Background: an optimization exercise with open tools, aiming at small area and a short achievable clock period. Do not read the settings as production practice.
Function was checked by simulation only, so behaviour that the tests miss may differ from the original.
Not every run is shown, and edits may drop behaviour that the tests do not exercise.

## flow/design.v in outline (module list and top-level ports)
// module mult: 7 lines
// module adder: 11 lines
// module adder22: 7 lines
// module mac1: 32 lines
// module acc_ctrl: 28 lines
// module acc: 26 lines
// module dist_mem_gen_0: 522 lines
// module addrConv: 12 lines
// module dataConv: 12 lines
// module saturationLogic: 17 lines
// module sigmoid: 15 lines
// module act10: 1044 lines
// module mac_acc_sigmoid: 3338 lines
module mac_acc_sigmoid(
  input clk2,
  input rst2,
  input [127:0] pixelsIn,
  input [127:0] weightsIn,
  input [7:0] b,
  output [7:0] dout);
  // ...
==> flow/run.sh <==
#!/bin/bash
# synth_recipe.tcl (not shown) runs the flow's synth.tcl, then flattens the netlist and writes it again
# the make line also repeats each setting of config.mk as NAME=value (left out here)
make -C /OpenROAD-flow-scripts/flow DESIGN_CONFIG=/design/flow/config.mk WORK_HOME=/design/flow/orfs CLKGATE_MAP_FILE= SYNTH_SCRIPT=/design/flow/synth_recipe.tcl finish
==> flow/config.mk <==
export PLATFORM = sky130hd
export DESIGN_NAME = mac_acc_sigmoid
export DESIGN_NICKNAME = mac_acc_sigmoid
export VERILOG_FILES = /design/flow/design.v
export SDC_FILE = /design/flow/constraint.sdc
export NUM_CORES = 4
export LEC_CHECK = 0
export CAP_MARGIN = 20
export CORE_MARGIN = 2
export CORE_UTILIZATION = 40
export SLEW_MARGIN = 20
==> flow/constraint.sdc <==
create_clock -name core_clock -period 11.5 [get_ports {clk2}]
set_input_delay 2.3000 -clock core_clock [delete_from_list [all_inputs] [get_ports {clk2}]]
set_output_delay 2.3000 -clock core_clock [all_outputs]
set_load 0.01 [all_outputs]
### Cell classes on the final placement, run 1

Bar = 100 µm.
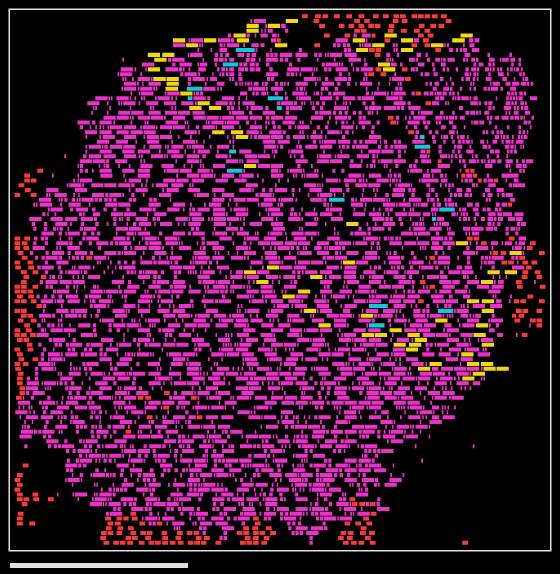
| class | colour | cells | share of their area |
|---|---|---|---|
| sequential cells | yellow | 77 | 4.0% |
| remaining buffers and delay cells | red | 285 | 7.2% |
| clock drivers and dummy loads | cyan | 16 | 0.85% |
| remaining logic cells | magenta | 3647 | 88% |
cell area after layout: 0.0405 mm²
floorplan row count: 110
Post-Route Utilization: 45.2%
core area: 0.0896 mm²

### M3 wires, run 1

Bar = 100 µm.
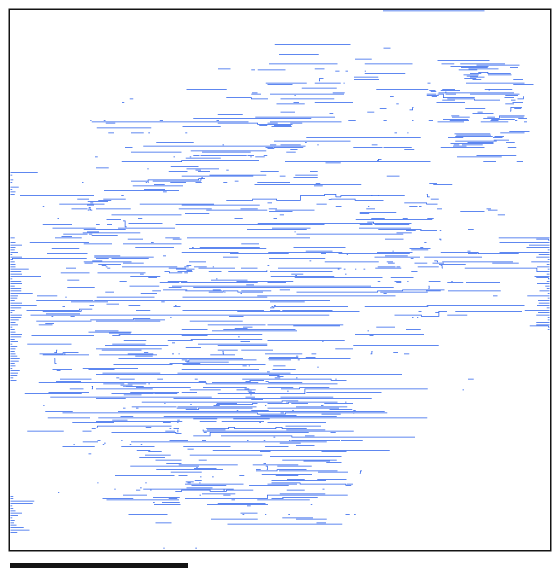
wire length on this layer: 14900 µm
main direction: horizontal
longest straight run: 185 µm
met3 Use GR: 6.64%
Detailed Route WL: 154 mm

### Logic cells by family, run 1

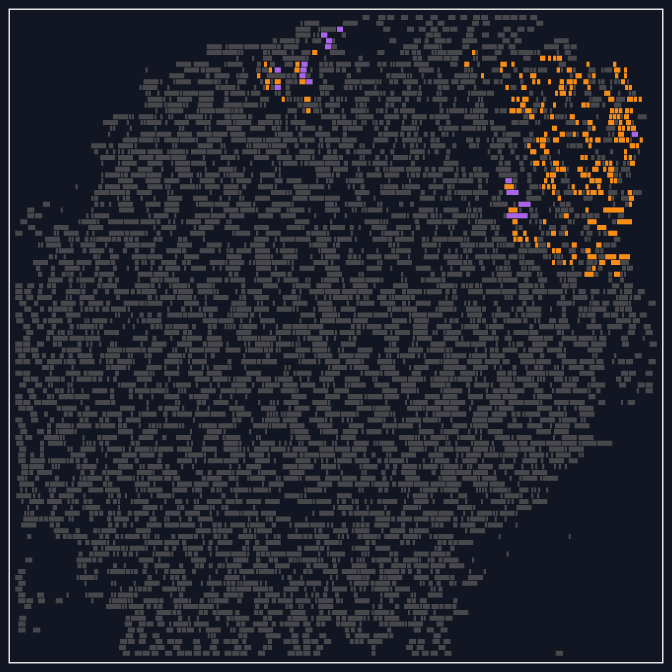
| family | colour | cells | most used | where |
|---|---|---|---|---|
| xor and xnor cells | purple | 15 | xnor2_1 | top middle |
| aoi and oai cells | orange | 199 | o21ai_0 | top right |
multi-input logic portion of the cell area: 75.2%
most frequent standard cell in the layout excluding fill and tap cells: sky130_fd_sc_hd__fa_1
Post-Layout Cell Count: 5208

### I/O nets highlighted, run 1

Bar = 100 µm.
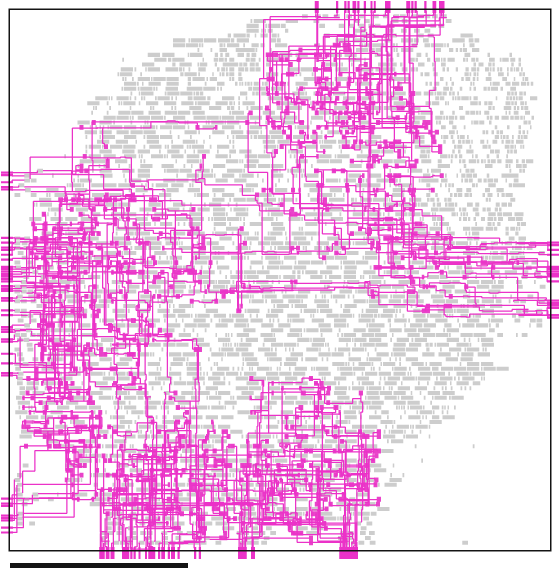
| port | colour | direction | edge | end cells | buffers | wire |
|---|---|---|---|---|---|---|
| pixelsIn | magenta | input | 46 bottom, 42 left, 24 top, 16 right | 1024 | 128 | 23.6 mm |
input/output buffers: 273
IO Count: 274

==> impl_metrics.tcl, run 1 <==
set metrics [dict create \
    crit_path_max_incr_delay_ns 0.61 \
    critical_path_arrival_ns 6.27 \
    setup.worst_path.class "reg -> out" \
    pre_cts_slack_ns 3.06 \
    post-place-cells 5185 \
    tritoncts_num_sinks 77 \
    rsz0062_at_grt "false" \
    finalSetupViolCount 0 \
    dpl.hpwl_mm 135 \
    synthesized_area_fraction_occupied_by_ao_oa_aoi_and_oai_cells_pct 4.86 \
    tritoncts "yes" \
    number_of_antenna_violations_at_the_first_check_in_global_routing 13 \
    detailed_place.area_mm2 0.0401 \
    regArea_mm2 0.00154 \
    xor_xnor_share_of_the_synthesized_area_pct 0.459 \
    dieArea_mm2 0.0925 \
    number_of_detailed_routing_iterations_run_before_antenna_repair 8 \
    insertion_delay_ns 0.41 \
    cts_htree_levels 3 \
    yosys_register_bits 77 \
    critical_path_buf_inv_count 3 \
    outcome "no timing/DRC/antenna violations" \
    vias 27900 \
    setup-tns-final_ns 0 \
    critPathTopFamily "compound AO/OA/AOI/OAI gates" \
    grt_max_degree 66 \
    groute.layer.met2.usage_pct 52.6 \
    mostFrequentLayoutCells "1043 x sky130_fd_sc_hd__fa_1, 1024 x sky130_fd_sc_hd__inv_1, 713 x sky130_fd_sc_hd__and2_1, 365 x sky130_fd_sc_hd__nand2_1, 273 x sky130_fd_sc_hd__clkdlybuf4s50_1" \
    post_drt_via_cell_ratio 5.36 \
    place_congestion 1.05 \
    final.period_utilization_pct 74.6 \
    drt_drc_violations_left 0 \
    cp_cell_sequence "fa_1, inv_1, ha_1, o211a_1, a211oi_2, a211o_1, and2_1, inv_1, nor2_1, ha_1, ha_1, a21oi_1, a31oi_1, o221ai_1, o211ai_1, nor4_2, a211oi_1, clkdlybuf4s50_1" \
    layout.buffer.nonclock.area_share_pct 6.98 \
    worstMarginPinSlew_ns 1.25 \
    cts_repair_resize_count 0 \
    worst-endpoint-required_ns 9.20 \
    nWellTaps 1176 \
    synth_fa_ha_area_share_pct 60.1 \
    ctsLongestPathBuffers 2 \
    yosys.area_share.simple_pct 18.8 \
    synth_enable_flop_cells 0 \
    initial_core_util_pct 40.2 \
    synth_area_leaders "sky130_fd_sc_hd__fa_1 58%, sky130_fd_sc_hd__and2_1 12%, sky130_fd_sc_hd__inv_1 11%, sky130_fd_sc_hd__dfxtp_1 4.3%, sky130_fd_sc_hd__nand2_1 3.8%" \
    ff2ff_setup_slack_ns 4.60 \
    timing.final.ws_setup_ns 2.93 \
    area.growth.synth_to_final_pct 12.3 \
    multi_input_cells 2621 \
    top_flip_flop_cell_by_instance_count_after_synthesis "sky130_fd_sc_hd__dfxtp_1" \
    min_period_ns 8.57 \
    finalHoldViolCount 0 \
    synth_async_sr_flop_share_pct 0 \
    die_h_um 304 \
    grt_max_usage_layer "met2" \
    routed_length_on_met2_mm 68.6 \
    post_cts.repair.setup_buffers 0 \
    netlist_area_mm2 0.0360 \
    routed-wl-met3_mm 14.9 \
    crit_fanout 10 \
    multiInputGateArea_mm2 0.0304 \
    route.antenna.remaining_nets 0 \
    synth_sequential_area_ratio_pct 4.28 \
    drive_gt1_share_pct 2.24 \
    seq_total_area_pct 3.81 \
    wire_length_of_the_first_global_routing_pass_mm 222 \
    synth.area.mux_share_pct 0.313 \
    detail_route.wirelength.met1_mm 60.7 \
    yosysTopAreaCell "sky130_fd_sc_hd__fa_1" \
    worstHoldPathCells 1 \
    yosys.cell_count.top_type "sky130_fd_sc_hd__fa_1" \
    worstSetupPathDepth 18 \
    gr-usage-met1_pct 46.2 \
    main_combinational_cell_family_by_area_after_synthesis "adder cells" \
    non_clock_inverter_count 1026 \
    diodes 7 \
    setup.worst_path.start_class "flip-flop" \
    combined_global_route_utilization_of_all_metal_layers_pct 34.2 \
    root_buffer "sky130_fd_sc_hd__clkbuf_16" \
    hold_path_class "reg -> reg" \
    worst-r2r-cell-count 19 \
    detail_route.iter0.violations 3165 \
    maxSlewViolCount 0 \
    yosys-top-cells-count "1043 x sky130_fd_sc_hd__fa_1, 1024 x sky130_fd_sc_hd__inv_1, 713 x sky130_fd_sc_hd__and2_1, 365 x sky130_fd_sc_hd__nand2_1, 77 x sky130_fd_sc_hd__dfxtp_1" \
    worst_path_max_delay_cell "sky130_fd_sc_hd__clkdlybuf4s50_1" \
    drv_cap 0 \
    nNetsFinal 5389 \
    synth.avg_cell_area_um2 9.55 \
    area_share_clock_buf_inv_pct 0.817 \
    design.seq.count 77 \
    cts_buffers 9 \
    endpoint_kind "primary output" \
    fmax_ghz 0.117 \
    gr-total-overflow 0 \
]
--- run 2: outline of the changes from run 1 ---
flow/design.v: 5084 -> 5032 lines; modules unchanged: 12
  mac_acc_sigmoid: edited, 3338 -> 3278 lines
  fa3: new, 4 lines
  ha2: new, 4 lines
==> module ha2 as of run 2 <==
module ha2(input a, input b, output s, output co);
  assign s = a ^ b;
  assign co = a & b;
endmodule
==> module fa3 as of run 2 <==
module fa3(input a, input b, input c, output s, output co);
  assign s = a ^ b ^ c;
  assign co = (a & b) | (a & c) | (b & c);
endmodule
--- a/flow/config.mk
+++ b/flow/config.mk
@@ -6,6 +6,9 @@
 export NUM_CORES = 4
 export LEC_CHECK = 0
+export ABC_CLOCK_PERIOD_IN_PS = 7000
 export CAP_MARGIN = 20
 export CORE_MARGIN = 2
 export CORE_UTILIZATION = 40
+export SETUP_SLACK_MARGIN = 4
 export SLEW_MARGIN = 20
+export SYNTH_HIERARCHICAL = 1
### Cell classes on the final placement, run 2

Bar = 100 µm.
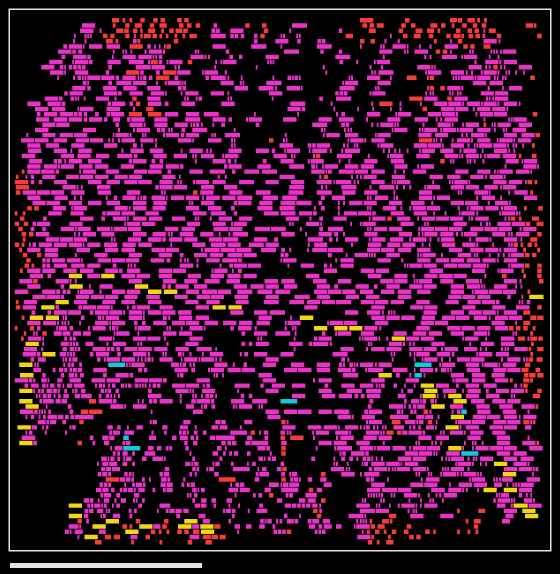
| class | colour | cells | share of their area |
|---|---|---|---|
| remaining buffers and delay cells | red | 308 | 7.6% |
| remaining logic cells | magenta | 2643 | 89% |
| sequential cells | yellow | 55 | 3.3% |
| clock drivers and dummy loads | cyan | 8 | 0.46% |
core area: 0.0761 mm²
Post-Route Utilization: 45.7%
floorplan row count: 101
Seq/total area: 3.18%
cell area after layout: 0.0348 mm²

### I/O nets highlighted, run 2

Bar = 100 µm.
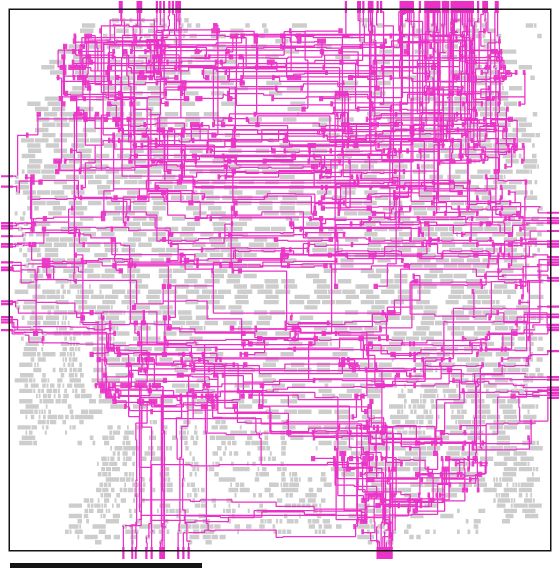
| port | colour | direction | edge | end cells | buffers | wire |
|---|---|---|---|---|---|---|
| pixelsIn | magenta | input | 63 top, 28 right, 20 bottom, 17 left | 1024 | 133 | 32.1 mm |

### M3 wires, run 2

Bar = 100 µm.
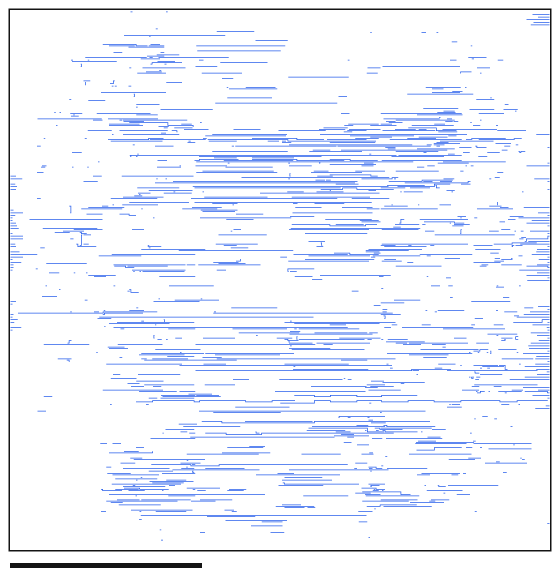
main direction: horizontal
nets with wire on the layer: 642
total vias in the final route: 24400
met3 Use GR: 6.98%

### Logic cells by family, run 2

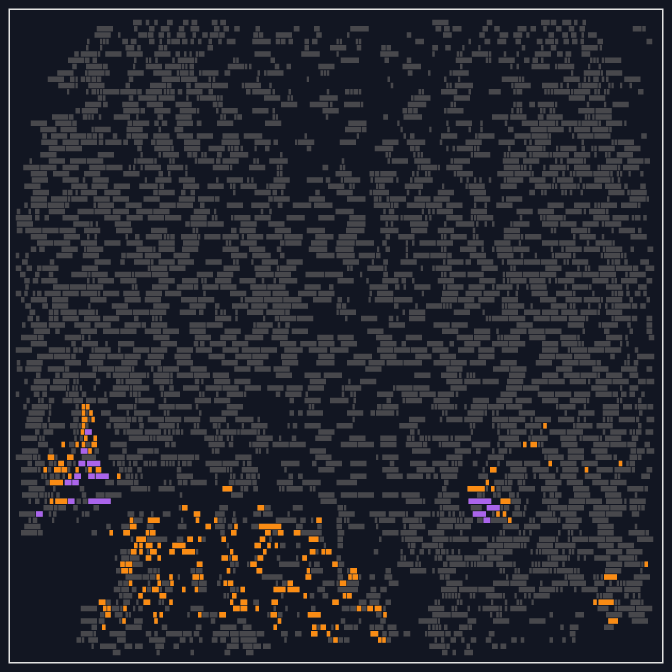
| family | colour | cells |
|---|---|---|
| xor and xnor cells | purple | 16 |
| aoi and oai cells | orange | 175 |
Post-Layout Cell Count: 4046
multi-input logic portion of the cell area: 84.6%

==> impl_metrics.tcl, run 2 <==
set metrics [dict create \
    design.seq.count 55 \
    wire_length_of_the_first_global_routing_pass_mm 206 \
    gr-usage-met1_pct 52.5 \
    area.growth.synth_to_final_pct 12.9 \
    setup-tns-final_ns 0 \
    number_of_antenna_violations_at_the_first_check_in_global_routing 4 \
    endpoint_kind "flip-flop" \
    worst_path_max_delay_cell "sky130_fd_sc_hd__fa_2" \
    final.period_utilization_pct 65.2 \
    crit_path_max_incr_delay_ns 0.63 \
    dieArea_mm2 0.0792 \
    nWellTaps 1030 \
    critical_path_buf_inv_count 1 \
    die_h_um 281 \
    grt_max_usage_layer "met2" \
    finalHoldViolCount 0 \
    routed_length_on_met2_mm 67.0 \
    setup.worst_path.start_class "input pin" \
    initial_core_util_pct 40.5 \
    timing.final.ws_setup_ns 4.00 \
    detail_route.iter0.violations 3109 \
    critical_path_arrival_ns 7.74 \
    layout.buffer.nonclock.area_share_pct 7.32 \
    cp_cell_sequence "buf_12, nand2_2, fa_1, fa_2, fa_2, fa_2, fa_2, fa_2, fa_1, fa_2, fa_2, fa_2, fa_1" \
    rsz0062_at_grt "true" \
    drv_cap 0 \
    non_clock_inverter_count 62 \
    drt_drc_violations_left 0 \
    ff2ff_setup_slack_ns 4.62 \
    post-place-cells 4011 \
    setup.worst_path.class "in -> reg" \
    multiInputGateArea_mm2 0.0294 \
    detail_route.wirelength.met1_mm 57.4 \
    cts_buffers 5 \
    routed-wl-met3_mm 14.2 \
    detailed_route_wl_mm 148 \
    worstHoldPathCells 1 \
    outcome "no timing/DRC/antenna violations" \
    number_of_detailed_routing_iterations_run_before_antenna_repair 6 \
    worstSetupPathDepth 13 \
    groute.layer.met2.usage_pct 59.0 \
    crit_fanout 8 \
    cts_repair_resize_count 1408 \
    post_drt_via_cell_ratio 6.03 \
    multi_input_cells 2581 \
    dpl.hpwl_mm 129 \
    finalSetupViolCount 0 \
    nNetsFinal 4367 \
    critPathTopFamily "adder cells" \
    worst-r2r-cell-count 15 \
    pre_cts_slack_ns 2.63 \
    hold_path_class "reg -> reg" \
]
## Run 3: what changed since run 2
--- a/flow/config.mk
+++ b/flow/config.mk
@@ -10,5 +10,5 @@
 export CORE_MARGIN = 2
 export CORE_UTILIZATION = 40
-export SETUP_SLACK_MARGIN = 4
+export SETUP_SLACK_MARGIN = 5
 export SLEW_MARGIN = 20
 export SYNTH_HIERARCHICAL = 1
### M3 wires, run 3

Bar = 100 µm.
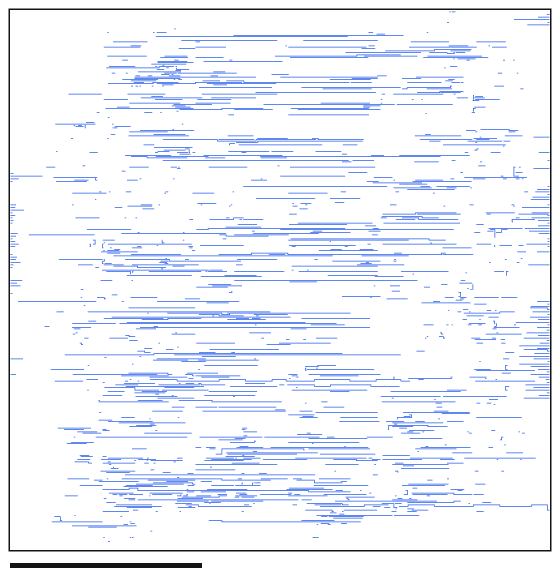
longest straight run: 120 µm
main direction: horizontal
share of all routed wire: 9.4%
nets with wire on the layer: 699
wire length on this layer: 14400 µm
total vias in the final route: 25300
met3 Use GR: 7.40%
Detailed Route WL: 153 mm

### I/O nets highlighted, run 3

Bar = 100 µm.
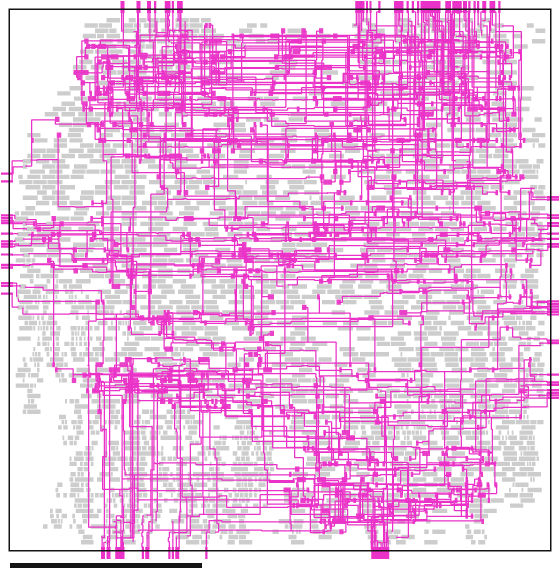
| port | colour | direction | edge | end cells | buffers | wire |
|---|---|---|---|---|---|---|
| pixelsIn | magenta | input | 60 top, 27 bottom, 25 right, 16 left | 1024 | 142 | 33.2 mm |

### Cell classes on the final placement, run 3

Bar = 100 µm.
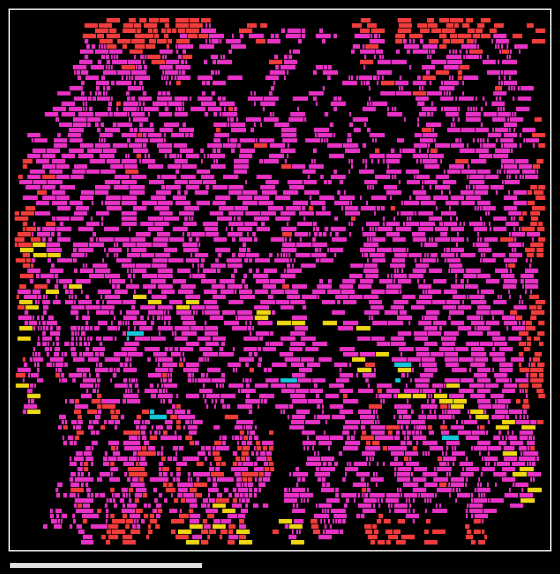
| class | colour | cells | share of their area |
|---|---|---|---|
| sequential cells | yellow | 55 | 3.0% |
| remaining logic cells | magenta | 2645 | 83% |
| clock drivers and dummy loads | cyan | 8 | 0.38% |
| remaining buffers and delay cells | red | 413 | 13% |
cell area after layout: 0.0390 mm²
Seq/total area: 2.86%
Post-Route Utilization: 51.3%

### Logic cells by family, run 3

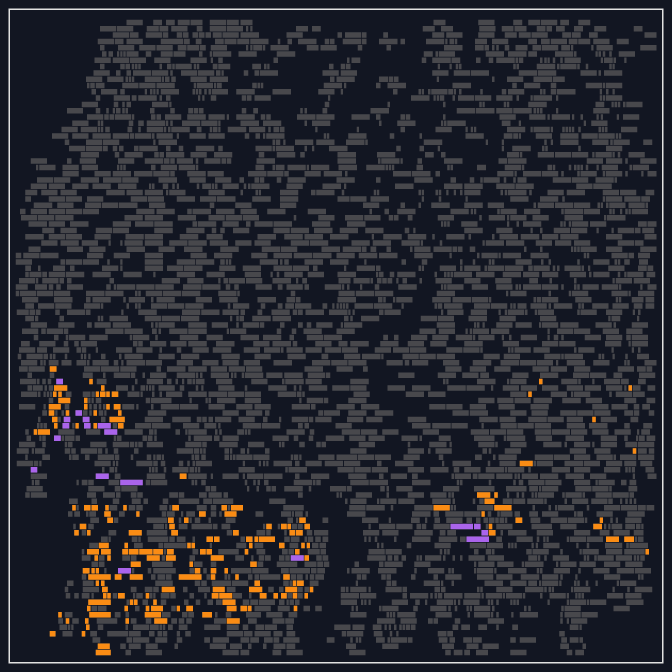
| family | colour | cells | most used |
|---|---|---|---|
| aoi and oai cells | orange | 175 | a21oi_1 |
| xor and xnor cells | purple | 18 | xor2_1 |
multi-input logic portion of the cell area: 80.0%
most frequent standard cell in the layout excluding fill and tap cells: sky130_fd_sc_hd__nand2_1

==> impl_metrics.tcl, run 3 <==
set metrics [dict create \
    outcome "no timing/DRC/antenna violations" \
    fin_cells 4152 \
    gr-usage-met1_pct 51.3 \
    post_drt_via_cell_ratio 6.09 \
    critical_path_arrival_ns 7.71 \
    finalSetupViolCount 0 \
    routed_length_on_met2_mm 70.5 \
    final.period_utilization_pct 65.2 \
    placement_rows 101 \
    routed-wl-met3_mm 14.4 \
    critPathTopFamily "adder cells" \
    drt_drc_violations_left 0 \
    timing.final.ws_setup_ns 4.00 \
    cts_repair_resize_count 2293 \
    worstHoldPathCells 1 \
    design.seq.count 55 \
    hold_path_class "reg -> reg" \
    cp_cell_sequence "buf_12, nand2_4, fa_1, fa_2, fa_2, fa_2, fa_2, fa_2, fa_2, fa_2, fa_2, fa_2, fa_2" \
    critical_path_buf_inv_count 1 \
    nNetsFinal 4474 \
    pre_cts_slack_ns 2.63 \
    crit_fanout 7 \
    groute.layer.met2.usage_pct 61.9 \
    dieArea_mm2 0.0792 \
    wire_length_of_the_first_global_routing_pass_mm 212 \
    number_of_antenna_violations_at_the_first_check_in_global_routing 8 \
    area.growth.synth_to_final_pct 26.8 \
    die_h_um 281 \
    worst-r2r-cell-count 15 \
    worstSetupPathDepth 13 \
    initial_core_util_pct 40.5 \
    core_region_area_mm2 0.0761 \
    endpoint_kind "flip-flop" \
    non_clock_inverter_count 62 \
    setup.worst_path.start_class "input pin" \
    worst_path_max_delay_cell "sky130_fd_sc_hd__fa_2" \
]
## Run 4: what changed since run 3
--- a/flow/config.mk
+++ b/flow/config.mk
@@ -6,9 +6,9 @@
 export NUM_CORES = 4
 export LEC_CHECK = 0
-export ABC_CLOCK_PERIOD_IN_PS = 7000
+export ABC_AREA = 1
 export CAP_MARGIN = 20
 export CORE_MARGIN = 2
 export CORE_UTILIZATION = 40
-export SETUP_SLACK_MARGIN = 5
+export SETUP_SLACK_MARGIN = 4
 export SLEW_MARGIN = 20
 export SYNTH_HIERARCHICAL = 1
### Clock tree after CTS, run 4

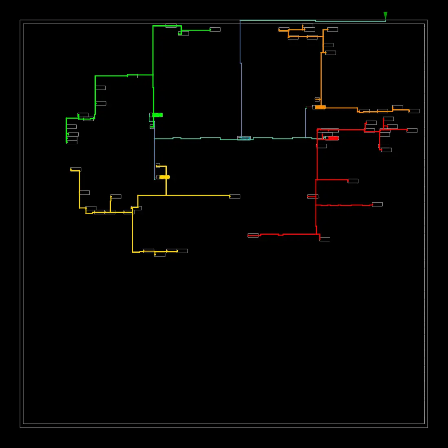
# H-tree levels: 2
clk root buf: sky130_fd_sc_hd__clkbuf_16
number of sequential storage elements: 55
CTS sink count: 55
CTS buffer count: 5

### M3 wires, run 4

Bar = 100 µm.
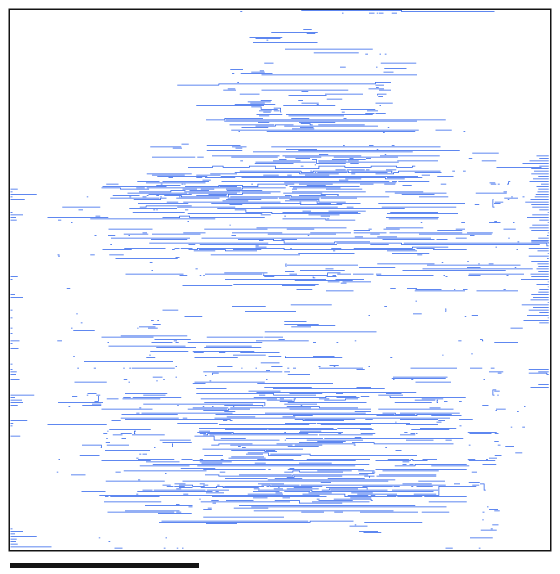
main direction: horizontal
nets with wire on the layer: 677
Detailed Route WL: 136 mm
met3 Use GR: 9.59%
total vias in the final route: 25100

### I/O nets highlighted, run 4

Bar = 100 µm.
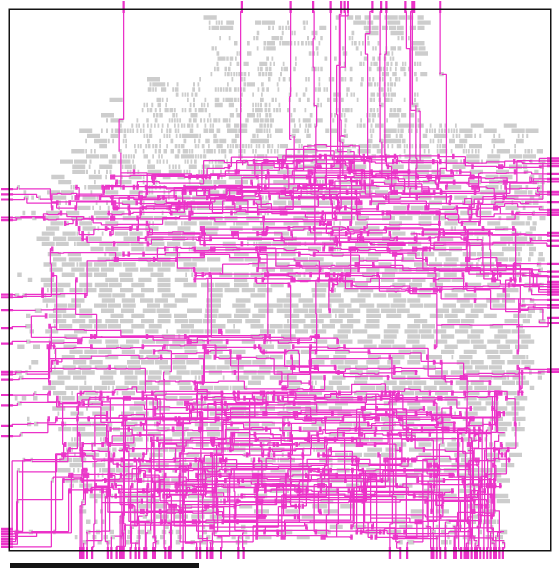
| port | colour | direction | edge | end cells | buffers | wire |
|---|---|---|---|---|---|---|
| pixelsIn | magenta | input | 55 bottom, 33 right, 25 left, 15 top | 1024 | 131 | 29.0 mm |

### Logic cells by family, run 4

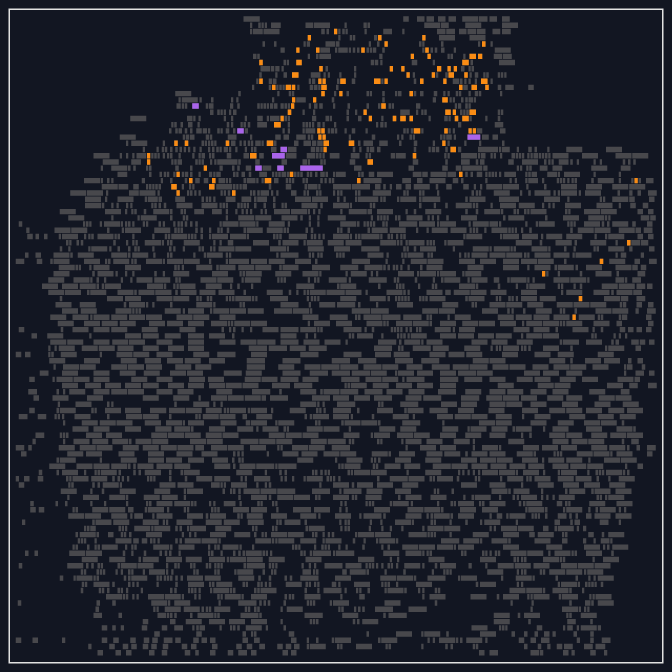
| family | colour | cells | most used |
|---|---|---|---|
| aoi and oai cells | orange | 105 | a21oi_1 |
| xor and xnor cells | purple | 8 | xor2_1 |
Post-Layout Cell Count: 4503
multi-input logic portion of the cell area: 82.1%

==> impl_metrics.tcl, run 4 <==
set metrics [dict create \
    finalSetupViolCount 0 \
    rsz0062_at_grt "true" \
    routed_length_on_met2_mm 58.8 \
    number_of_detailed_routing_iterations_run_before_antenna_repair 5 \
    mostFrequentLayoutCells "1294 x sky130_fd_sc_hd__nand2_1, 941 x sky130_fd_sc_hd__fa_1, 350 x sky130_fd_sc_hd__inv_1, 112 x sky130_fd_sc_hd__buf_4, 109 x sky130_fd_sc_hd__fa_2" \
    ctsLongestPathBuffers 2 \
    regArea_mm2 0.00110 \
    worstMarginPinSlew_ns 0.748 \
    clockBufferCount 5 \
    critical_path_arrival_ns 7.72 \
    pre_cts_slack_ns 2.81 \
    non_clock_inverter_count 367 \
    final_area_mm2 0.0348 \
    worst_path_max_delay_cell "sky130_fd_sc_hd__fa_2" \
    worstHoldPathCells 1 \
    fillCellCount 7792 \
    outcome "no timing/DRC/antenna violations" \
    drt_drc_violations_left 0 \
    layout.buffer.nonclock.area_share_pct 6.49 \
    dieArea_mm2 0.0815 \
    final.period_utilization_pct 65.4 \
    setup.worst_path.start_class "input pin" \
    post_synth_inst_count 3399 \
    seq_total_area_pct 3.16 \
    multiInputGateArea_mm2 0.0286 \
    ff2ff_setup_slack_ns 4.23 \
    hold_path_class "reg -> reg" \
    worstSetupPathDepth 13 \
    core_region_area_mm2 0.0787 \
    fin_worst_hold_slack_ns 0.453 \
    initial_core_util_pct 40.3 \
    maxSlewViolCount 0 \
    fmax_ghz 0.133 \
    dpl.hpwl_mm 122 \
    groute.layer.met2.usage_pct 50.8 \
    yosys_warnings 8 \
    io_buffer_count 273 \
    worst-r2r-cell-count 16 \
    cp_cell_sequence "buf_2, nand2_1, fa_1, fa_2, fa_2, fa_2, fa_1, fa_2, fa_1, fa_1, fa_2, fa_1, fa_1" \
    wire_per_inst_um 30.3 \
    die_h_um 285 \
    cts_repair_resize_count 1419 \
    wire_length_of_the_first_global_routing_pass_mm 197 \
    slew_headroom_pct 49.6 \
    routed-wl-met3_mm 16.7 \
    nNetsFinal 4792 \
    drive_gt1_share_pct 13.4 \
    crit_fanout 8 \
    gr-usage-met1_pct 46.7 \
    final_common_cell "sky130_fd_sc_hd__nand2_1" \
    post_drt_via_cell_ratio 5.57 \
    detail_route.wirelength.met1_mm 51.8 \
    number_of_antenna_violations_at_the_first_check_in_global_routing 15 \
    grt_max_degree 42 \
    hold_buffers 0 \
    critical_path_buf_inv_count 1 \
    route.antenna.remaining_nets 0 \
    post_route_utilization_pct 44.2 \
    timing.final.ws_setup_ns 3.98 \
    placement_rows 103 \
    path_common_cell "sky130_fd_sc_hd__fa_1" \
    combined_global_route_utilization_of_all_metal_layers_pct 34.6 \
    critPathTopFamily "adder cells" \
    io_count 274 \
    area.growth.synth_to_final_pct 9.80 \
    endpoint_kind "flip-flop" \
]
--- run 5: outline of the changes from run 4 ---
flow/design.v: 5032 -> 5092 lines; modules unchanged: 14
  mac_acc_sigmoid: edited, 3278 -> 3338 lines
--- a/flow/config.mk
+++ b/flow/config.mk
@@ -6,5 +6,5 @@
 export NUM_CORES = 4
 export LEC_CHECK = 0
-export ABC_AREA = 1
+export ABC_CLOCK_PERIOD_IN_PS = 7000
 export CAP_MARGIN = 20
 export CORE_MARGIN = 2
### M3 wires, run 5

Bar = 100 µm.
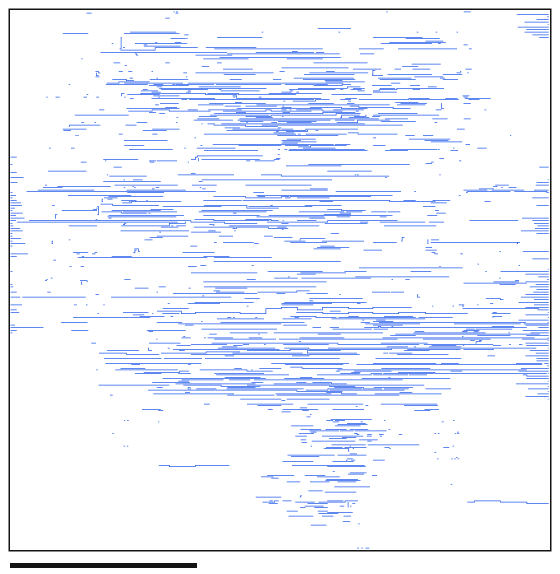
share of all routed wire: 12%
main direction: horizontal
wire length on this layer: 15600 µm
longest straight run: 101 µm
Detailed Route WL: 134 mm
total vias in the final route: 24800

### Clock tree after CTS, run 5

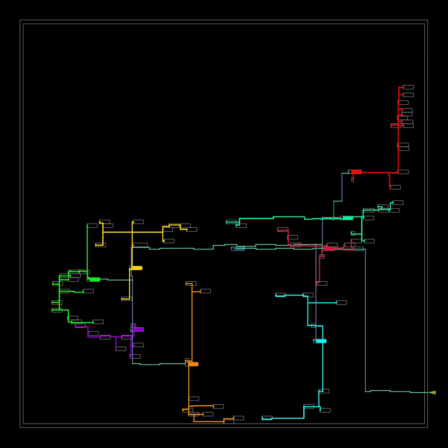
number of sequential storage elements: 77
CTS sink count: 77

### I/O nets highlighted, run 5

Bar = 100 µm.
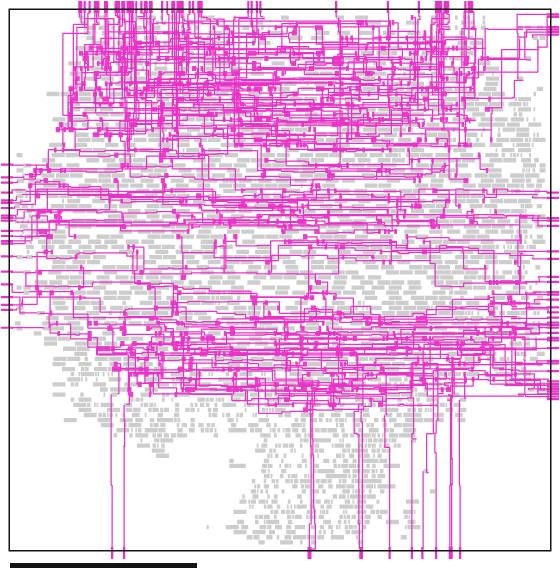
| port | colour | direction | edge | end cells | buffers | wire |
|---|---|---|---|---|---|---|
| pixelsIn | magenta | input | 55 top, 39 right, 21 left, 13 bottom | 1024 | 129 | 28.5 mm |

### Logic cells by family, run 5

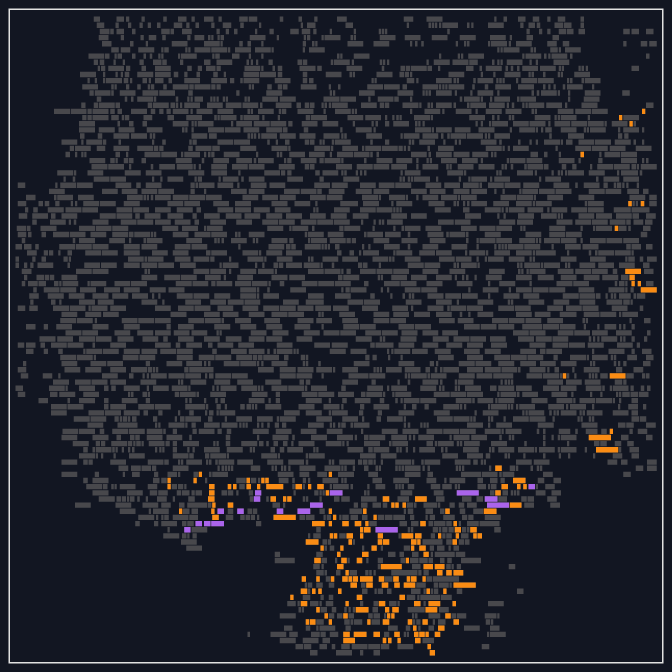
| family | colour | cells | most used |
|---|---|---|---|
| aoi and oai cells | orange | 181 | a21oi_1 |
| xor and xnor cells | purple | 17 | xnor2_1 |
Post-Layout Cell Count: 4192
multi-input logic portion of the cell area: 82.6%
most frequent standard cell in the layout excluding fill and tap cells: sky130_fd_sc_hd__fa_1

==> impl_metrics.tcl, run 5 <==
set metrics [dict create \
    outcome "no timing/DRC/antenna violations" \
    gr-usage-met1_pct 45.8 \
    final_area_mm2 0.0363 \
    wire_per_inst_um 31.9 \
    multiInputGateArea_mm2 0.0300 \
    drt_drc_violations_left 0 \
    root_buffer "sky130_fd_sc_hd__clkbuf_16" \
    dieArea_mm2 0.0831 \
    cts_buffers 9 \
    drive_gt1_share_pct 11.0 \
    initial_core_util_pct 40.3 \
    io_count 274 \
    detail_route.wirelength.met1_mm 50.8 \
    regArea_mm2 0.00155 \
    post_drt_via_cell_ratio 5.93 \
    critPathTopFamily "adder cells" \
    yosys_warnings 8 \
    crit_fanout 8 \
    path_common_cell "sky130_fd_sc_hd__fa_1" \
    final.period_utilization_pct 65.0 \
    worstMarginPinSlew_ns 0.798 \
    number_of_detailed_routing_iterations_run_before_antenna_repair 5 \
    worstHoldPathCells 1 \
    non_clock_inverter_count 84 \
    finalSetupViolCount 0 \
    hold_path_class "reg -> reg" \
    rsz0062_at_grt "true" \
    fin_worst_hold_slack_ns 0.439 \
    endpoint_kind "flip-flop" \
    hold_buffers 0 \
    critical_path_buf_inv_count 1 \
    slew_headroom_pct 46.8 \
    placement_rows 104 \
    fmax_ghz 0.134 \
    layout.buffer.nonclock.area_share_pct 7.66 \
    ctsLongestPathBuffers 2 \
    clockBufferCount 10 \
    number_of_antenna_violations_at_the_first_check_in_global_routing 28 \
    route.antenna.remaining_nets 0 \
    area.growth.synth_to_final_pct 12.2 \
    cp_cell_sequence "clkdlybuf4s50_1, and2_1, fa_1, fa_1, fa_1, fa_1, fa_1, fa_1, fa_1, fa_1, fa_1" \
    routed_length_on_met2_mm 59.3 \
    nNetsFinal 4483 \
    post_synth_inst_count 3039 \
]
## Run 6: what changed since run 5
--- a/flow/config.mk
+++ b/flow/config.mk
@@ -10,5 +10,5 @@
 export CORE_MARGIN = 2
 export CORE_UTILIZATION = 40
-export SETUP_SLACK_MARGIN = 4
+export SETUP_SLACK_MARGIN = 5
 export SLEW_MARGIN = 20
 export SYNTH_HIERARCHICAL = 1
### M3 wires, run 6

Bar = 100 µm.
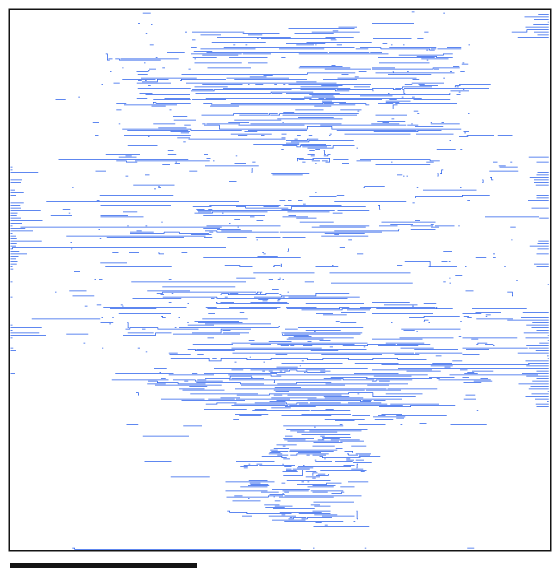
longest straight run: 121 µm
share of all routed wire: 11%
met3 Use GR: 8.17%
total vias in the final route: 25100
Detailed Route WL: 136 mm

### Cell classes on the final placement, run 6

Bar = 100 µm.
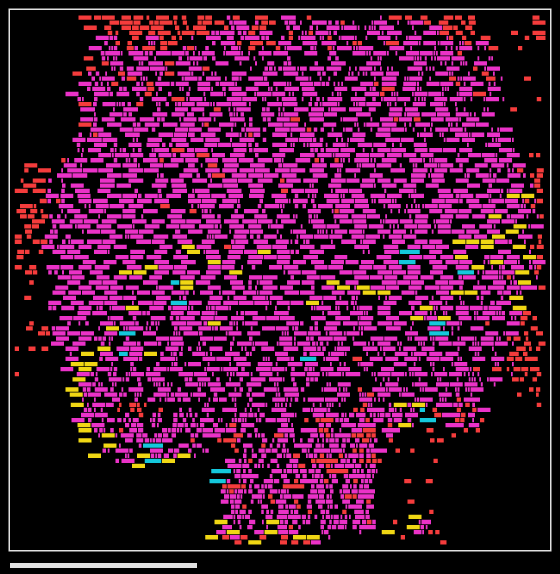
| class | colour | cells | share of their area |
|---|---|---|---|
| sequential cells | yellow | 77 | 4.1% |
| remaining buffers and delay cells | red | 371 | 11% |
| remaining logic cells | magenta | 2709 | 84% |
| clock drivers and dummy loads | cyan | 16 | 1.0% |
floorplan row count: 104
Post-Route Utilization: 48.6%

### Logic cells by family, run 6

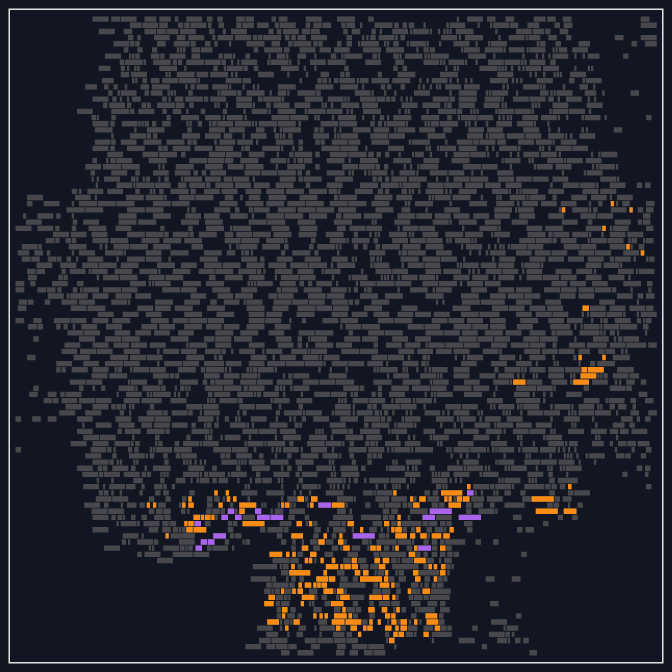
| family | colour | cells |
|---|---|---|
| xor and xnor cells | purple | 18 |
| aoi and oai cells | orange | 181 |
most frequent standard cell in the layout excluding fill and tap cells: sky130_fd_sc_hd__nand2_1
multi-input logic portion of the cell area: 80.6%
Post-Layout Cell Count: 4235

### I/O nets highlighted, run 6

Bar = 100 µm.
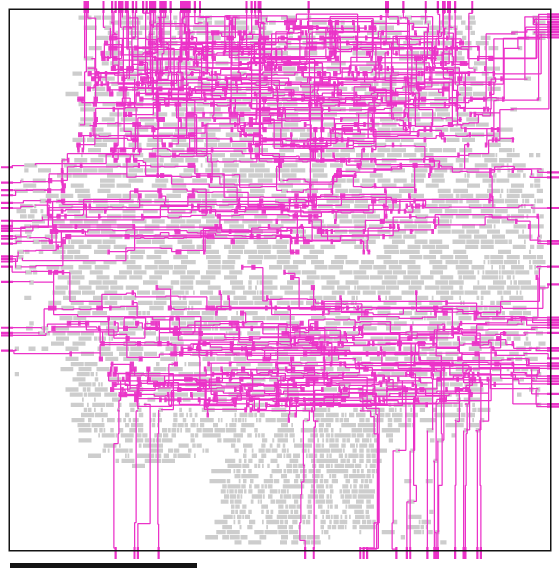
| port | colour | direction | edge | end cells | buffers | wire |
|---|---|---|---|---|---|---|
| pixelsIn | magenta | input | 49 top, 36 right, 22 left, 21 bottom | 1024 | 143 | 28.3 mm |

==> impl_metrics.tcl, run 6 <==
set metrics [dict create \
    drive_gt1_share_pct 31.4 \
    critical_path_arrival_ns 4.94 \
    non_clock_buffer_count 371 \
    io_count 274 \
    cts_htree_levels 3 \
    routed.top_layer "met4" \
    area.growth.synth_to_final_pct 20.8 \
    rsz0062_at_grt "true" \
    cts_buffers 9 \
    ctsLongestPathBuffers 2 \
    number_of_antenna_violations_at_the_first_check_in_global_routing 2 \
    place_congestion 1.03 \
    drt_drc_violations_left 0 \
    fillCellCount 7307 \
    detail_route.iter0.violations 2894 \
    routed_length_on_met2_mm 63.4 \
    yosys_warnings 8 \
    worst-r2r-cell-count 14 \
    regArea_mm2 0.00155 \
    clkSlewWorstSetupHoldPaths_ns 0.07 \
    slew_headroom_pct 46.0 \
    detail_route.wirelength.met1_mm 49.8 \
    number_of_global_route_vias_before_repair 27400 \
    pre_cts_slack_ns 3.24 \
    path_common_cell "sky130_fd_sc_hd__nor2_4" \
    worst_path_max_delay_cell "sky130_fd_sc_hd__fa_1" \
    post_drt_via_cell_ratio 5.93 \
    netlist_area_mm2 0.0323 \
    routed-wl-met3_mm 15.1 \
    fmax_ghz 0.138 \
    gr-total-overflow 0 \
    clockBufferCount 11 \
    root_buffer "sky130_fd_sc_hd__clkbuf_16" \
    post_synth_inst_count 3039 \
    wire_length_of_the_first_global_routing_pass_mm 195 \
    tritoncts "yes" \
    io_buffer_count 273 \
    min_period_ns 7.24 \
    layout.buffer.nonclock.area_share_pct 10.2 \
    maxSlewViolCount 0 \
    number_of_detailed_routing_iterations_run_before_antenna_repair 5 \
    drv_cap 0 \
    critPathTopFamily "compound AO/OA/AOI/OAI gates" \
    multiInputGateArea_mm2 0.0315 \
    initial_core_util_pct 40.3 \
    timing.final.ws_setup_ns 4.26 \
    tritoncts_num_sinks 77 \
    setup.worst_path.start_class "flip-flop" \
    worstSetupPathDepth 19 \
    largest_register_ffs 8 \
    nNetsFinal 4539 \
    crit_path_max_incr_delay_ns 0.51 \
    synth.avg_cell_area_um2 10.6 \
    leading_cell_category_by_total_area "multi-input combinational cells" \
    outcome "no timing/DRC/antenna violations" \
    route.antenna.remaining_nets 0 \
    setup.worst_path.class "reg -> out" \
    final_area_mm2 0.0391 \
    worstMarginPinSlew_ns 0.810 \
    ff2ff_setup_slack_ns 4.89 \
    endpoint_kind "primary output" \
    setup-tns-final_ns 0 \
    mostFrequentLayoutCells "782 x sky130_fd_sc_hd__nand2_1, 708 x sky130_fd_sc_hd__fa_1, 360 x sky130_fd_sc_hd__fa_2, 224 x sky130_fd_sc_hd__and2_1, 147 x sky130_fd_sc_hd__buf_4" \
    groute.layer.met2.usage_pct 52.7 \
    seq_total_area_pct 3.96 \
    worst-endpoint-required_ns 9.20 \
    die_h_um 288 \
    floorplan.die.width_um 288 \
    finalSetupViolCount 0 \
    finalClockSkew_ns 0.0173 \
    wire_per_inst_um 32.1 \
    dpl.hpwl_mm 118 \
    design.seq.count 77 \
    final.period_utilization_pct 63.0 \
    diodes 2 \
    critical_path_buf_inv_count 4 \
    crit_fanout 13 \
    fin_worst_hold_slack_ns 0.439 \
    worstHoldPathCells 1 \
    non_clock_inverter_count 84 \
    dieArea_mm2 0.0831 \
    post-place-cells 4126 \
    nWellTaps 1060 \
    hold_buffers 0 \
    cp_cell_sequence "inv_2, fa_1, ha_4, fa_2, a211oi_4, nor2_4, o21a_1, nor2_4, buf_4, xnor2_2, a211oi_2, nand2_1, a211oi_1, o32ai_2, buf_4, nor2_4, a41oi_2, mux2_4, buf_6" \
    detailed_place.area_mm2 0.0360 \
    multi_input_cells 2625 \
    insertion_delay_ns 0.39 \
    combined_global_route_utilization_of_all_metal_layers_pct 33.6 \
    gr-usage-met1_pct 44.6 \
    hold_path_class "reg -> reg" \
]
## Run 7: what changed since run 6
--- a/flow/design.v
+++ b/flow/design.v
@@ -5076,5 +5076,49 @@
     acc2_21 <= hs21_22;
   end
-  wire [21:0] sum = {~acc0_21, ~acc0_20, ~acc0_19, ~acc0_18, ~acc0_17, ~acc0_16, ~acc0_15, ~acc0_14, ~acc0_13, ~acc0_12, ~acc0_11, ~acc0_10, ~acc0_9, ~acc0_8, ~acc0_7, ~acc0_6, ~acc0_5, ~acc0_4, ~acc0_3, ~acc0_2, ~acc0_1, ~acc0_0} + {~acc1_21, ~acc1_20, ~acc1_19, ~acc1_18, ~acc1_17, ~acc1_16, ~acc1_15, ~acc1_14, ~acc1_13, ~acc1_12, ~acc1_11, ~acc1_10, ~acc1_9, ~acc1_8, ~acc1_7, ~acc1_6, ~acc1_5, ~acc1_4, ~acc1_3, ~acc1_2, ~acc1_1, ~acc1_0} + {~acc2_21, ~acc2_20, ~acc2_19, ~acc2_18, ~acc2_17, ~acc2_16, ~acc2_15, ~acc2_14, ~acc2_13, ~acc2_12, ~acc2_11, ~acc2_10, ~acc2_9, ~acc2_8, ~acc2_7, ~acc2_6, ~acc2_5, ~acc2_4, ~acc2_3, ~acc2_2, ~acc2_1, ~acc2_0};
+  wire os0, oc0;
+  fa3 u_os0(.a(acc0_0), .b(acc1_0), .c(acc2_0), .s(os0), .co(oc0));
+  wire os1, oc1;
+  fa3 u_os1(.a(acc0_1), .b(acc1_1), .c(acc2_1), .s(os1), .co(oc1));
+  wire os2, oc2;
+  fa3 u_os2(.a(acc0_2), .b(acc1_2), .c(acc2_2), .s(os2), .co(oc2));
+  wire os3, oc3;
+  fa3 u_os3(.a(acc0_3), .b(acc1_3), .c(acc2_3), .s(os3), .co(oc3));
+  wire os4, oc4;
+  fa3 u_os4(.a(acc0_4), .b(acc1_4), .c(acc2_4), .s(os4), .co(oc4));
+  wire os5, oc5;
+  fa3 u_os5(.a(acc0_5), .b(acc1_5), .c(acc2_5), .s(os5), .co(oc5));
+  wire os6, oc6;
+  fa3 u_os6(.a(acc0_6), .b(acc1_6), .c(acc2_6), .s(os6), .co(oc6));
+  wire os7, oc7;
+  fa3 u_os7(.a(acc0_7), .b(acc1_7), .c(acc2_7), .s(os7), .co(oc7));
+  wire os8, oc8;
+  fa3 u_os8(.a(acc0_8), .b(acc1_8), .c(acc2_8), .s(os8), .co(oc8));
+  wire os9, oc9;
+  fa3 u_os9(.a(acc0_9), .b(acc1_9), .c(acc2_9), .s(os9), .co(oc9));
+  wire os10, oc10;
+  fa3 u_os10(.a(acc0_10), .b(acc1_10), .c(acc2_10), .s(os10), .co(oc10));
+  wire os11, oc11;
+  fa3 u_os11(.a(acc0_11), .b(acc1_11), .c(acc2_11), .s(os11), .co(oc11));
+  wire os12, oc12;
+  fa3 u_os12(.a(acc0_12), .b(acc1_12), .c(acc2_12), .s(os12), .co(oc12));
+  wire os13, oc13;
+  fa3 u_os13(.a(acc0_13), .b(acc1_13), .c(acc2_13), .s(os13), .co(oc13));
+  wire os14, oc14;
+  fa3 u_os14(.a(acc0_14), .b(acc1_14), .c(acc2_14), .s(os14), .co(oc14));
+  wire os15, oc15;
+  fa3 u_os15(.a(acc0_15), .b(acc1_15), .c(acc2_15), .s(os15), .co(oc15));
+  wire os16, oc16;
+  fa3 u_os16(.a(acc0_16), .b(acc1_16), .c(acc2_16), .s(os16), .co(oc16));
+  wire os17, oc17;
+  fa3 u_os17(.a(acc0_17), .b(acc1_17), .c(acc2_17), .s(os17), .co(oc17));
+  wire os18, oc18;
+  fa3 u_os18(.a(acc0_18), .b(acc1_18), .c(acc2_18), .s(os18), .co(oc18));
+  wire os19, oc19;
+  fa3 u_os19(.a(acc0_19), .b(acc1_19), .c(acc2_19), .s(os19), .co(oc19));
+  wire os20, oc20;
+  fa3 u_os20(.a(acc0_20), .b(acc1_20), .c(acc2_20), .s(os20), .co(oc20));
+  wire os21, oc21;
+  fa3 u_os21(.a(acc0_21), .b(acc1_21), .c(acc2_21), .s(os21), .co(oc21));
+  wire [21:0] sum = {~os21, ~os20, ~os19, ~os18, ~os17, ~os16, ~os15, ~os14, ~os13, ~os12, ~os11, ~os10, ~os9, ~os8, ~os7, ~os6, ~os5, ~os4, ~os3, ~os2, ~os1, ~os0} + {~oc20, ~oc19, ~oc18, ~oc17, ~oc16, ~oc15, ~oc14, ~oc13, ~oc12, ~oc11, ~oc10, ~oc9, ~oc8, ~oc7, ~oc6, ~oc5, ~oc4, ~oc3, ~oc2, ~oc1, ~oc0, ~1'b1};
   wire [7:0] fout;
   act10 sig(sum, fout);
--- a/flow/config.mk
+++ b/flow/config.mk
@@ -6,9 +6,9 @@
 export NUM_CORES = 4
 export LEC_CHECK = 0
-export ABC_CLOCK_PERIOD_IN_PS = 7000
+export ABC_AREA = 1
 export CAP_MARGIN = 20
 export CORE_MARGIN = 2
 export CORE_UTILIZATION = 40
-export SETUP_SLACK_MARGIN = 5
+export SETUP_SLACK_MARGIN = 4.3
 export SLEW_MARGIN = 20
 export SYNTH_HIERARCHICAL = 1
### Cell classes on the final placement, run 7

Bar = 100 µm.
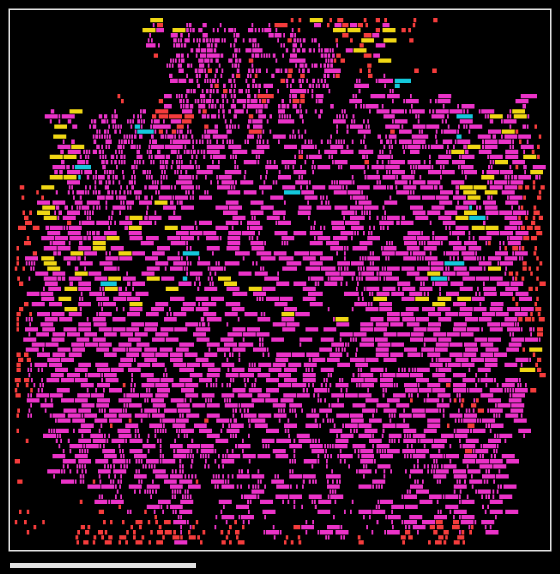
| class | colour | cells | share of their area |
|---|---|---|---|
| remaining logic cells | magenta | 3104 | 88% |
| sequential cells | yellow | 77 | 4.5% |
| clock drivers and dummy loads | cyan | 16 | 0.86% |
| remaining buffers and delay cells | red | 309 | 6.3% |
Post-Route Utilization: 44.7%
Seq/total area: 4.30%

### Clock tree after CTS, run 7

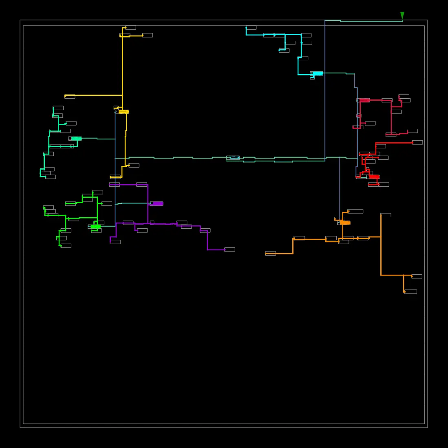
CTS buffer count: 9
# H-tree levels: 3

### I/O nets highlighted, run 7

Bar = 100 µm.
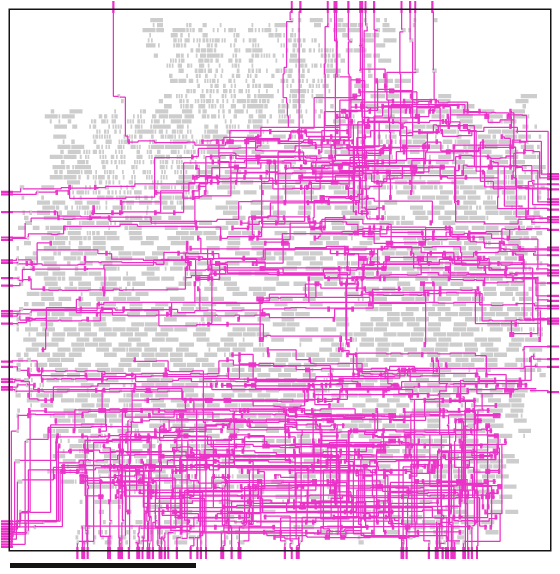
| port | colour | direction | edge | end cells | buffers | wire |
|---|---|---|---|---|---|---|
| pixelsIn | magenta | input | 51 bottom, 32 right, 30 left, 15 top | 1024 | 128 | 30.0 mm |

### M3 wires, run 7

Bar = 100 µm.
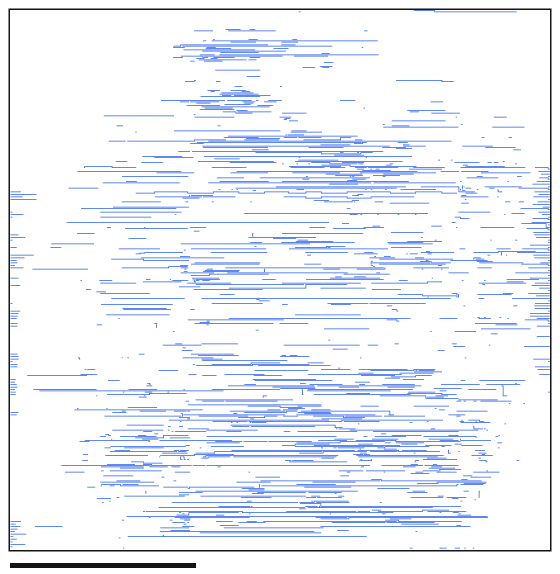
share of all routed wire: 11%
main direction: horizontal
longest straight run: 193 µm
wire length on this layer: 16800 µm
nets with wire on the layer: 693
met3 Use GR: 9.91%
total vias in the final route: 25900
Detailed Route WL: 149 mm

==> impl_metrics.tcl, run 7 <==
set metrics [dict create \
    post-place-cells 4519 \
    route.antenna.remaining_nets 0 \
    place_congestion 1.05 \
    fmax_ghz 0.139 \
    number_of_global_route_vias_before_repair 27900 \
    ff2ff_setup_slack_ns 5.03 \
    fillCellCount 7946 \
    groute.layer.met2.usage_pct 55.2 \
    nNetsFinal 4873 \
    non_clock_buffer_count 309 \
    outcome "no timing/DRC/antenna violations" \
    routed-wl-met3_mm 16.8 \
    insertion_delay_ns 0.40 \
    setup.worst_path.start_class "input pin" \
    routed_length_on_met2_mm 65.0 \
    post_drt_via_cell_ratio 5.66 \
    timing.final.ws_setup_ns 4.31 \
    min_period_ns 7.19 \
    clkSlewWorstSetupHoldPaths_ns 0.08 \
    final_area_mm2 0.0361 \
    number_of_antenna_violations_at_the_first_check_in_global_routing 10 \
    endpoint_kind "flip-flop" \
    multi_input_cells 2746 \
    critPathTopFamily "adder cells" \
    hold_buffers 0 \
    diodes 10 \
    synth.avg_cell_area_um2 9.49 \
    number_of_detailed_routing_iterations_run_before_antenna_repair 5 \
    detail_route.iter0.violations 2955 \
    crit_path_max_incr_delay_ns 0.59 \
    drive_gt1_share_pct 14.8 \
    initial_core_util_pct 40.4 \
    final_common_cell "sky130_fd_sc_hd__nand2_1" \
    dpl.hpwl_mm 130 \
    layout.buffer.nonclock.area_share_pct 6.07 \
    worstMarginPinSlew_ns 0.713 \
    worstHoldPathCells 1 \
    crit_fanout 8 \
    io_count 274 \
    worst-r2r-cell-count 14 \
    routed.top_layer "met4" \
    tritoncts "yes" \
    tritoncts_num_sinks 77 \
    non_clock_inverter_count 358 \
    fin_worst_hold_slack_ns 0.449 \
    root_buffer "sky130_fd_sc_hd__clkbuf_16" \
    worstSetupPathDepth 11 \
    floorplan.die.width_um 290 \
    nWellTaps 1060 \
    rsz0062_at_grt "true" \
    regArea_mm2 0.00155 \
    largest_register_ffs 8 \
]
## Run 8: large edit since run 7, in outline
flow/design.v: 5136 -> 4971 lines; modules unchanged: 14
  mac_acc_sigmoid: edited, 3382 -> 3217 lines
--- a/flow/config.mk
+++ b/flow/config.mk
@@ -10,5 +10,5 @@
 export CORE_MARGIN = 2
 export CORE_UTILIZATION = 40
-export SETUP_SLACK_MARGIN = 4.3
+export SETUP_SLACK_MARGIN = 4
 export SLEW_MARGIN = 20
 export SYNTH_HIERARCHICAL = 1
### Clock tree after CTS, run 8

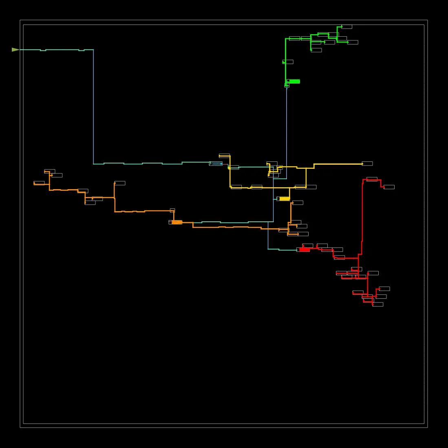
# H-tree levels: 2
CTS sink count: 53
number of sequential storage elements: 53

### Logic cells by family, run 8

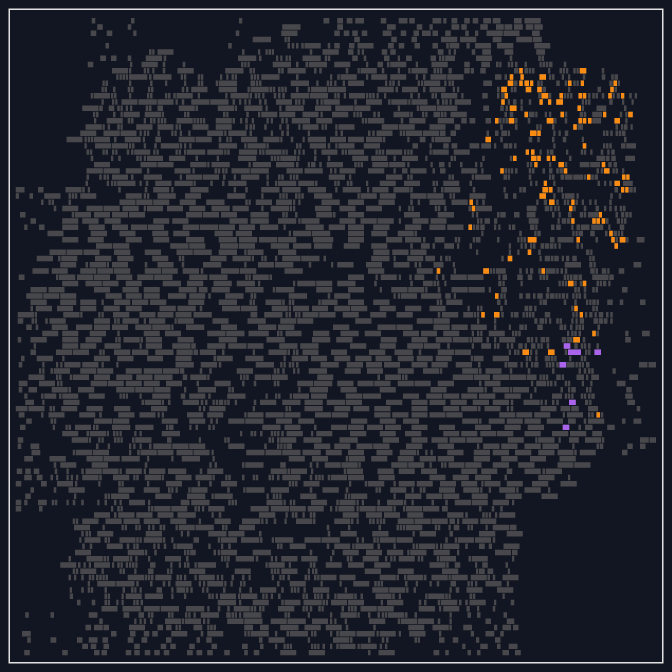
| family | colour | cells | where |
|---|---|---|---|
| aoi and oai cells | orange | 102 | top right |
| xor and xnor cells | purple | 6 | right middle |
multi-input logic portion of the cell area: 82.1%
Post-Layout Cell Count: 4448

### I/O nets highlighted, run 8

Bar = 100 µm.
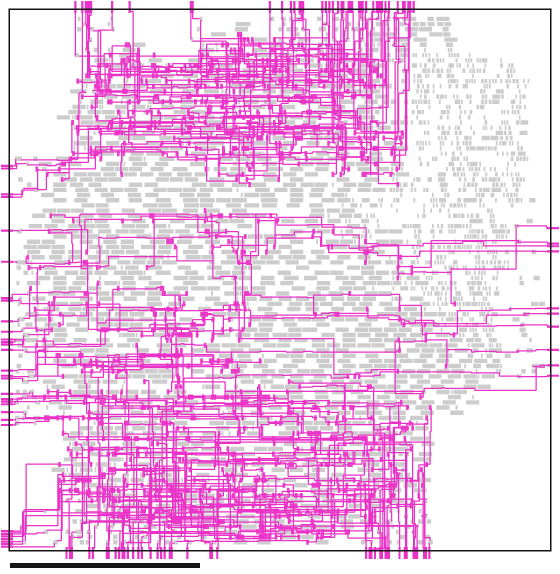
| port | colour | direction | edge | end cells | buffers | wire |
|---|---|---|---|---|---|---|
| pixelsIn | magenta | input | 44 top, 43 bottom, 31 left, 10 right | 1024 | 130 | 26.0 mm |

### M3 wires, run 8

Bar = 100 µm.
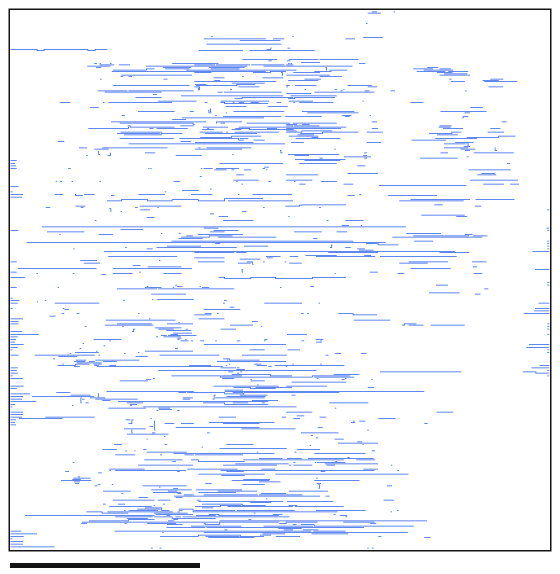
share of all routed wire: 8.6%
longest straight run: 191 µm
nets with wire on the layer: 617
met3 Use GR: 5.79%
total vias in the final route: 24800
Detailed Route WL: 136 mm

==> impl_metrics.tcl, run 8 <==
set metrics [dict create \
    outcome "no timing/DRC/antenna violations" \
    route.antenna.remaining_nets 0 \
    final_common_cell "sky130_fd_sc_hd__nand2_1" \
    worstHoldPathCells 1 \
    post-place-cells 4428 \
    io_count 274 \
    drv_cap 0 \
    tritoncts "yes" \
    cts_buffers 5 \
    setup.worst_path.start_class "input pin" \
    routed_length_on_met2_mm 65.3 \
    worstSetupPathDepth 12 \
    routed-wl-met3_mm 11.7 \
    min_period_ns 7.55 \
    crit_fanout 7 \
    diodes 5 \
    die_h_um 283 \
    layout.buffer.nonclock.area_share_pct 6.54 \
    critPathTopFamily "adder cells" \
    fmax_ghz 0.132 \
    wire_length_of_the_first_global_routing_pass_mm 196 \
    hold_buffers 0 \
    area_share_clock_buf_inv_pct 0.446 \
    regArea_mm2 0.00106 \
    post_route_utilization_pct 44.6 \
    non_clock_inverter_count 366 \
    multiInputGateArea_mm2 0.0283 \
    endpoint_kind "flip-flop" \
    largest_register_ffs 8 \
    initial_core_util_pct 40.4 \
    placement_rows 102 \
    nNetsFinal 4735 \
    worst-r2r-cell-count 19 \
    place_congestion 1.08 \
    final_area_mm2 0.0345 \
    number_of_antenna_violations_at_the_first_check_in_global_routing 6 \
    fin_worst_hold_slack_ns 0.448 \
    rsz0062_at_grt "true" \
    floorplan.die.width_um 283 \
    nWellTaps 1040 \
    finalHoldViolCount 0 \
    detail_route.iter0.violations 2525 \
    dpl.hpwl_mm 120 \
    number_of_global_route_vias_before_repair 27300 \
    groute.layer.met2.usage_pct 57.4 \
    non_clock_buffer_count 289 \
    wire_per_inst_um 30.7 \
    hold_path_class "reg -> reg" \
    core_region_area_mm2 0.0773 \
    path_common_cell "sky130_fd_sc_hd__fa_2" \
    drive_gt1_share_pct 16.2 \
    pre_cts_slack_ns 2.81 \
    gr-total-overflow 0 \
    number_of_detailed_routing_iterations_run_before_antenna_repair 5 \
    multi_input_cells 2687 \
    synth.avg_cell_area_um2 9.30 \
    clkSlewWorstSetupHoldPaths_ns 0.09 \
    worst-endpoint-required_ns 11.72 \
    crit_path_max_incr_delay_ns 0.62 \
    insertion_delay_ns 0.35 \
    ff2ff_setup_slack_ns 4.71 \
    area.growth.synth_to_final_pct 10.5 \
    routed.top_layer "met4" \
    post_drt_via_cell_ratio 5.58 \
    seq_total_area_pct 3.07 \
    critical_path_buf_inv_count 1 \
    root_buffer "sky130_fd_sc_hd__clkbuf_16" \
    timing.final.ws_setup_ns 3.95 \
    worstMarginPinSlew_ns 0.903 \
    fillCellCount 7734 \
]
## Run 9: what changed since run 8
--- a/flow/design.v
+++ b/flow/design.v
@@ -1763,46 +1763,68 @@
   reg acc0_0;
   reg acc1_0;
+  reg acc2_0;
   reg acc0_1;
   reg acc1_1;
+  reg acc2_1;
   reg acc0_2;
   reg acc1_2;
+  reg acc2_2;
   reg acc0_3;
   reg acc1_3;
+  reg acc2_3;
   reg acc0_4;
   reg acc1_4;
+  reg acc2_4;
   reg acc0_5;
   reg acc1_5;
+  reg acc2_5;
   reg acc0_6;
   reg acc1_6;
+  reg acc2_6;
   reg acc0_7;
   reg acc1_7;
+  reg acc2_7;
   reg acc0_8;
   reg acc1_8;
+  reg acc2_8;
   reg acc0_9;
   reg acc1_9;
+  reg acc2_9;
   reg acc0_10;
   reg acc1_10;
+  reg acc2_10;
   reg acc0_11;
   reg acc1_11;
+  reg acc2_11;
   reg acc0_12;
   reg acc1_12;
+  reg acc2_12;
   reg acc0_13;
   reg acc1_13;
+  reg acc2_13;
   reg acc0_14;
   reg acc1_14;
+  reg acc2_14;
   reg acc0_15;
   reg acc1_15;
+  reg acc2_15;
   reg acc0_16;
   reg acc1_16;
+  reg acc2_16;
   reg acc0_17;
   reg acc1_17;
+  reg acc2_17;
   reg acc0_18;
   reg acc1_18;
+  reg acc2_18;
   reg acc0_19;
   reg acc1_19;
+  reg acc2_19;
   reg acc0_20;
   reg acc1_20;
+  reg acc2_20;
   reg acc0_21;
   reg acc1_21;
+  reg acc2_21;
   wire pp1 = ~(pixelsIn[0] & weightsIn[0]);
   wire pp2 = ~(pixelsIn[0] & weightsIn[1]);
@@ -4871,89 +4893,117 @@
   wire s17_985, c17_985;
   fa3 u_s17_985(.a(s17_968), .b(c16_935), .c(c16_966), .s(s17_985), .co(c17_985));
-  wire hs0_24, hc0_24;
-  fa3 u_hs0_24(.a(fb1025), .b(s0_936), .c(1'b1), .s(hs0_24), .co(hc0_24));
-  wire s1_986, c1_986;
-  fa3 u_s1_986(.a(hc0_23), .b(hs1_22), .c(s1_969), .s(s1_986), .co(c1_986));
-  wire s2_987, c2_987;
-  fa3 u_s2_987(.a(c1_969), .b(s2_970), .c(s2_939), .s(s2_987), .co(c2_987));
-  wire s3_988, c3_988;
-  fa3 u_s3_988(.a(c2_970), .b(s3_941), .c(s3_971), .s(s3_988), .co(c3_988));
-  wire s4_989, c4_989;
-  fa3 u_s4_989(.a(c3_971), .b(s4_972), .c(s4_943), .s(s4_989), .co(c4_989));
-  wire s5_990, c5_990;
-  fa3 u_s5_990(.a(c4_972), .b(s5_945), .c(s5_973), .s(s5_990), .co(c5_990));
-  wire s6_991, c6_991;
-  fa3 u_s6_991(.a(c5_973), .b(s6_974), .c(s6_947), .s(s6_991), .co(c6_991));
-  wire s7_992, c7_992;
-  fa3 u_s7_992(.a(c6_974), .b(s7_949), .c(s7_975), .s(s7_992), .co(c7_992));
-  wire s8_993, c8_993;
-  fa3 u_s8_993(.a(s8_951), .b(c7_975), .c(s8_976), .s(s8_993), .co(c8_993));
-  wire s9_994, c9_994;
-  fa3 u_s9_994(.a(s9_953), .b(c8_976), .c(s9_977), .s(s9_994), .co(c9_994));
-  wire s10_995, c10_995;
-  fa3 u_s10_995(.a(s10_955), .b(c9_977), .c(s10_978), .s(s10_995), .co(c10_995));
-  wire s11_996, c11_996;
-  fa3 u_s11_996(.a(s11_957), .b(c10_978), .c(s11_979), .s(s11_996), .co(c11_996));
-  wire s12_997, c12_997;
-  fa3 u_s12_997(.a(s12_959), .b(c11_979), .c(s12_980), .s(s12_997), .co(c12_997));
-  wire s13_998, c13_998;
-  fa3 u_s13_998(.a(s13_961), .b(c12_980), .c(s13_981), .s(s13_998), .co(c13_998));
-  wire s14_999, c14_999;
-  fa3 u_s14_999(.a(s14_963), .b(c13_981), .c(s14_982), .s(s14_999), .co(c14_999));
-  wire s15_1000, c15_1000;
-  fa3 u_s15_1000(.a(s15_965), .b(s15_983), .c(c14_982), .s(s15_1000), .co(c15_1000));
-  wire s16_1001, c16_1001;
-  fa3 u_s16_1001(.a(c15_965), .b(s16_984), .c(c15_983), .s(s16_1001), .co(c16_1001));
-  wire s17_1002, c17_1002;
-  fa3 u_s17_1002(.a(c16_967), .b(s17_985), .c(c16_984), .s(s17_1002), .co(c17_1002));
-  wire s18_1003, c18_1003;
-  fa3 u_s18_1003(.a(fb1043), .b(c17_968), .c(c17_985), .s(s18_1003), .co(c18_1003));
   always @(posedge clk2) begin
-    acc0_0 <= hs0_23;
-    acc1_0 <= hs0_24;
-    acc0_1 <= hc0_24;
-    acc1_1 <= s1_986;
-    acc0_2 <= c1_986;
-    acc1_2 <= s2_987;
-    acc0_3 <= c2_987;
-    acc1_3 <= s3_988;
-    acc0_4 <= c3_988;
-    acc1_4 <= s4_989;
-    acc0_5 <= c4_989;
-    acc1_5 <= s5_990;
-    acc0_6 <= c5_990;
-    acc1_6 <= s6_991;
-    acc0_7 <= c6_991;
-    acc1_7 <= s7_992;
-    acc0_8 <= c7_992;
-    acc1_8 <= s8_993;
-    acc0_9 <= c8_993;
-    acc1_9 <= s9_994;
-    acc0_10 <= c9_994;
-    acc1_10 <= s10_995;
-    acc0_11 <= c10_995;
-    acc1_11 <= s11_996;
-    acc0_12 <= c11_996;
-    acc1_12 <= s12_997;
-    acc0_13 <= c12_997;
-    acc1_13 <= s13_998;
-    acc0_14 <= c13_998;
-    acc1_14 <= s14_999;
-    acc0_15 <= c14_999;
-    acc1_15 <= s15_1000;
-    acc0_16 <= s16_1001;
-    acc1_16 <= c15_1000;
-    acc0_17 <= s17_1002;
-    acc1_17 <= c16_1001;
-    acc0_18 <= s18_1003;
-    acc1_18 <= c17_1002;
+    acc0_0 <= fb1025;
+    acc1_0 <= s0_936;
+    acc2_0 <= hs0_23;
+    acc0_1 <= hc0_23;
+    acc1_1 <= hs1_22;
+    acc2_1 <= s1_969;
+    acc0_2 <= c1_969;
+    acc1_2 <= s2_970;
+    acc2_2 <= s2_939;
+    acc0_3 <= c2_970;
+    acc1_3 <= s3_941;
+    acc2_3 <= s3_971;
+    acc0_4 <= c3_971;
+    acc1_4 <= s4_972;
+    acc2_4 <= s4_943;
+    acc0_5 <= c4_972;
+    acc1_5 <= s5_945;
+    acc2_5 <= s5_973;
+    acc0_6 <= c5_973;
+    acc1_6 <= s6_974;
+    acc2_6 <= s6_947;
+    acc0_7 <= c6_974;
+    acc1_7 <= s7_949;
+    acc2_7 <= s7_975;
+    acc0_8 <= s8_951;
+    acc1_8 <= c7_975;
+    acc2_8 <= s8_976;
+    acc0_9 <= s9_953;
+    acc1_9 <= c8_976;
+    acc2_9 <= s9_977;
+    acc0_10 <= s10_955;
+    acc1_10 <= c9_977;
+    acc2_10 <= s10_978;
+    acc0_11 <= s11_957;
+    acc1_11 <= c10_978;
+    acc2_11 <= s11_979;
+    acc0_12 <= s12_959;
+    acc1_12 <= c11_979;
+    acc2_12 <= s12_980;
+    acc0_13 <= s13_961;
+    acc1_13 <= c12_980;
+    acc2_13 <= s13_981;
+    acc0_14 <= s14_963;
+    acc1_14 <= c13_981;
+    acc2_14 <= s14_982;
+    acc0_15 <= s15_965;
+    acc1_15 <= s15_983;
+    acc2_15 <= c14_982;
+    acc0_16 <= c15_965;
+    acc1_16 <= s16_984;
+    acc2_16 <= c15_983;
+    acc0_17 <= c16_967;
+    acc1_17 <= s17_985;
+    acc2_17 <= c16_984;
+    acc0_18 <= fb1043;
+    acc1_18 <= c17_968;
+    acc2_18 <= c17_985;
     acc0_19 <= fb1044;
-    acc1_19 <= c18_1003;
+    acc1_19 <= 1'b1;
+    acc2_19 <= 1'b1;
     acc0_20 <= fb1045;
     acc1_20 <= 1'b1;
+    acc2_20 <= 1'b1;
     acc0_21 <= fb1046;
     acc1_21 <= 1'b1;
+    acc2_21 <= 1'b1;
   end
-  assign sum = {~acc0_21, ~acc0_20, ~acc0_19, ~acc0_18, ~acc0_17, ~acc0_16, ~acc0_15, ~acc0_14, ~acc0_13, ~acc0_12, ~acc0_11, ~acc0_10, ~acc0_9, ~acc0_8, ~acc0_7, ~acc0_6, ~acc0_5, ~acc0_4, ~acc0_3, ~acc0_2, ~acc0_1, ~acc0_0} + {~acc1_21, ~acc1_20, ~acc1_19, ~acc1_18, ~acc1_17, ~acc1_16, ~acc1_15, ~acc1_14, ~acc1_13, ~acc1_12, ~acc1_11, ~acc1_10, ~acc1_9, ~acc1_8, ~acc1_7, ~acc1_6, ~acc1_5, ~acc1_4, ~acc1_3, ~acc1_2, ~acc1_1, ~acc1_0};
+  wire os0, oc0;
+  fa3 u_os0(.a(acc0_0), .b(acc1_0), .c(acc2_0), .s(os0), .co(oc0));
+  wire os1, oc1;
+  fa3 u_os1(.a(acc0_1), .b(acc1_1), .c(acc2_1), .s(os1), .co(oc1));
+  wire os2, oc2;
+  fa3 u_os2(.a(acc0_2), .b(acc1_2), .c(acc2_2), .s(os2), .co(oc2));
+  wire os3, oc3;
+  fa3 u_os3(.a(acc0_3), .b(acc1_3), .c(acc2_3), .s(os3), .co(oc3));
+  wire os4, oc4;
+  fa3 u_os4(.a(acc0_4), .b(acc1_4), .c(acc2_4), .s(os4), .co(oc4));
+  wire os5, oc5;
+  fa3 u_os5(.a(acc0_5), .b(acc1_5), .c(acc2_5), .s(os5), .co(oc5));
+  wire os6, oc6;
+  fa3 u_os6(.a(acc0_6), .b(acc1_6), .c(acc2_6), .s(os6), .co(oc6));
+  wire os7, oc7;
+  fa3 u_os7(.a(acc0_7), .b(acc1_7), .c(acc2_7), .s(os7), .co(oc7));
+  wire os8, oc8;
+  fa3 u_os8(.a(acc0_8), .b(acc1_8), .c(acc2_8), .s(os8), .co(oc8));
+  wire os9, oc9;
+  fa3 u_os9(.a(acc0_9), .b(acc1_9), .c(acc2_9), .s(os9), .co(oc9));
+  wire os10, oc10;
+  fa3 u_os10(.a(acc0_10), .b(acc1_10), .c(acc2_10), .s(os10), .co(oc10));
+  wire os11, oc11;
+  fa3 u_os11(.a(acc0_11), .b(acc1_11), .c(acc2_11), .s(os11), .co(oc11));
+  wire os12, oc12;
+  fa3 u_os12(.a(acc0_12), .b(acc1_12), .c(acc2_12), .s(os12), .co(oc12));
+  wire os13, oc13;
+  fa3 u_os13(.a(acc0_13), .b(acc1_13), .c(acc2_13), .s(os13), .co(oc13));
+  wire os14, oc14;
+  fa3 u_os14(.a(acc0_14), .b(acc1_14), .c(acc2_14), .s(os14), .co(oc14));
+  wire os15, oc15;
+  fa3 u_os15(.a(acc0_15), .b(acc1_15), .c(acc2_15), .s(os15), .co(oc15));
+  wire os16, oc16;
+  fa3 u_os16(.a(acc0_16), .b(acc1_16), .c(acc2_16), .s(os16), .co(oc16));
+  wire os17, oc17;
+  fa3 u_os17(.a(acc0_17), .b(acc1_17), .c(acc2_17), .s(os17), .co(oc17));
+  wire os18, oc18;
+  fa3 u_os18(.a(acc0_18), .b(acc1_18), .c(acc2_18), .s(os18), .co(oc18));
+  wire os19, oc19;
+  fa3 u_os19(.a(acc0_19), .b(acc1_19), .c(acc2_19), .s(os19), .co(oc19));
+  wire os20, oc20;
+  fa3 u_os20(.a(acc0_20), .b(acc1_20), .c(acc2_20), .s(os20), .co(oc20));
+  wire os21, oc21;
+  fa3 u_os21(.a(acc0_21), .b(acc1_21), .c(acc2_21), .s(os21), .co(oc21));
+  assign sum = {~os21, ~os20, ~os19, ~os18, ~os17, ~os16, ~os15, ~os14, ~os13, ~os12, ~os11, ~os10, ~os9, ~os8, ~os7, ~os6, ~os5, ~os4, ~os3, ~os2, ~os1, ~os0} + {~oc20, ~oc19, ~oc18, ~oc17, ~oc16, ~oc15, ~oc14, ~oc13, ~oc12, ~oc11, ~oc10, ~oc9, ~oc8, ~oc7, ~oc6, ~oc5, ~oc4, ~oc3, ~oc2, ~oc1, ~oc0, ~1'b1};
   wire [7:0] fout;
   act10 sig(sum, fout);
--- a/flow/config.mk
+++ b/flow/config.mk
@@ -10,5 +10,5 @@
 export CORE_MARGIN = 2
 export CORE_UTILIZATION = 40
-export SETUP_SLACK_MARGIN = 4
+export SETUP_SLACK_MARGIN = 4.3
 export SLEW_MARGIN = 20
 export SYNTH_HIERARCHICAL = 1
### I/O nets highlighted, run 9

Bar = 100 µm.
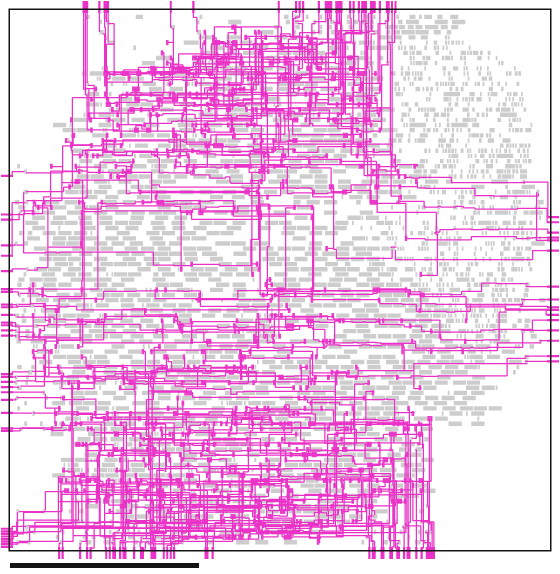
| port | colour | direction | edge | end cells | buffers | wire |
|---|---|---|---|---|---|---|
| pixelsIn | magenta | input | 44 bottom, 36 top, 32 left, 16 right | 1024 | 128 | 27.4 mm |

### Clock tree after CTS, run 9

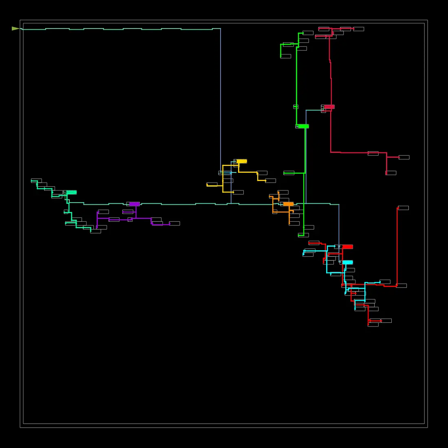
CTS sink count: 71
number of sequential storage elements: 71

### M3 wires, run 9

Bar = 100 µm.
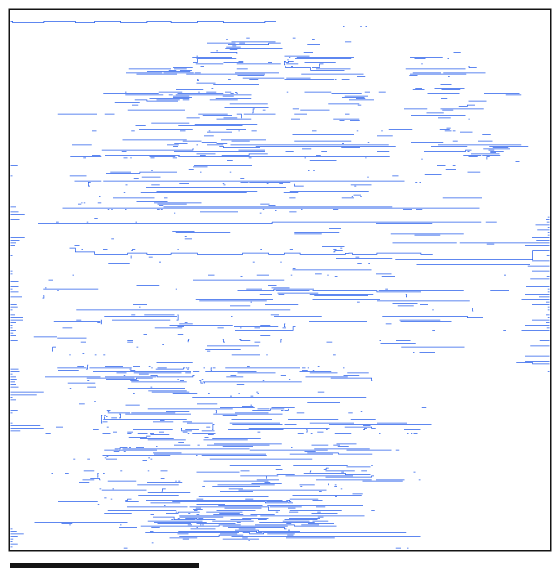
main direction: horizontal
longest straight run: 220 µm
nets with wire on the layer: 629
wire length on this layer: 11800 µm
Detailed Route WL: 139 mm
met3 Use GR: 5.90%

### Logic cells by family, run 9

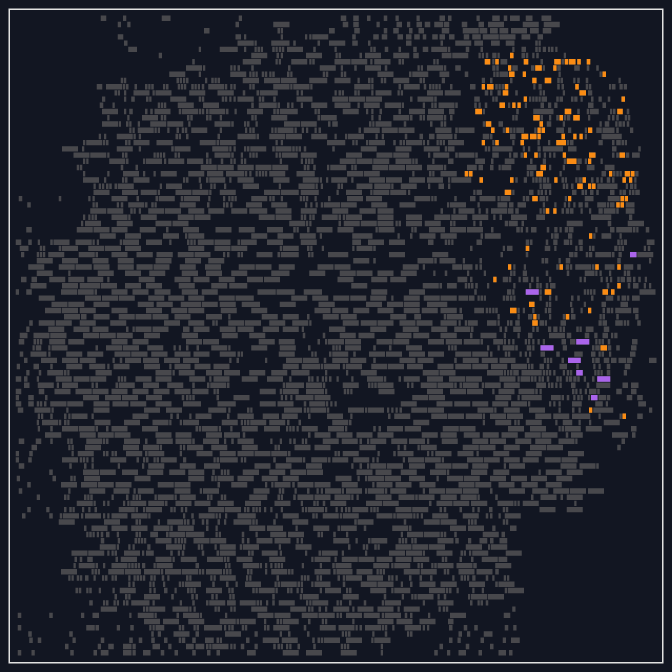
| family | colour | cells | most used | where |
|---|---|---|---|---|
| aoi and oai cells | orange | 103 | a21oi_1 | top right |
| xor and xnor cells | purple | 8 | xor2_2 | right middle |
multi-input logic portion of the cell area: 81.3%
Post-Layout Cell Count: 4486

==> impl_metrics.tcl, run 9 <==
set metrics [dict create \
    non_clock_buffer_count 292 \
    floorplan.die.width_um 285 \
    route.antenna.remaining_nets 0 \
    hold_path_class "reg -> reg" \
    cts_buffers 9 \
    seq_total_area_pct 4.10 \
    non_clock_inverter_count 362 \
    crit_path_max_incr_delay_ns 0.64 \
    multiInputGateArea_mm2 0.0282 \
    nNetsFinal 4762 \
    area_share_clock_buf_inv_pct 0.827 \
    routed-wl-met3_mm 11.8 \
    place_congestion 1.02 \
    ff2ff_setup_slack_ns 4.74 \
    number_of_antenna_violations_at_the_first_check_in_global_routing 4 \
    outcome "no timing/DRC/antenna violations" \
    tritoncts "yes" \
    setup.worst_path.start_class "input pin" \
    final_common_cell "sky130_fd_sc_hd__nand2_1" \
    routed.top_layer "met4" \
    initial_core_util_pct 40.2 \
    fin_worst_hold_slack_ns 0.454 \
    hold_buffers 0 \
    rsz0062_at_grt "true" \
    crit_fanout 8 \
    final_area_mm2 0.0346 \
    post-place-cells 4453 \
    post_drt_via_cell_ratio 5.56 \
    post_route_utilization_pct 44.0 \
    detail_route.iter0.violations 2611 \
    worst-endpoint-required_ns 11.75 \
    die_h_um 285 \
    cts_htree_levels 3 \
    worst-r2r-cell-count 22 \
    pre_cts_slack_ns 3.17 \
    io_count 274 \
    gr-total-overflow 0 \
    multi_input_cells 2690 \
    number_of_detailed_routing_iterations_run_before_antenna_repair 5 \
    synth.avg_cell_area_um2 9.38 \
    min_period_ns 7.21 \
    insertion_delay_ns 0.39 \
    wire_length_of_the_first_global_routing_pass_mm 196 \
    root_buffer "sky130_fd_sc_hd__clkbuf_16" \
    vias 25000 \
    number_of_global_route_vias_before_repair 27200 \
    largest_register_ffs 8 \
    regArea_mm2 0.00142 \
    placement_rows 103 \
    drv_cap 0 \
    endpoint_kind "flip-flop" \
    finalHoldViolCount 0 \
    critPathTopFamily "adder cells" \
    dpl.hpwl_mm 120 \
    nWellTaps 1050 \
]
## Run 10: what changed since run 9
--- a/flow/config.mk
+++ b/flow/config.mk
@@ -10,5 +10,5 @@
 export CORE_MARGIN = 2
 export CORE_UTILIZATION = 40
-export SETUP_SLACK_MARGIN = 4.3
+export SETUP_SLACK_MARGIN = 4.6
 export SLEW_MARGIN = 20
 export SYNTH_HIERARCHICAL = 1
### M3 wires, run 10

Bar = 100 µm.
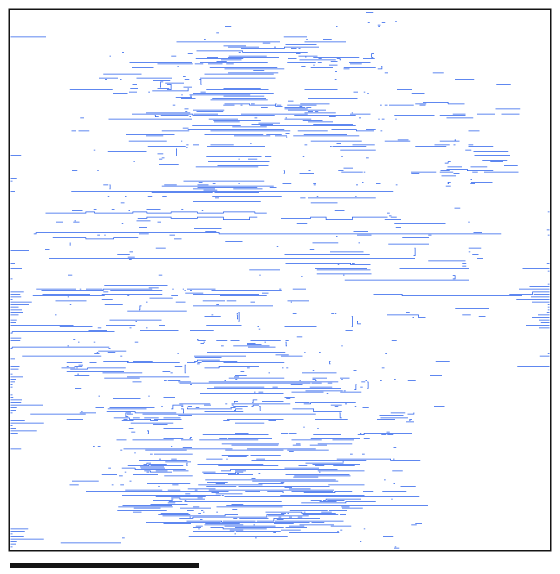
nets with wire on the layer: 637
longest straight run: 193 µm
wire length on this layer: 11600 µm
share of all routed wire: 8.4%
Detailed Route WL: 138 mm
met3 Use GR: 6.05%
total vias in the final route: 25000

### Logic cells by family, run 10

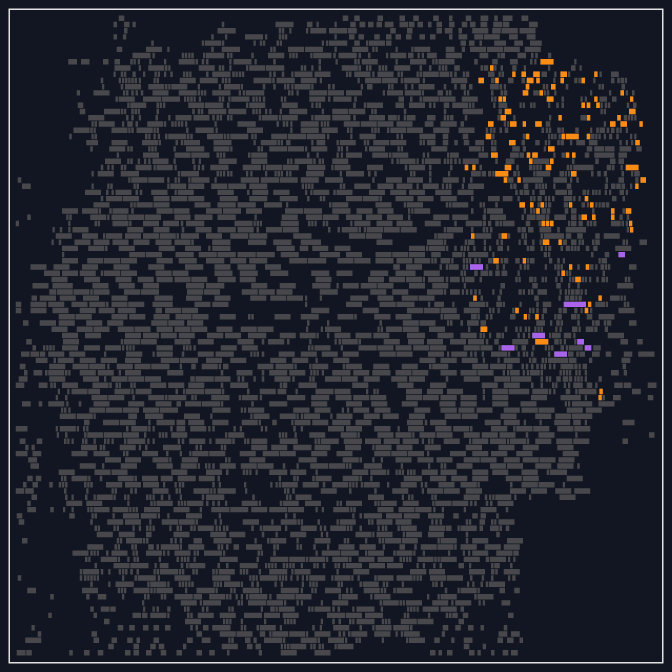
| family | colour | cells | where |
|---|---|---|---|
| aoi and oai cells | orange | 103 | top right |
| xor and xnor cells | purple | 8 | right middle |
multi-input logic portion of the cell area: 80.3%
Post-Layout Cell Count: 4512

### Cell classes on the final placement, run 10

Bar = 100 µm.
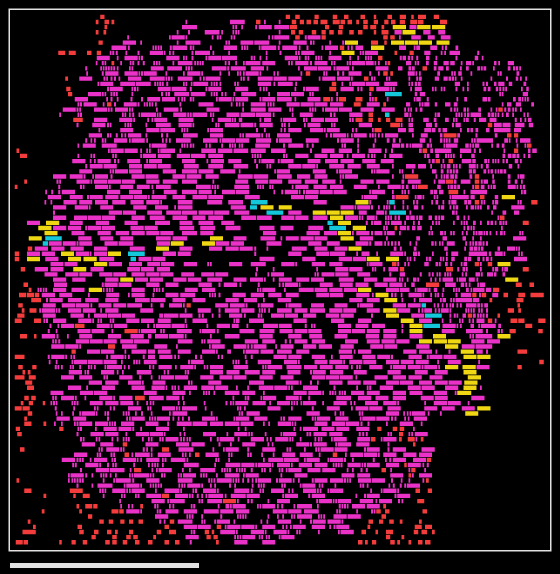
| class | colour | cells | share of their area |
|---|---|---|---|
| remaining buffers and delay cells | red | 316 | 7.6% |
| clock drivers and dummy loads | cyan | 16 | 0.83% |
| remaining logic cells | magenta | 3052 | 87% |
| sequential cells | yellow | 71 | 4.1% |
floorplan row count: 103
core area: 0.0786 mm²

### I/O nets highlighted, run 10

Bar = 100 µm.
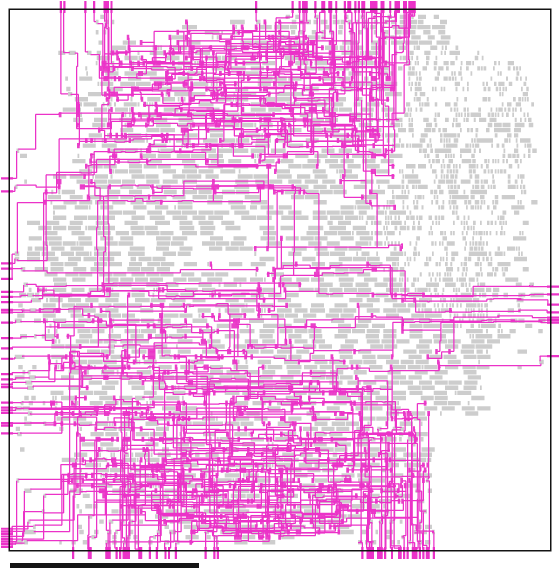
| port | colour | direction | edge | end cells | buffers | wire |
|---|---|---|---|---|---|---|
| pixelsIn | magenta | input | 44 bottom, 43 top, 33 left, 8 right | 1024 | 132 | 26.9 mm |

==> impl_metrics.tcl, run 10 <==
set metrics [dict create \
    crit_fanout 8 \
    outcome "no timing/DRC/antenna violations" \
    wire_length_of_the_first_global_routing_pass_mm 196 \
    die_h_um 285 \
    finalSetupViolCount 0 \
    largest_register_ffs 8 \
    root_buffer "sky130_fd_sc_hd__clkbuf_16" \
    fillCellCount 7746 \
    cts_htree_levels 3 \
    drv_cap 0 \
    slew_headroom_pct 38.3 \
    io_buffer_count 273 \
    pre_cts_slack_ns 3.35 \
    initial_core_util_pct 40.2 \
    multiInputGateArea_mm2 0.0288 \
    hold_path_class "reg -> reg" \
    dieArea_mm2 0.0813 \
    gr-total-overflow 0 \
    floorplan.die.width_um 285 \
    place_congestion 1.02 \
    netlist_area_mm2 0.0316 \
    nNetsFinal 4786 \
    drt_drc_violations_left 0 \
    finalHoldViolCount 0 \
    crit_path_max_incr_delay_ns 0.62 \
    setup.worst_path.start_class "input pin" \
    io_count 274 \
    final_area_mm2 0.0359 \
    endpoint_kind "flip-flop" \
    worst-endpoint-required_ns 11.82 \
    area_share_clock_buf_inv_pct 0.799 \
    synth.avg_cell_area_um2 9.38 \
    design.seq.count 71 \
    fmax_ghz 0.143 \
    insertion_delay_ns 0.39 \
    routed-wl-met3_mm 11.6 \
    tritoncts_num_sinks 71 \
    leading_cell_category_by_total_area "multi-input combinational cells" \
    seq_total_area_pct 3.97 \
    non_clock_inverter_count 362 \
    multi_input_cells 2690 \
    groute.layer.met2.usage_pct 55.8 \
    fin_worst_hold_slack_ns 0.465 \
    post_route_utilization_pct 45.6 \
    dpl.hpwl_mm 120 \
    number_of_detailed_routing_iterations_run_before_antenna_repair 5 \
    tritoncts "yes" \
    routed.top_layer "met4" \
    worstMarginPinSlew_ns 0.923 \
    worst-r2r-cell-count 22 \
    clockBufferCount 9 \
    non_clock_buffer_count 316 \
    diodes 7 \
    ff2ff_setup_slack_ns 5.00 \
    route.antenna.remaining_nets 0 \
    gr-usage-met1_pct 41.9 \
    nWellTaps 1050 \
    final_common_cell "sky130_fd_sc_hd__nand2_1" \
    drive_gt1_share_pct 18.6 \
    min_period_ns 6.98 \
    setup.worst_path.class "in -> reg" \
    post-place-cells 4457 \
    critPathTopFamily "adder cells" \
    hold_buffers 0 \
    number_of_global_route_vias_before_repair 27500 \
    number_of_antenna_violations_at_the_first_check_in_global_routing 8 \
    regArea_mm2 0.00142 \
    detail_route.iter0.violations 2581 \
    rsz0062_at_grt "true" \
    post_drt_via_cell_ratio 5.54 \
    cts_buffers 9 \
]
## Run 11: what changed since run 10
--- a/flow/config.mk
+++ b/flow/config.mk
@@ -9,5 +9,6 @@
 export CAP_MARGIN = 20
 export CORE_MARGIN = 2
-export CORE_UTILIZATION = 40
+export CORE_UTILIZATION = 55
+export PLACE_DENSITY = 0.7
 export SETUP_SLACK_MARGIN = 4.6
 export SLEW_MARGIN = 20
### I/O nets highlighted, run 11

Bar = 50 µm.
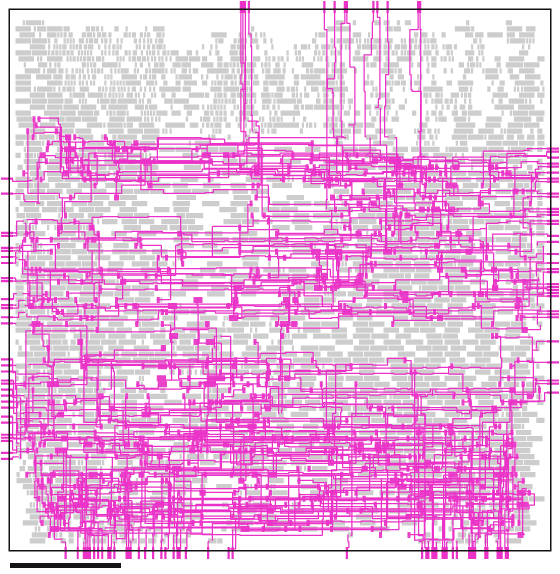
| port | colour | direction | edge | end cells | buffers | wire |
|---|---|---|---|---|---|---|
| pixelsIn | magenta | input | 50 bottom, 34 right, 31 left, 13 top | 1024 | 142 | 28.0 mm |

### Cell classes on the final placement, run 11

Bar = 50 µm.
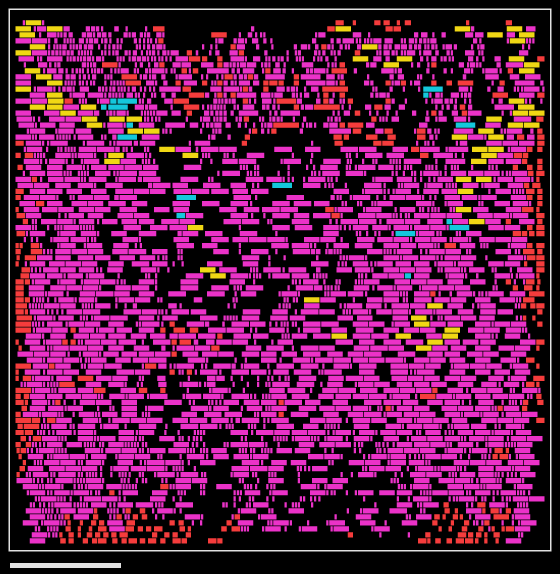
| class | colour | cells | share of their area |
|---|---|---|---|
| sequential cells | yellow | 71 | 4.0% |
| remaining logic cells | magenta | 3052 | 85% |
| clock drivers and dummy loads | cyan | 16 | 0.80% |
| remaining buffers and delay cells | red | 370 | 9.8% |
Seq/total area: 3.87%
floorplan row count: 87

### Clock tree after CTS, run 11

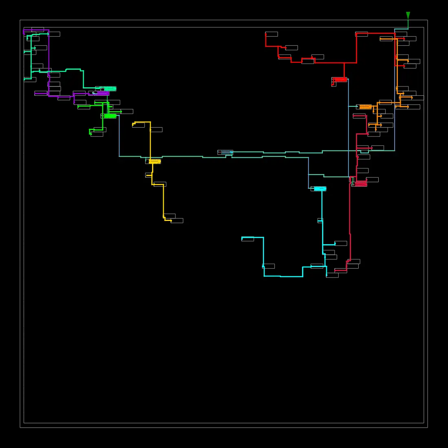
# H-tree levels: 3

### Logic cells by family, run 11

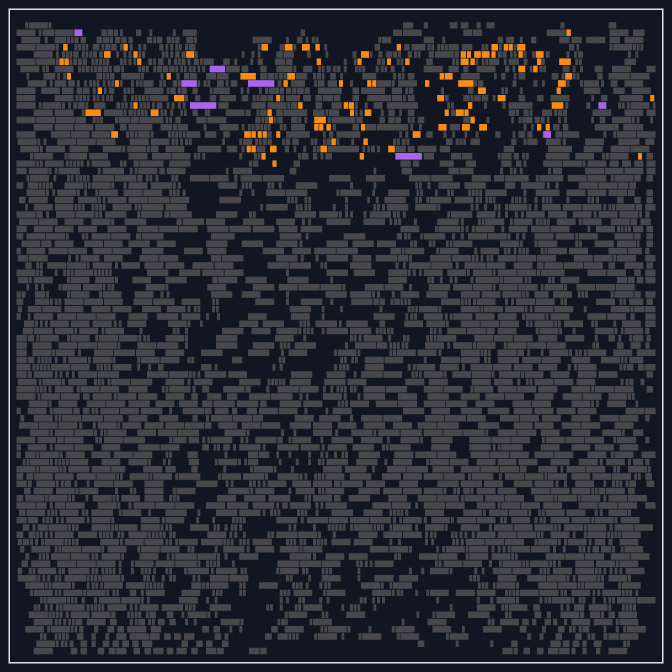
| family | colour | cells |
|---|---|---|
| aoi and oai cells | orange | 103 |
| xor and xnor cells | purple | 8 |
multi-input logic portion of the cell area: 79.4%
Post-Layout Cell Count: 4266

==> impl_metrics.tcl, run 11 <==
set metrics [dict create \
    detail_route.iter0.violations 4158 \
    groute.layer.met3.usage_pct 23.4 \
    outcome "no timing/DRC/antenna violations" \
    wire_length_of_the_first_global_routing_pass_mm 203 \
    leading_cell_category_by_total_area "multi-input combinational cells" \
    critPathTopFamily "adder cells" \
    nWellTaps 756 \
    worstMarginPinSlew_ns 0.969 \
    nNetsFinal 4840 \
    finalHoldViolCount 0 \
    detailed_route_wl_mm 143 \
    fillCellCount 4535 \
    design.seq.count 71 \
    crit_path_max_incr_delay_ns 0.60 \
    dieArea_mm2 0.0594 \
    pre_cts_slack_ns 3.28 \
    netlist_area_mm2 0.0316 \
    hold_path_class "reg -> reg" \
    route.antenna.remaining_nets 0 \
    drive_gt1_share_pct 22.2 \
    min_period_ns 7.07 \
    worst-endpoint-required_ns 11.82 \
    groute.layer.met2.usage_pct 66.6 \
    post_route_utilization_pct 64.9 \
    io_count 274 \
    initial_core_util_pct 55.9 \
    number_of_global_route_vias_before_repair 29300 \
    post_drt_via_cell_ratio 6.44 \
    ff2ff_setup_slack_ns 4.70 \
    worstSetupPathDepth 12 \
    mostFrequentLayoutCells "1217 x sky130_fd_sc_hd__nand2_1, 805 x sky130_fd_sc_hd__fa_1, 338 x sky130_fd_sc_hd__inv_1, 228 x sky130_fd_sc_hd__fa_2, 122 x sky130_fd_sc_hd__buf_4" \
    routed-wl-met3_mm 24.5 \
    io_buffer_count 273 \
    core_region_area_mm2 0.0566 \
    post-place-cells 4161 \
    non_clock_buffer_count 370 \
    synth.avg_cell_area_um2 9.38 \
    fin_worst_hold_slack_ns 0.452 \
    die_h_um 244 \
    finalClockSkew_ns 0.0158 \
    vias 27500 \
    root_buffer "sky130_fd_sc_hd__clkbuf_16" \
    slew_headroom_pct 33.6 \
    post_synth_inst_count 3372 \
    fmax_ghz 0.141 \
    tritoncts_num_sinks 71 \
    routed.top_layer "met5" \
    drv_cap 0 \
    multiInputGateArea_mm2 0.0292 \
    hold_buffers 0 \
    cts_buffers 9 \
    final_area_mm2 0.0367 \
    rsz0062_at_grt "true" \
    insertion_delay_ns 0.38 \
    diodes 1 \
    floorplan.die.width_um 244 \
    tritoncts "yes" \
    grt_max_degree 21 \
    place_congestion 1.09 \
    largest_register_ffs 8 \
    gr-usage-met1_pct 63.6 \
    regArea_mm2 0.00142 \
    endpoint_kind "flip-flop" \
    setup.worst_path.start_class "input pin" \
    worst-r2r-cell-count 22 \
    clockBufferCount 9 \
    number_of_detailed_routing_iterations_run_before_antenna_repair 10 \
    gr-total-overflow 0 \
    finalSetupViolCount 0 \
    multi_input_cells 2690 \
    final_common_cell "sky130_fd_sc_hd__nand2_1" \
    number_of_antenna_violations_at_the_first_check_in_global_routing 0 \
    non_clock_inverter_count 362 \
    area_share_clock_buf_inv_pct 0.777 \
    crit_fanout 8 \
    dpl.hpwl_mm 123 \
]
## Run 12: large edit since run 11, in outline
flow/design.v: 5021 -> 5073 lines; modules unchanged: 14
  mac_acc_sigmoid: edited, 3267 -> 3319 lines
--- a/flow/config.mk
+++ b/flow/config.mk
@@ -9,6 +9,5 @@
 export CAP_MARGIN = 20
 export CORE_MARGIN = 2
-export CORE_UTILIZATION = 55
-export PLACE_DENSITY = 0.7
+export CORE_UTILIZATION = 40
 export SETUP_SLACK_MARGIN = 4.6
 export SLEW_MARGIN = 20
### Cell classes on the final placement, run 12

Bar = 100 µm.
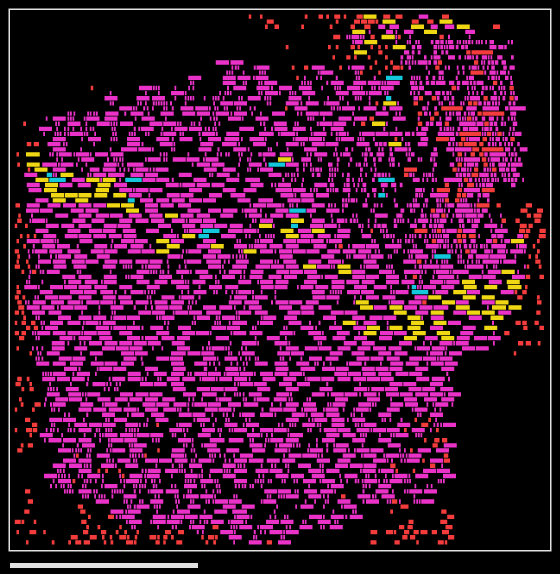
| class | colour | cells | share of their area |
|---|---|---|---|
| remaining buffers and delay cells | red | 353 | 7.9% |
| clock drivers and dummy loads | cyan | 16 | 0.85% |
| sequential cells | yellow | 88 | 5.0% |
| remaining logic cells | magenta | 3083 | 86% |
floorplan row count: 104
core area: 0.0802 mm²

### I/O nets highlighted, run 12

Bar = 100 µm.
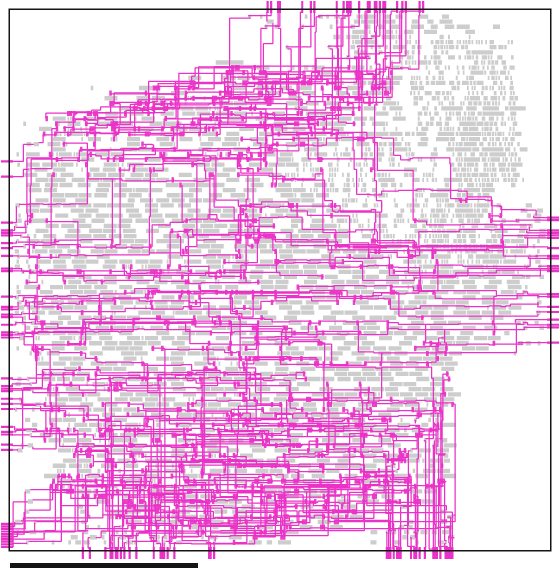
| port | colour | direction | edge | end cells | buffers | wire |
|---|---|---|---|---|---|---|
| pixelsIn | magenta | input | 42 left, 41 bottom, 25 top, 20 right | 1024 | 131 | 27.6 mm |

### Clock tree after CTS, run 12

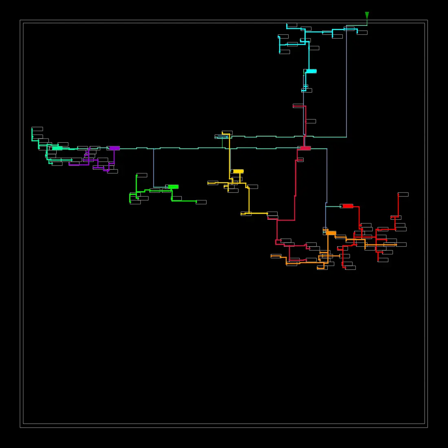
CTS sink count: 88
number of sequential storage elements: 88

### M3 wires, run 12

Bar = 100 µm.
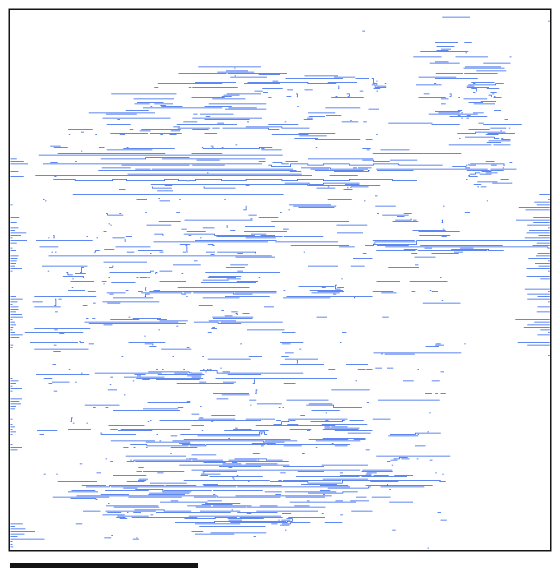
wire length on this layer: 12900 µm
share of all routed wire: 9.3%
Detailed Route WL: 138 mm
total vias in the final route: 25700
met3 Use GR: 5.90%

==> impl_metrics.tcl, run 12 <==
set metrics [dict create \
    outcome "no timing/DRC/antenna violations" \
    setup.worst_path.start_class "flip-flop" \
    netlist_area_mm2 0.0322 \
    mostFrequentLayoutCells "1243 x sky130_fd_sc_hd__nand2_1, 1003 x sky130_fd_sc_hd__fa_1, 341 x sky130_fd_sc_hd__inv_1, 88 x sky130_fd_sc_hd__buf_2, 84 x sky130_fd_sc_hd__dfxtp_1" \
    insertion_delay_ns 0.40 \
    drv_cap 0 \
    largest_register_ffs 8 \
    drive_gt1_share_pct 15.0 \
    number_of_global_route_vias_before_repair 27900 \
    root_buffer "sky130_fd_sc_hd__clkbuf_16" \
    nWellTaps 1060 \
    post_route_utilization_pct 45.5 \
    fin_worst_hold_slack_ns 0.457 \
    tritoncts "yes" \
    multi_input_area_share_pct 79.1 \
    gr-usage-met1_pct 44.3 \
    non_clock_inverter_count 373 \
    io_count 274 \
    number_of_detailed_routing_iterations_run_before_antenna_repair 6 \
    multiInputGateArea_mm2 0.0289 \
    min_period_ns 6.99 \
    routed-wl-met3_mm 12.9 \
    worst-r2r-cell-count 19 \
    slew_headroom_pct 46.0 \
    grt_max_degree 26 \
    fin_cells 4607 \
    non_clock_buffer_count 353 \
    io_buffer_count 273 \
    dpl.hpwl_mm 121 \
    cts_htree_levels 3 \
    detail_route.iter0.violations 2851 \
    hold_path_class "reg -> reg" \
    number_of_antenna_violations_at_the_first_check_in_global_routing 8 \
    route.antenna.remaining_nets 0 \
    finalHoldViolCount 0 \
    die_h_um 288 \
    hold_buffers 0 \
    post_drt_via_cell_ratio 5.58 \
    fillCellCount 7779 \
    leading_cell_category_by_total_area "multi-input combinational cells" \
    diodes 7 \
    floorplan.die.width_um 288 \
    gr-total-overflow 0 \
    ff2ff_setup_slack_ns 4.84 \
    worstHoldPathCells 1 \
    synth.avg_cell_area_um2 9.43 \
    post_synth_inst_count 3414 \
    finalSetupViolCount 0 \
    dieArea_mm2 0.0828 \
    rsz0062_at_grt "true" \
    fmax_ghz 0.143 \
    crit_path_max_incr_delay_ns 0.51 \
    groute.layer.met2.usage_pct 55.2 \
    cts_buffers 9 \
    endpoint_kind "primary output" \
    worst-endpoint-required_ns 9.20 \
    post-place-cells 4513 \
    critPathTopFamily "adder cells" \
    regArea_mm2 0.00177 \
    multi_input_cells 2710 \
    area_share_clock_buf_inv_pct 0.823 \
    routed.top_layer "met5" \
]
## Run 13: large edit since run 12, in outline
flow/design.v: 5073 -> 5002 lines; modules unchanged: 14
  mac_acc_sigmoid: edited, 3319 -> 3241 lines
  ha2n: new, 4 lines
  and2m: new, 3 lines
==> module and2m as of run 13 <==
module and2m(input a, input b, output y);
  assign y = a & b;
endmodule
==> module ha2n as of run 13 <==
module ha2n(input a, input b, output s, output co);
  assign s = ~(a ^ b);
  assign co = a | b;
endmodule
--- a/flow/config.mk
+++ b/flow/config.mk
@@ -10,5 +10,5 @@
 export CORE_MARGIN = 2
 export CORE_UTILIZATION = 40
-export SETUP_SLACK_MARGIN = 4.6
+export SETUP_SLACK_MARGIN = 4.3
 export SLEW_MARGIN = 20
 export SYNTH_HIERARCHICAL = 1
### Logic cells by family, run 13

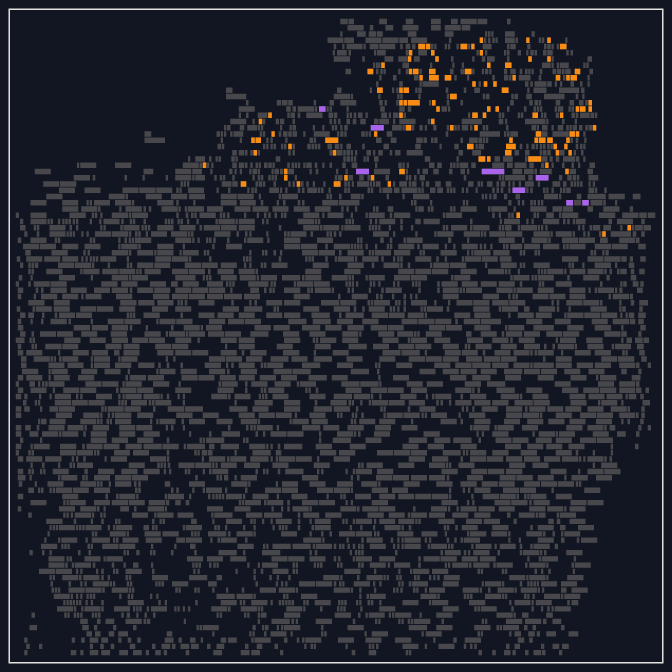
| family | colour | cells |
|---|---|---|
| xor and xnor cells | purple | 8 |
| aoi and oai cells | orange | 103 |
Post-Layout Cell Count: 4484
multi-input logic portion of the cell area: 80.5%

### I/O nets highlighted, run 13

Bar = 100 µm.
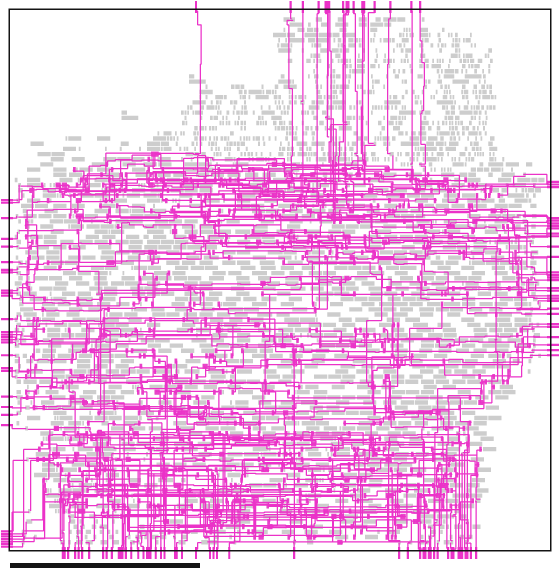
| port | colour | direction | edge | end cells | buffers | wire |
|---|---|---|---|---|---|---|
| pixelsIn | magenta | input | 51 bottom, 31 left, 29 right, 17 top | 1024 | 131 | 28.7 mm |

### Cell classes on the final placement, run 13

Bar = 100 µm.
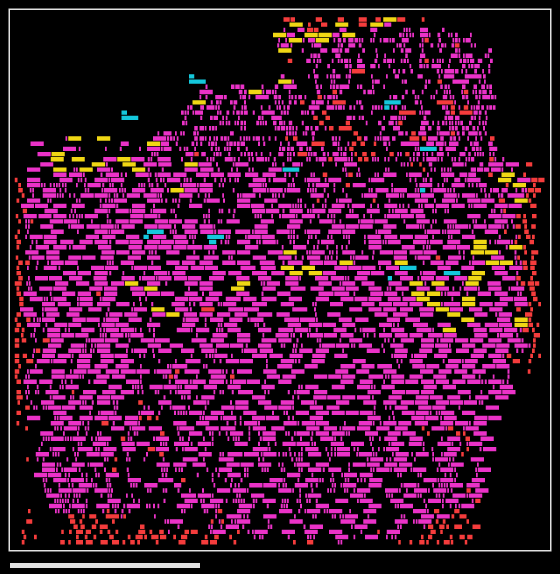
| class | colour | cells | share of their area |
|---|---|---|---|
| remaining logic cells | magenta | 3026 | 88% |
| remaining buffers and delay cells | red | 314 | 7.1% |
| sequential cells | yellow | 69 | 4.1% |
| clock drivers and dummy loads | cyan | 16 | 0.86% |
Post-Route Utilization: 44.9%
cell area after layout: 0.0348 mm²
floorplan row count: 102

### Clock tree after CTS, run 13

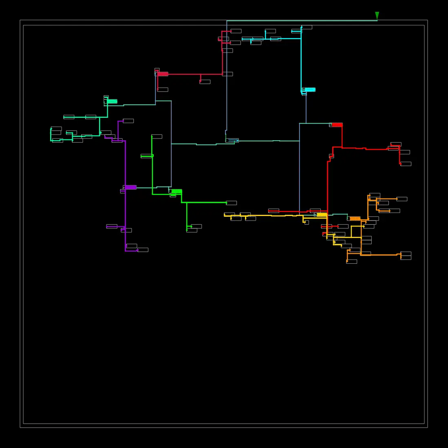
number of sequential storage elements: 69
CTS sink count: 69

==> impl_metrics.tcl, run 13 <==
set metrics [dict create \
    synth.avg_cell_area_um2 9.33 \
    insertion_delay_ns 0.39 \
    dpl.hpwl_mm 123 \
    die_h_um 284 \
    netlist_area_mm2 0.0313 \
    detail_route.iter0.violations 3323 \
    routed.top_layer "met5" \
    regArea_mm2 0.00138 \
    endpoint_kind "flip-flop" \
    ff2ff_setup_slack_ns 4.63 \
    largest_register_ffs 8 \
    routed-wl-met3_mm 17.6 \
    finalSetupViolCount 0 \
    core_region_area_mm2 0.0775 \
    root_buffer "sky130_fd_sc_hd__clkbuf_16" \
    hold_buffers 0 \
    fillCellCount 7623 \
    leading_cell_category_by_total_area "multi-input combinational cells" \
    crit_path_max_incr_delay_ns 0.61 \
    fin_worst_hold_slack_ns 0.453 \
    post_synth_inst_count 3357 \
    fmax_ghz 0.140 \
    finalHoldViolCount 0 \
    number_of_global_route_vias_before_repair 27300 \
    mostFrequentLayoutCells "1252 x sky130_fd_sc_hd__nand2_1, 958 x sky130_fd_sc_hd__fa_1, 342 x sky130_fd_sc_hd__inv_1, 71 x sky130_fd_sc_hd__clkbuf_4, 70 x sky130_fd_sc_hd__nand3_1" \
    grt_max_degree 33 \
    non_clock_inverter_count 362 \
    min_period_ns 7.15 \
    non_clock_buffer_count 314 \
    nWellTaps 1040 \
    worst-endpoint-required_ns 11.76 \
    tritoncts "yes" \
    drive_gt1_share_pct 13.7 \
    number_of_antenna_violations_at_the_first_check_in_global_routing 19 \
    slew_headroom_pct 43.4 \
    post-place-cells 4418 \
    worstHoldPathCells 1 \
    multiInputGateArea_mm2 0.0280 \
    nNetsFinal 4743 \
    vias 25400 \
    io_buffer_count 273 \
    diodes 19 \
    rsz0062_at_grt "true" \
    outcome "no timing/DRC/antenna violations" \
    drv_cap 0 \
    worst-r2r-cell-count 22 \
    post_drt_via_cell_ratio 5.67 \
    critical_path_arrival_ns 7.41 \
    gr-usage-met1_pct 49.2 \
    hold_path_class "reg -> reg" \
    cts_buffers 9 \
    number_of_detailed_routing_iterations_run_before_antenna_repair 6 \
    multi_input_cells 2664 \
]
## Run 14: what changed since run 13
--- a/flow/config.mk
+++ b/flow/config.mk
@@ -10,5 +10,5 @@
 export CORE_MARGIN = 2
 export CORE_UTILIZATION = 40
-export SETUP_SLACK_MARGIN = 4.3
+export SETUP_SLACK_MARGIN = 4.45
 export SLEW_MARGIN = 20
 export SYNTH_HIERARCHICAL = 1
### Logic cells by family, run 14

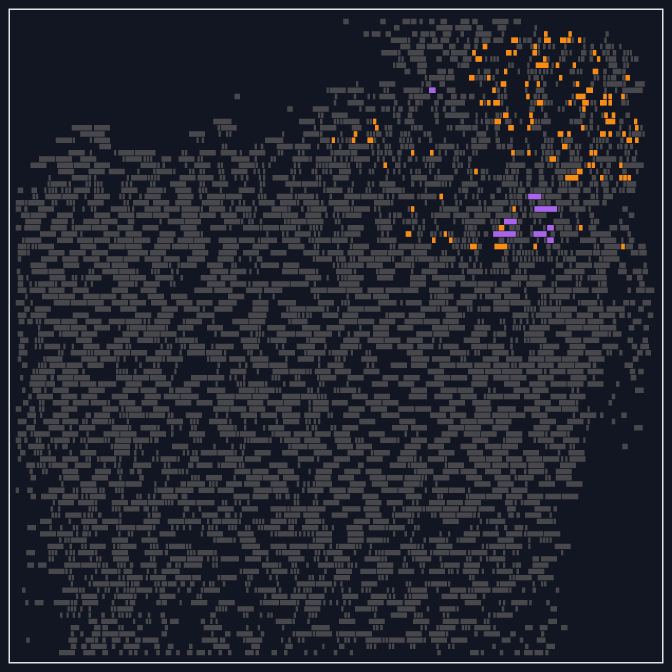
| family | colour | cells | most used |
|---|---|---|---|
| xor and xnor cells | purple | 8 | xnor2_1 |
| aoi and oai cells | orange | 103 | a21oi_1 |
Post-Layout Cell Count: 4488
multi-input logic portion of the cell area: 79.7%

### Clock tree after CTS, run 14

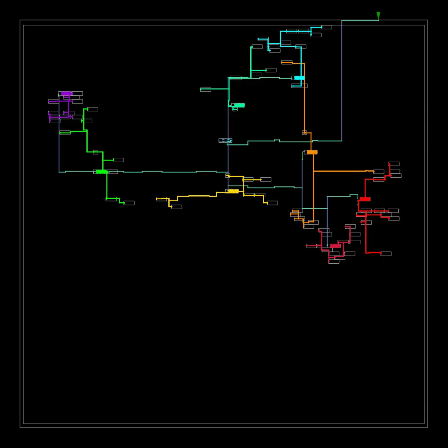

### M3 wires, run 14

Bar = 100 µm.
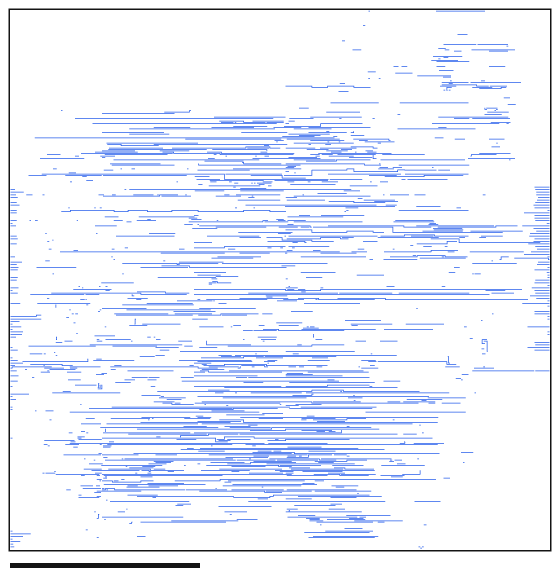
main direction: horizontal
wire length on this layer: 17900 µm
Detailed Route WL: 141 mm
met3 Use GR: 10.9%

### I/O nets highlighted, run 14

Bar = 100 µm.
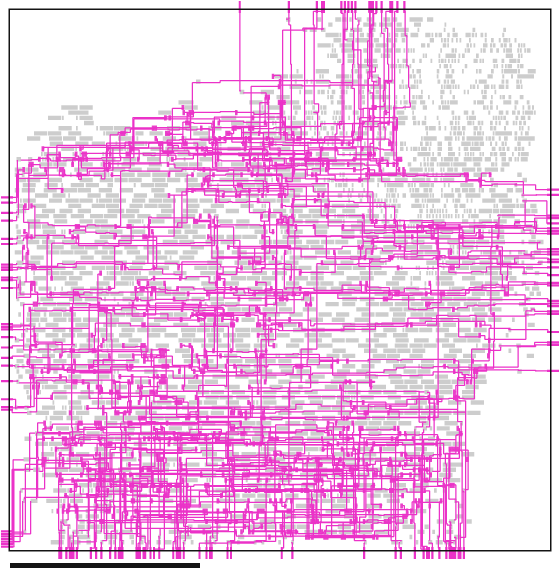
| port | colour | direction | edge | end cells | buffers | wire |
|---|---|---|---|---|---|---|
| pixelsIn | magenta | input | 53 bottom, 30 left, 26 right, 19 top | 1024 | 140 | 29.2 mm |

==> impl_metrics.tcl, run 14 <==
set metrics [dict create \
    multiInputGateArea_mm2 0.0282 \
    drv_cap 0 \
    ff2ff_setup_slack_ns 4.78 \
    final_area_mm2 0.0354 \
    min_period_ns 7.06 \
    slew_headroom_pct 40.0 \
    mostFrequentLayoutCells "1242 x sky130_fd_sc_hd__nand2_1, 930 x sky130_fd_sc_hd__fa_1, 342 x sky130_fd_sc_hd__inv_1, 90 x sky130_fd_sc_hd__fa_2, 84 x sky130_fd_sc_hd__buf_4" \
    non_clock_buffer_count 326 \
    crit_path_max_incr_delay_ns 0.56 \
    post_drt_via_cell_ratio 5.68 \
    tritoncts "yes" \
    routed_length_on_met2_mm 62.2 \
    finalSetupViolCount 0 \
    path_common_cell "sky130_fd_sc_hd__fa_1" \
    fin_worst_hold_slack_ns 0.458 \
    worst-r2r-cell-count 23 \
    io_buffer_count 273 \
    combined_global_route_utilization_of_all_metal_layers_pct 35.6 \
    finalHoldViolCount 0 \
    gr-usage-met1_pct 45.6 \
    gr-total-overflow 0 \
    number_of_global_route_vias_before_repair 27500 \
    seq_total_area_pct 3.90 \
    vias 25500 \
    post_synth_inst_count 3357 \
    fillCellCount 7695 \
    non_clock_inverter_count 364 \
    netlist_area_mm2 0.0313 \
    worstHoldPathCells 1 \
    synth.avg_cell_area_um2 9.33 \
    number_of_detailed_routing_iterations_run_before_antenna_repair 7 \
    post-place-cells 4420 \
    detail_route.wirelength.met1_mm 50.8 \
    critical_path_arrival_ns 7.33 \
    maxSlewViolCount 0 \
    post_route_utilization_pct 45.7 \
    nNetsFinal 4758 \
    route.antenna.remaining_nets 0 \
    groute.layer.met2.usage_pct 53.7 \
    detailed_place.area_mm2 0.0344 \
    leading_cell_category_by_total_area "multi-input combinational cells" \
    number_of_antenna_violations_at_the_first_check_in_global_routing 9 \
    rsz0062_at_grt "true" \
    multi_input_cells 2665 \
    largest_register_ffs 8 \
    worst-endpoint-required_ns 11.78 \
    clockBufferCount 10 \
    cts_buffers 9 \
    grt_max_degree 37 \
    drive_gt1_share_pct 15.8 \
    insertion_delay_ns 0.40 \
    core_region_area_mm2 0.0775 \
    fmax_ghz 0.142 \
    routed-wl-met3_mm 17.9 \
    diodes 8 \
    die_h_um 284 \
    nWellTaps 1040 \
    hold_buffers 0 \
    root_buffer "sky130_fd_sc_hd__clkbuf_16" \
    pre_cts_slack_ns 3.23 \
    outcome "no timing/DRC/antenna violations" \
    placement_rows 102 \
    regArea_mm2 0.00138 \
    tritoncts_num_sinks 69 \
    cts_htree_levels 3 \
    detail_route.iter0.violations 3030 \
    dpl.hpwl_mm 122 \
    endpoint_kind "flip-flop" \
    setup.worst_path.class "in -> reg" \
    hold_path_class "reg -> reg" \
    critPathTopFamily "adder cells" \
    routed.top_layer "met5" \
    finalClockSkew_ns 0.0213 \
    design.seq.count 69 \
]

-- afterwards: timing with drivers on the ports --
In the flow no input, the clock included, has a driving cell. The finished layouts below were timed again as built, in two steps. Step 1 sets driving cells, clkbuf_16 on the clock port and buf_2 on the other inputs (assumed; they add their load-dependent delay and slew). Step 2 adds t to the input delays and takes it off the output delays; t is the mean of the earliest and latest rising clock arrival at the registers after step 1. Input paths then give back, and output paths get back, about the clock's delay inside the block. Three values: ideal, step 1, step 2; two values: the first two.
run	t, ns	setup WS [ns]	hold WS [ns]	worst setup path at the end
run 1	0.450	2.927 / 2.868 / 3.035	0.448 / 0.448 / 0.448	input to register
run 2	0.403	3.996 / 3.954 / 3.551	0.457 / 0.457 / 0.457	input to register
run 3	0.397	4.002 / 3.977 / 3.581	0.457 / 0.457 / 0.457	input to register
run 4	0.384	3.978 / 3.944 / 3.560	0.453 / 0.453 / 0.453	input to register
run 5	0.449	4.027 / 4.016 / 3.567	0.439 / 0.439 / 0.439	input to register
run 6	0.439	4.259 / 4.204 / 4.072	0.439 / 0.439 / 0.439	input to register
run 7	0.454	4.305 / 4.291 / 3.837	0.449 / 0.449 / 0.449	input to register
run 8	0.402	3.951 / 3.943 / 3.541	0.448 / 0.448 / 0.448	input to register
run 9	0.443	4.288 / 4.325 / 3.882	0.454 / 0.454 / 0.454	input to register
run 10	0.443	4.519 / 4.473 / 4.030	0.465 / 0.465 / 0.465	input to register
run 11	0.425	4.432 / 4.426 / 4.001	0.452 / 0.452 / 0.452	input to register
run 12	0.447	4.514 / 4.455 / 4.121	0.457 / 0.457 / 0.457	input to register
run 13	0.433	4.347 / 4.320 / 3.887	0.453 / 0.453 / 0.453	input to register
run 14	0.451	4.442 / 4.442 / 3.992	0.458 / 0.458 / 0.458	input to register
After both steps setup and hold are still met in every run listed. The setup slack of run 10, which loses most, moves by -0.046 ns with the drivers and by -0.489 ns with both steps.
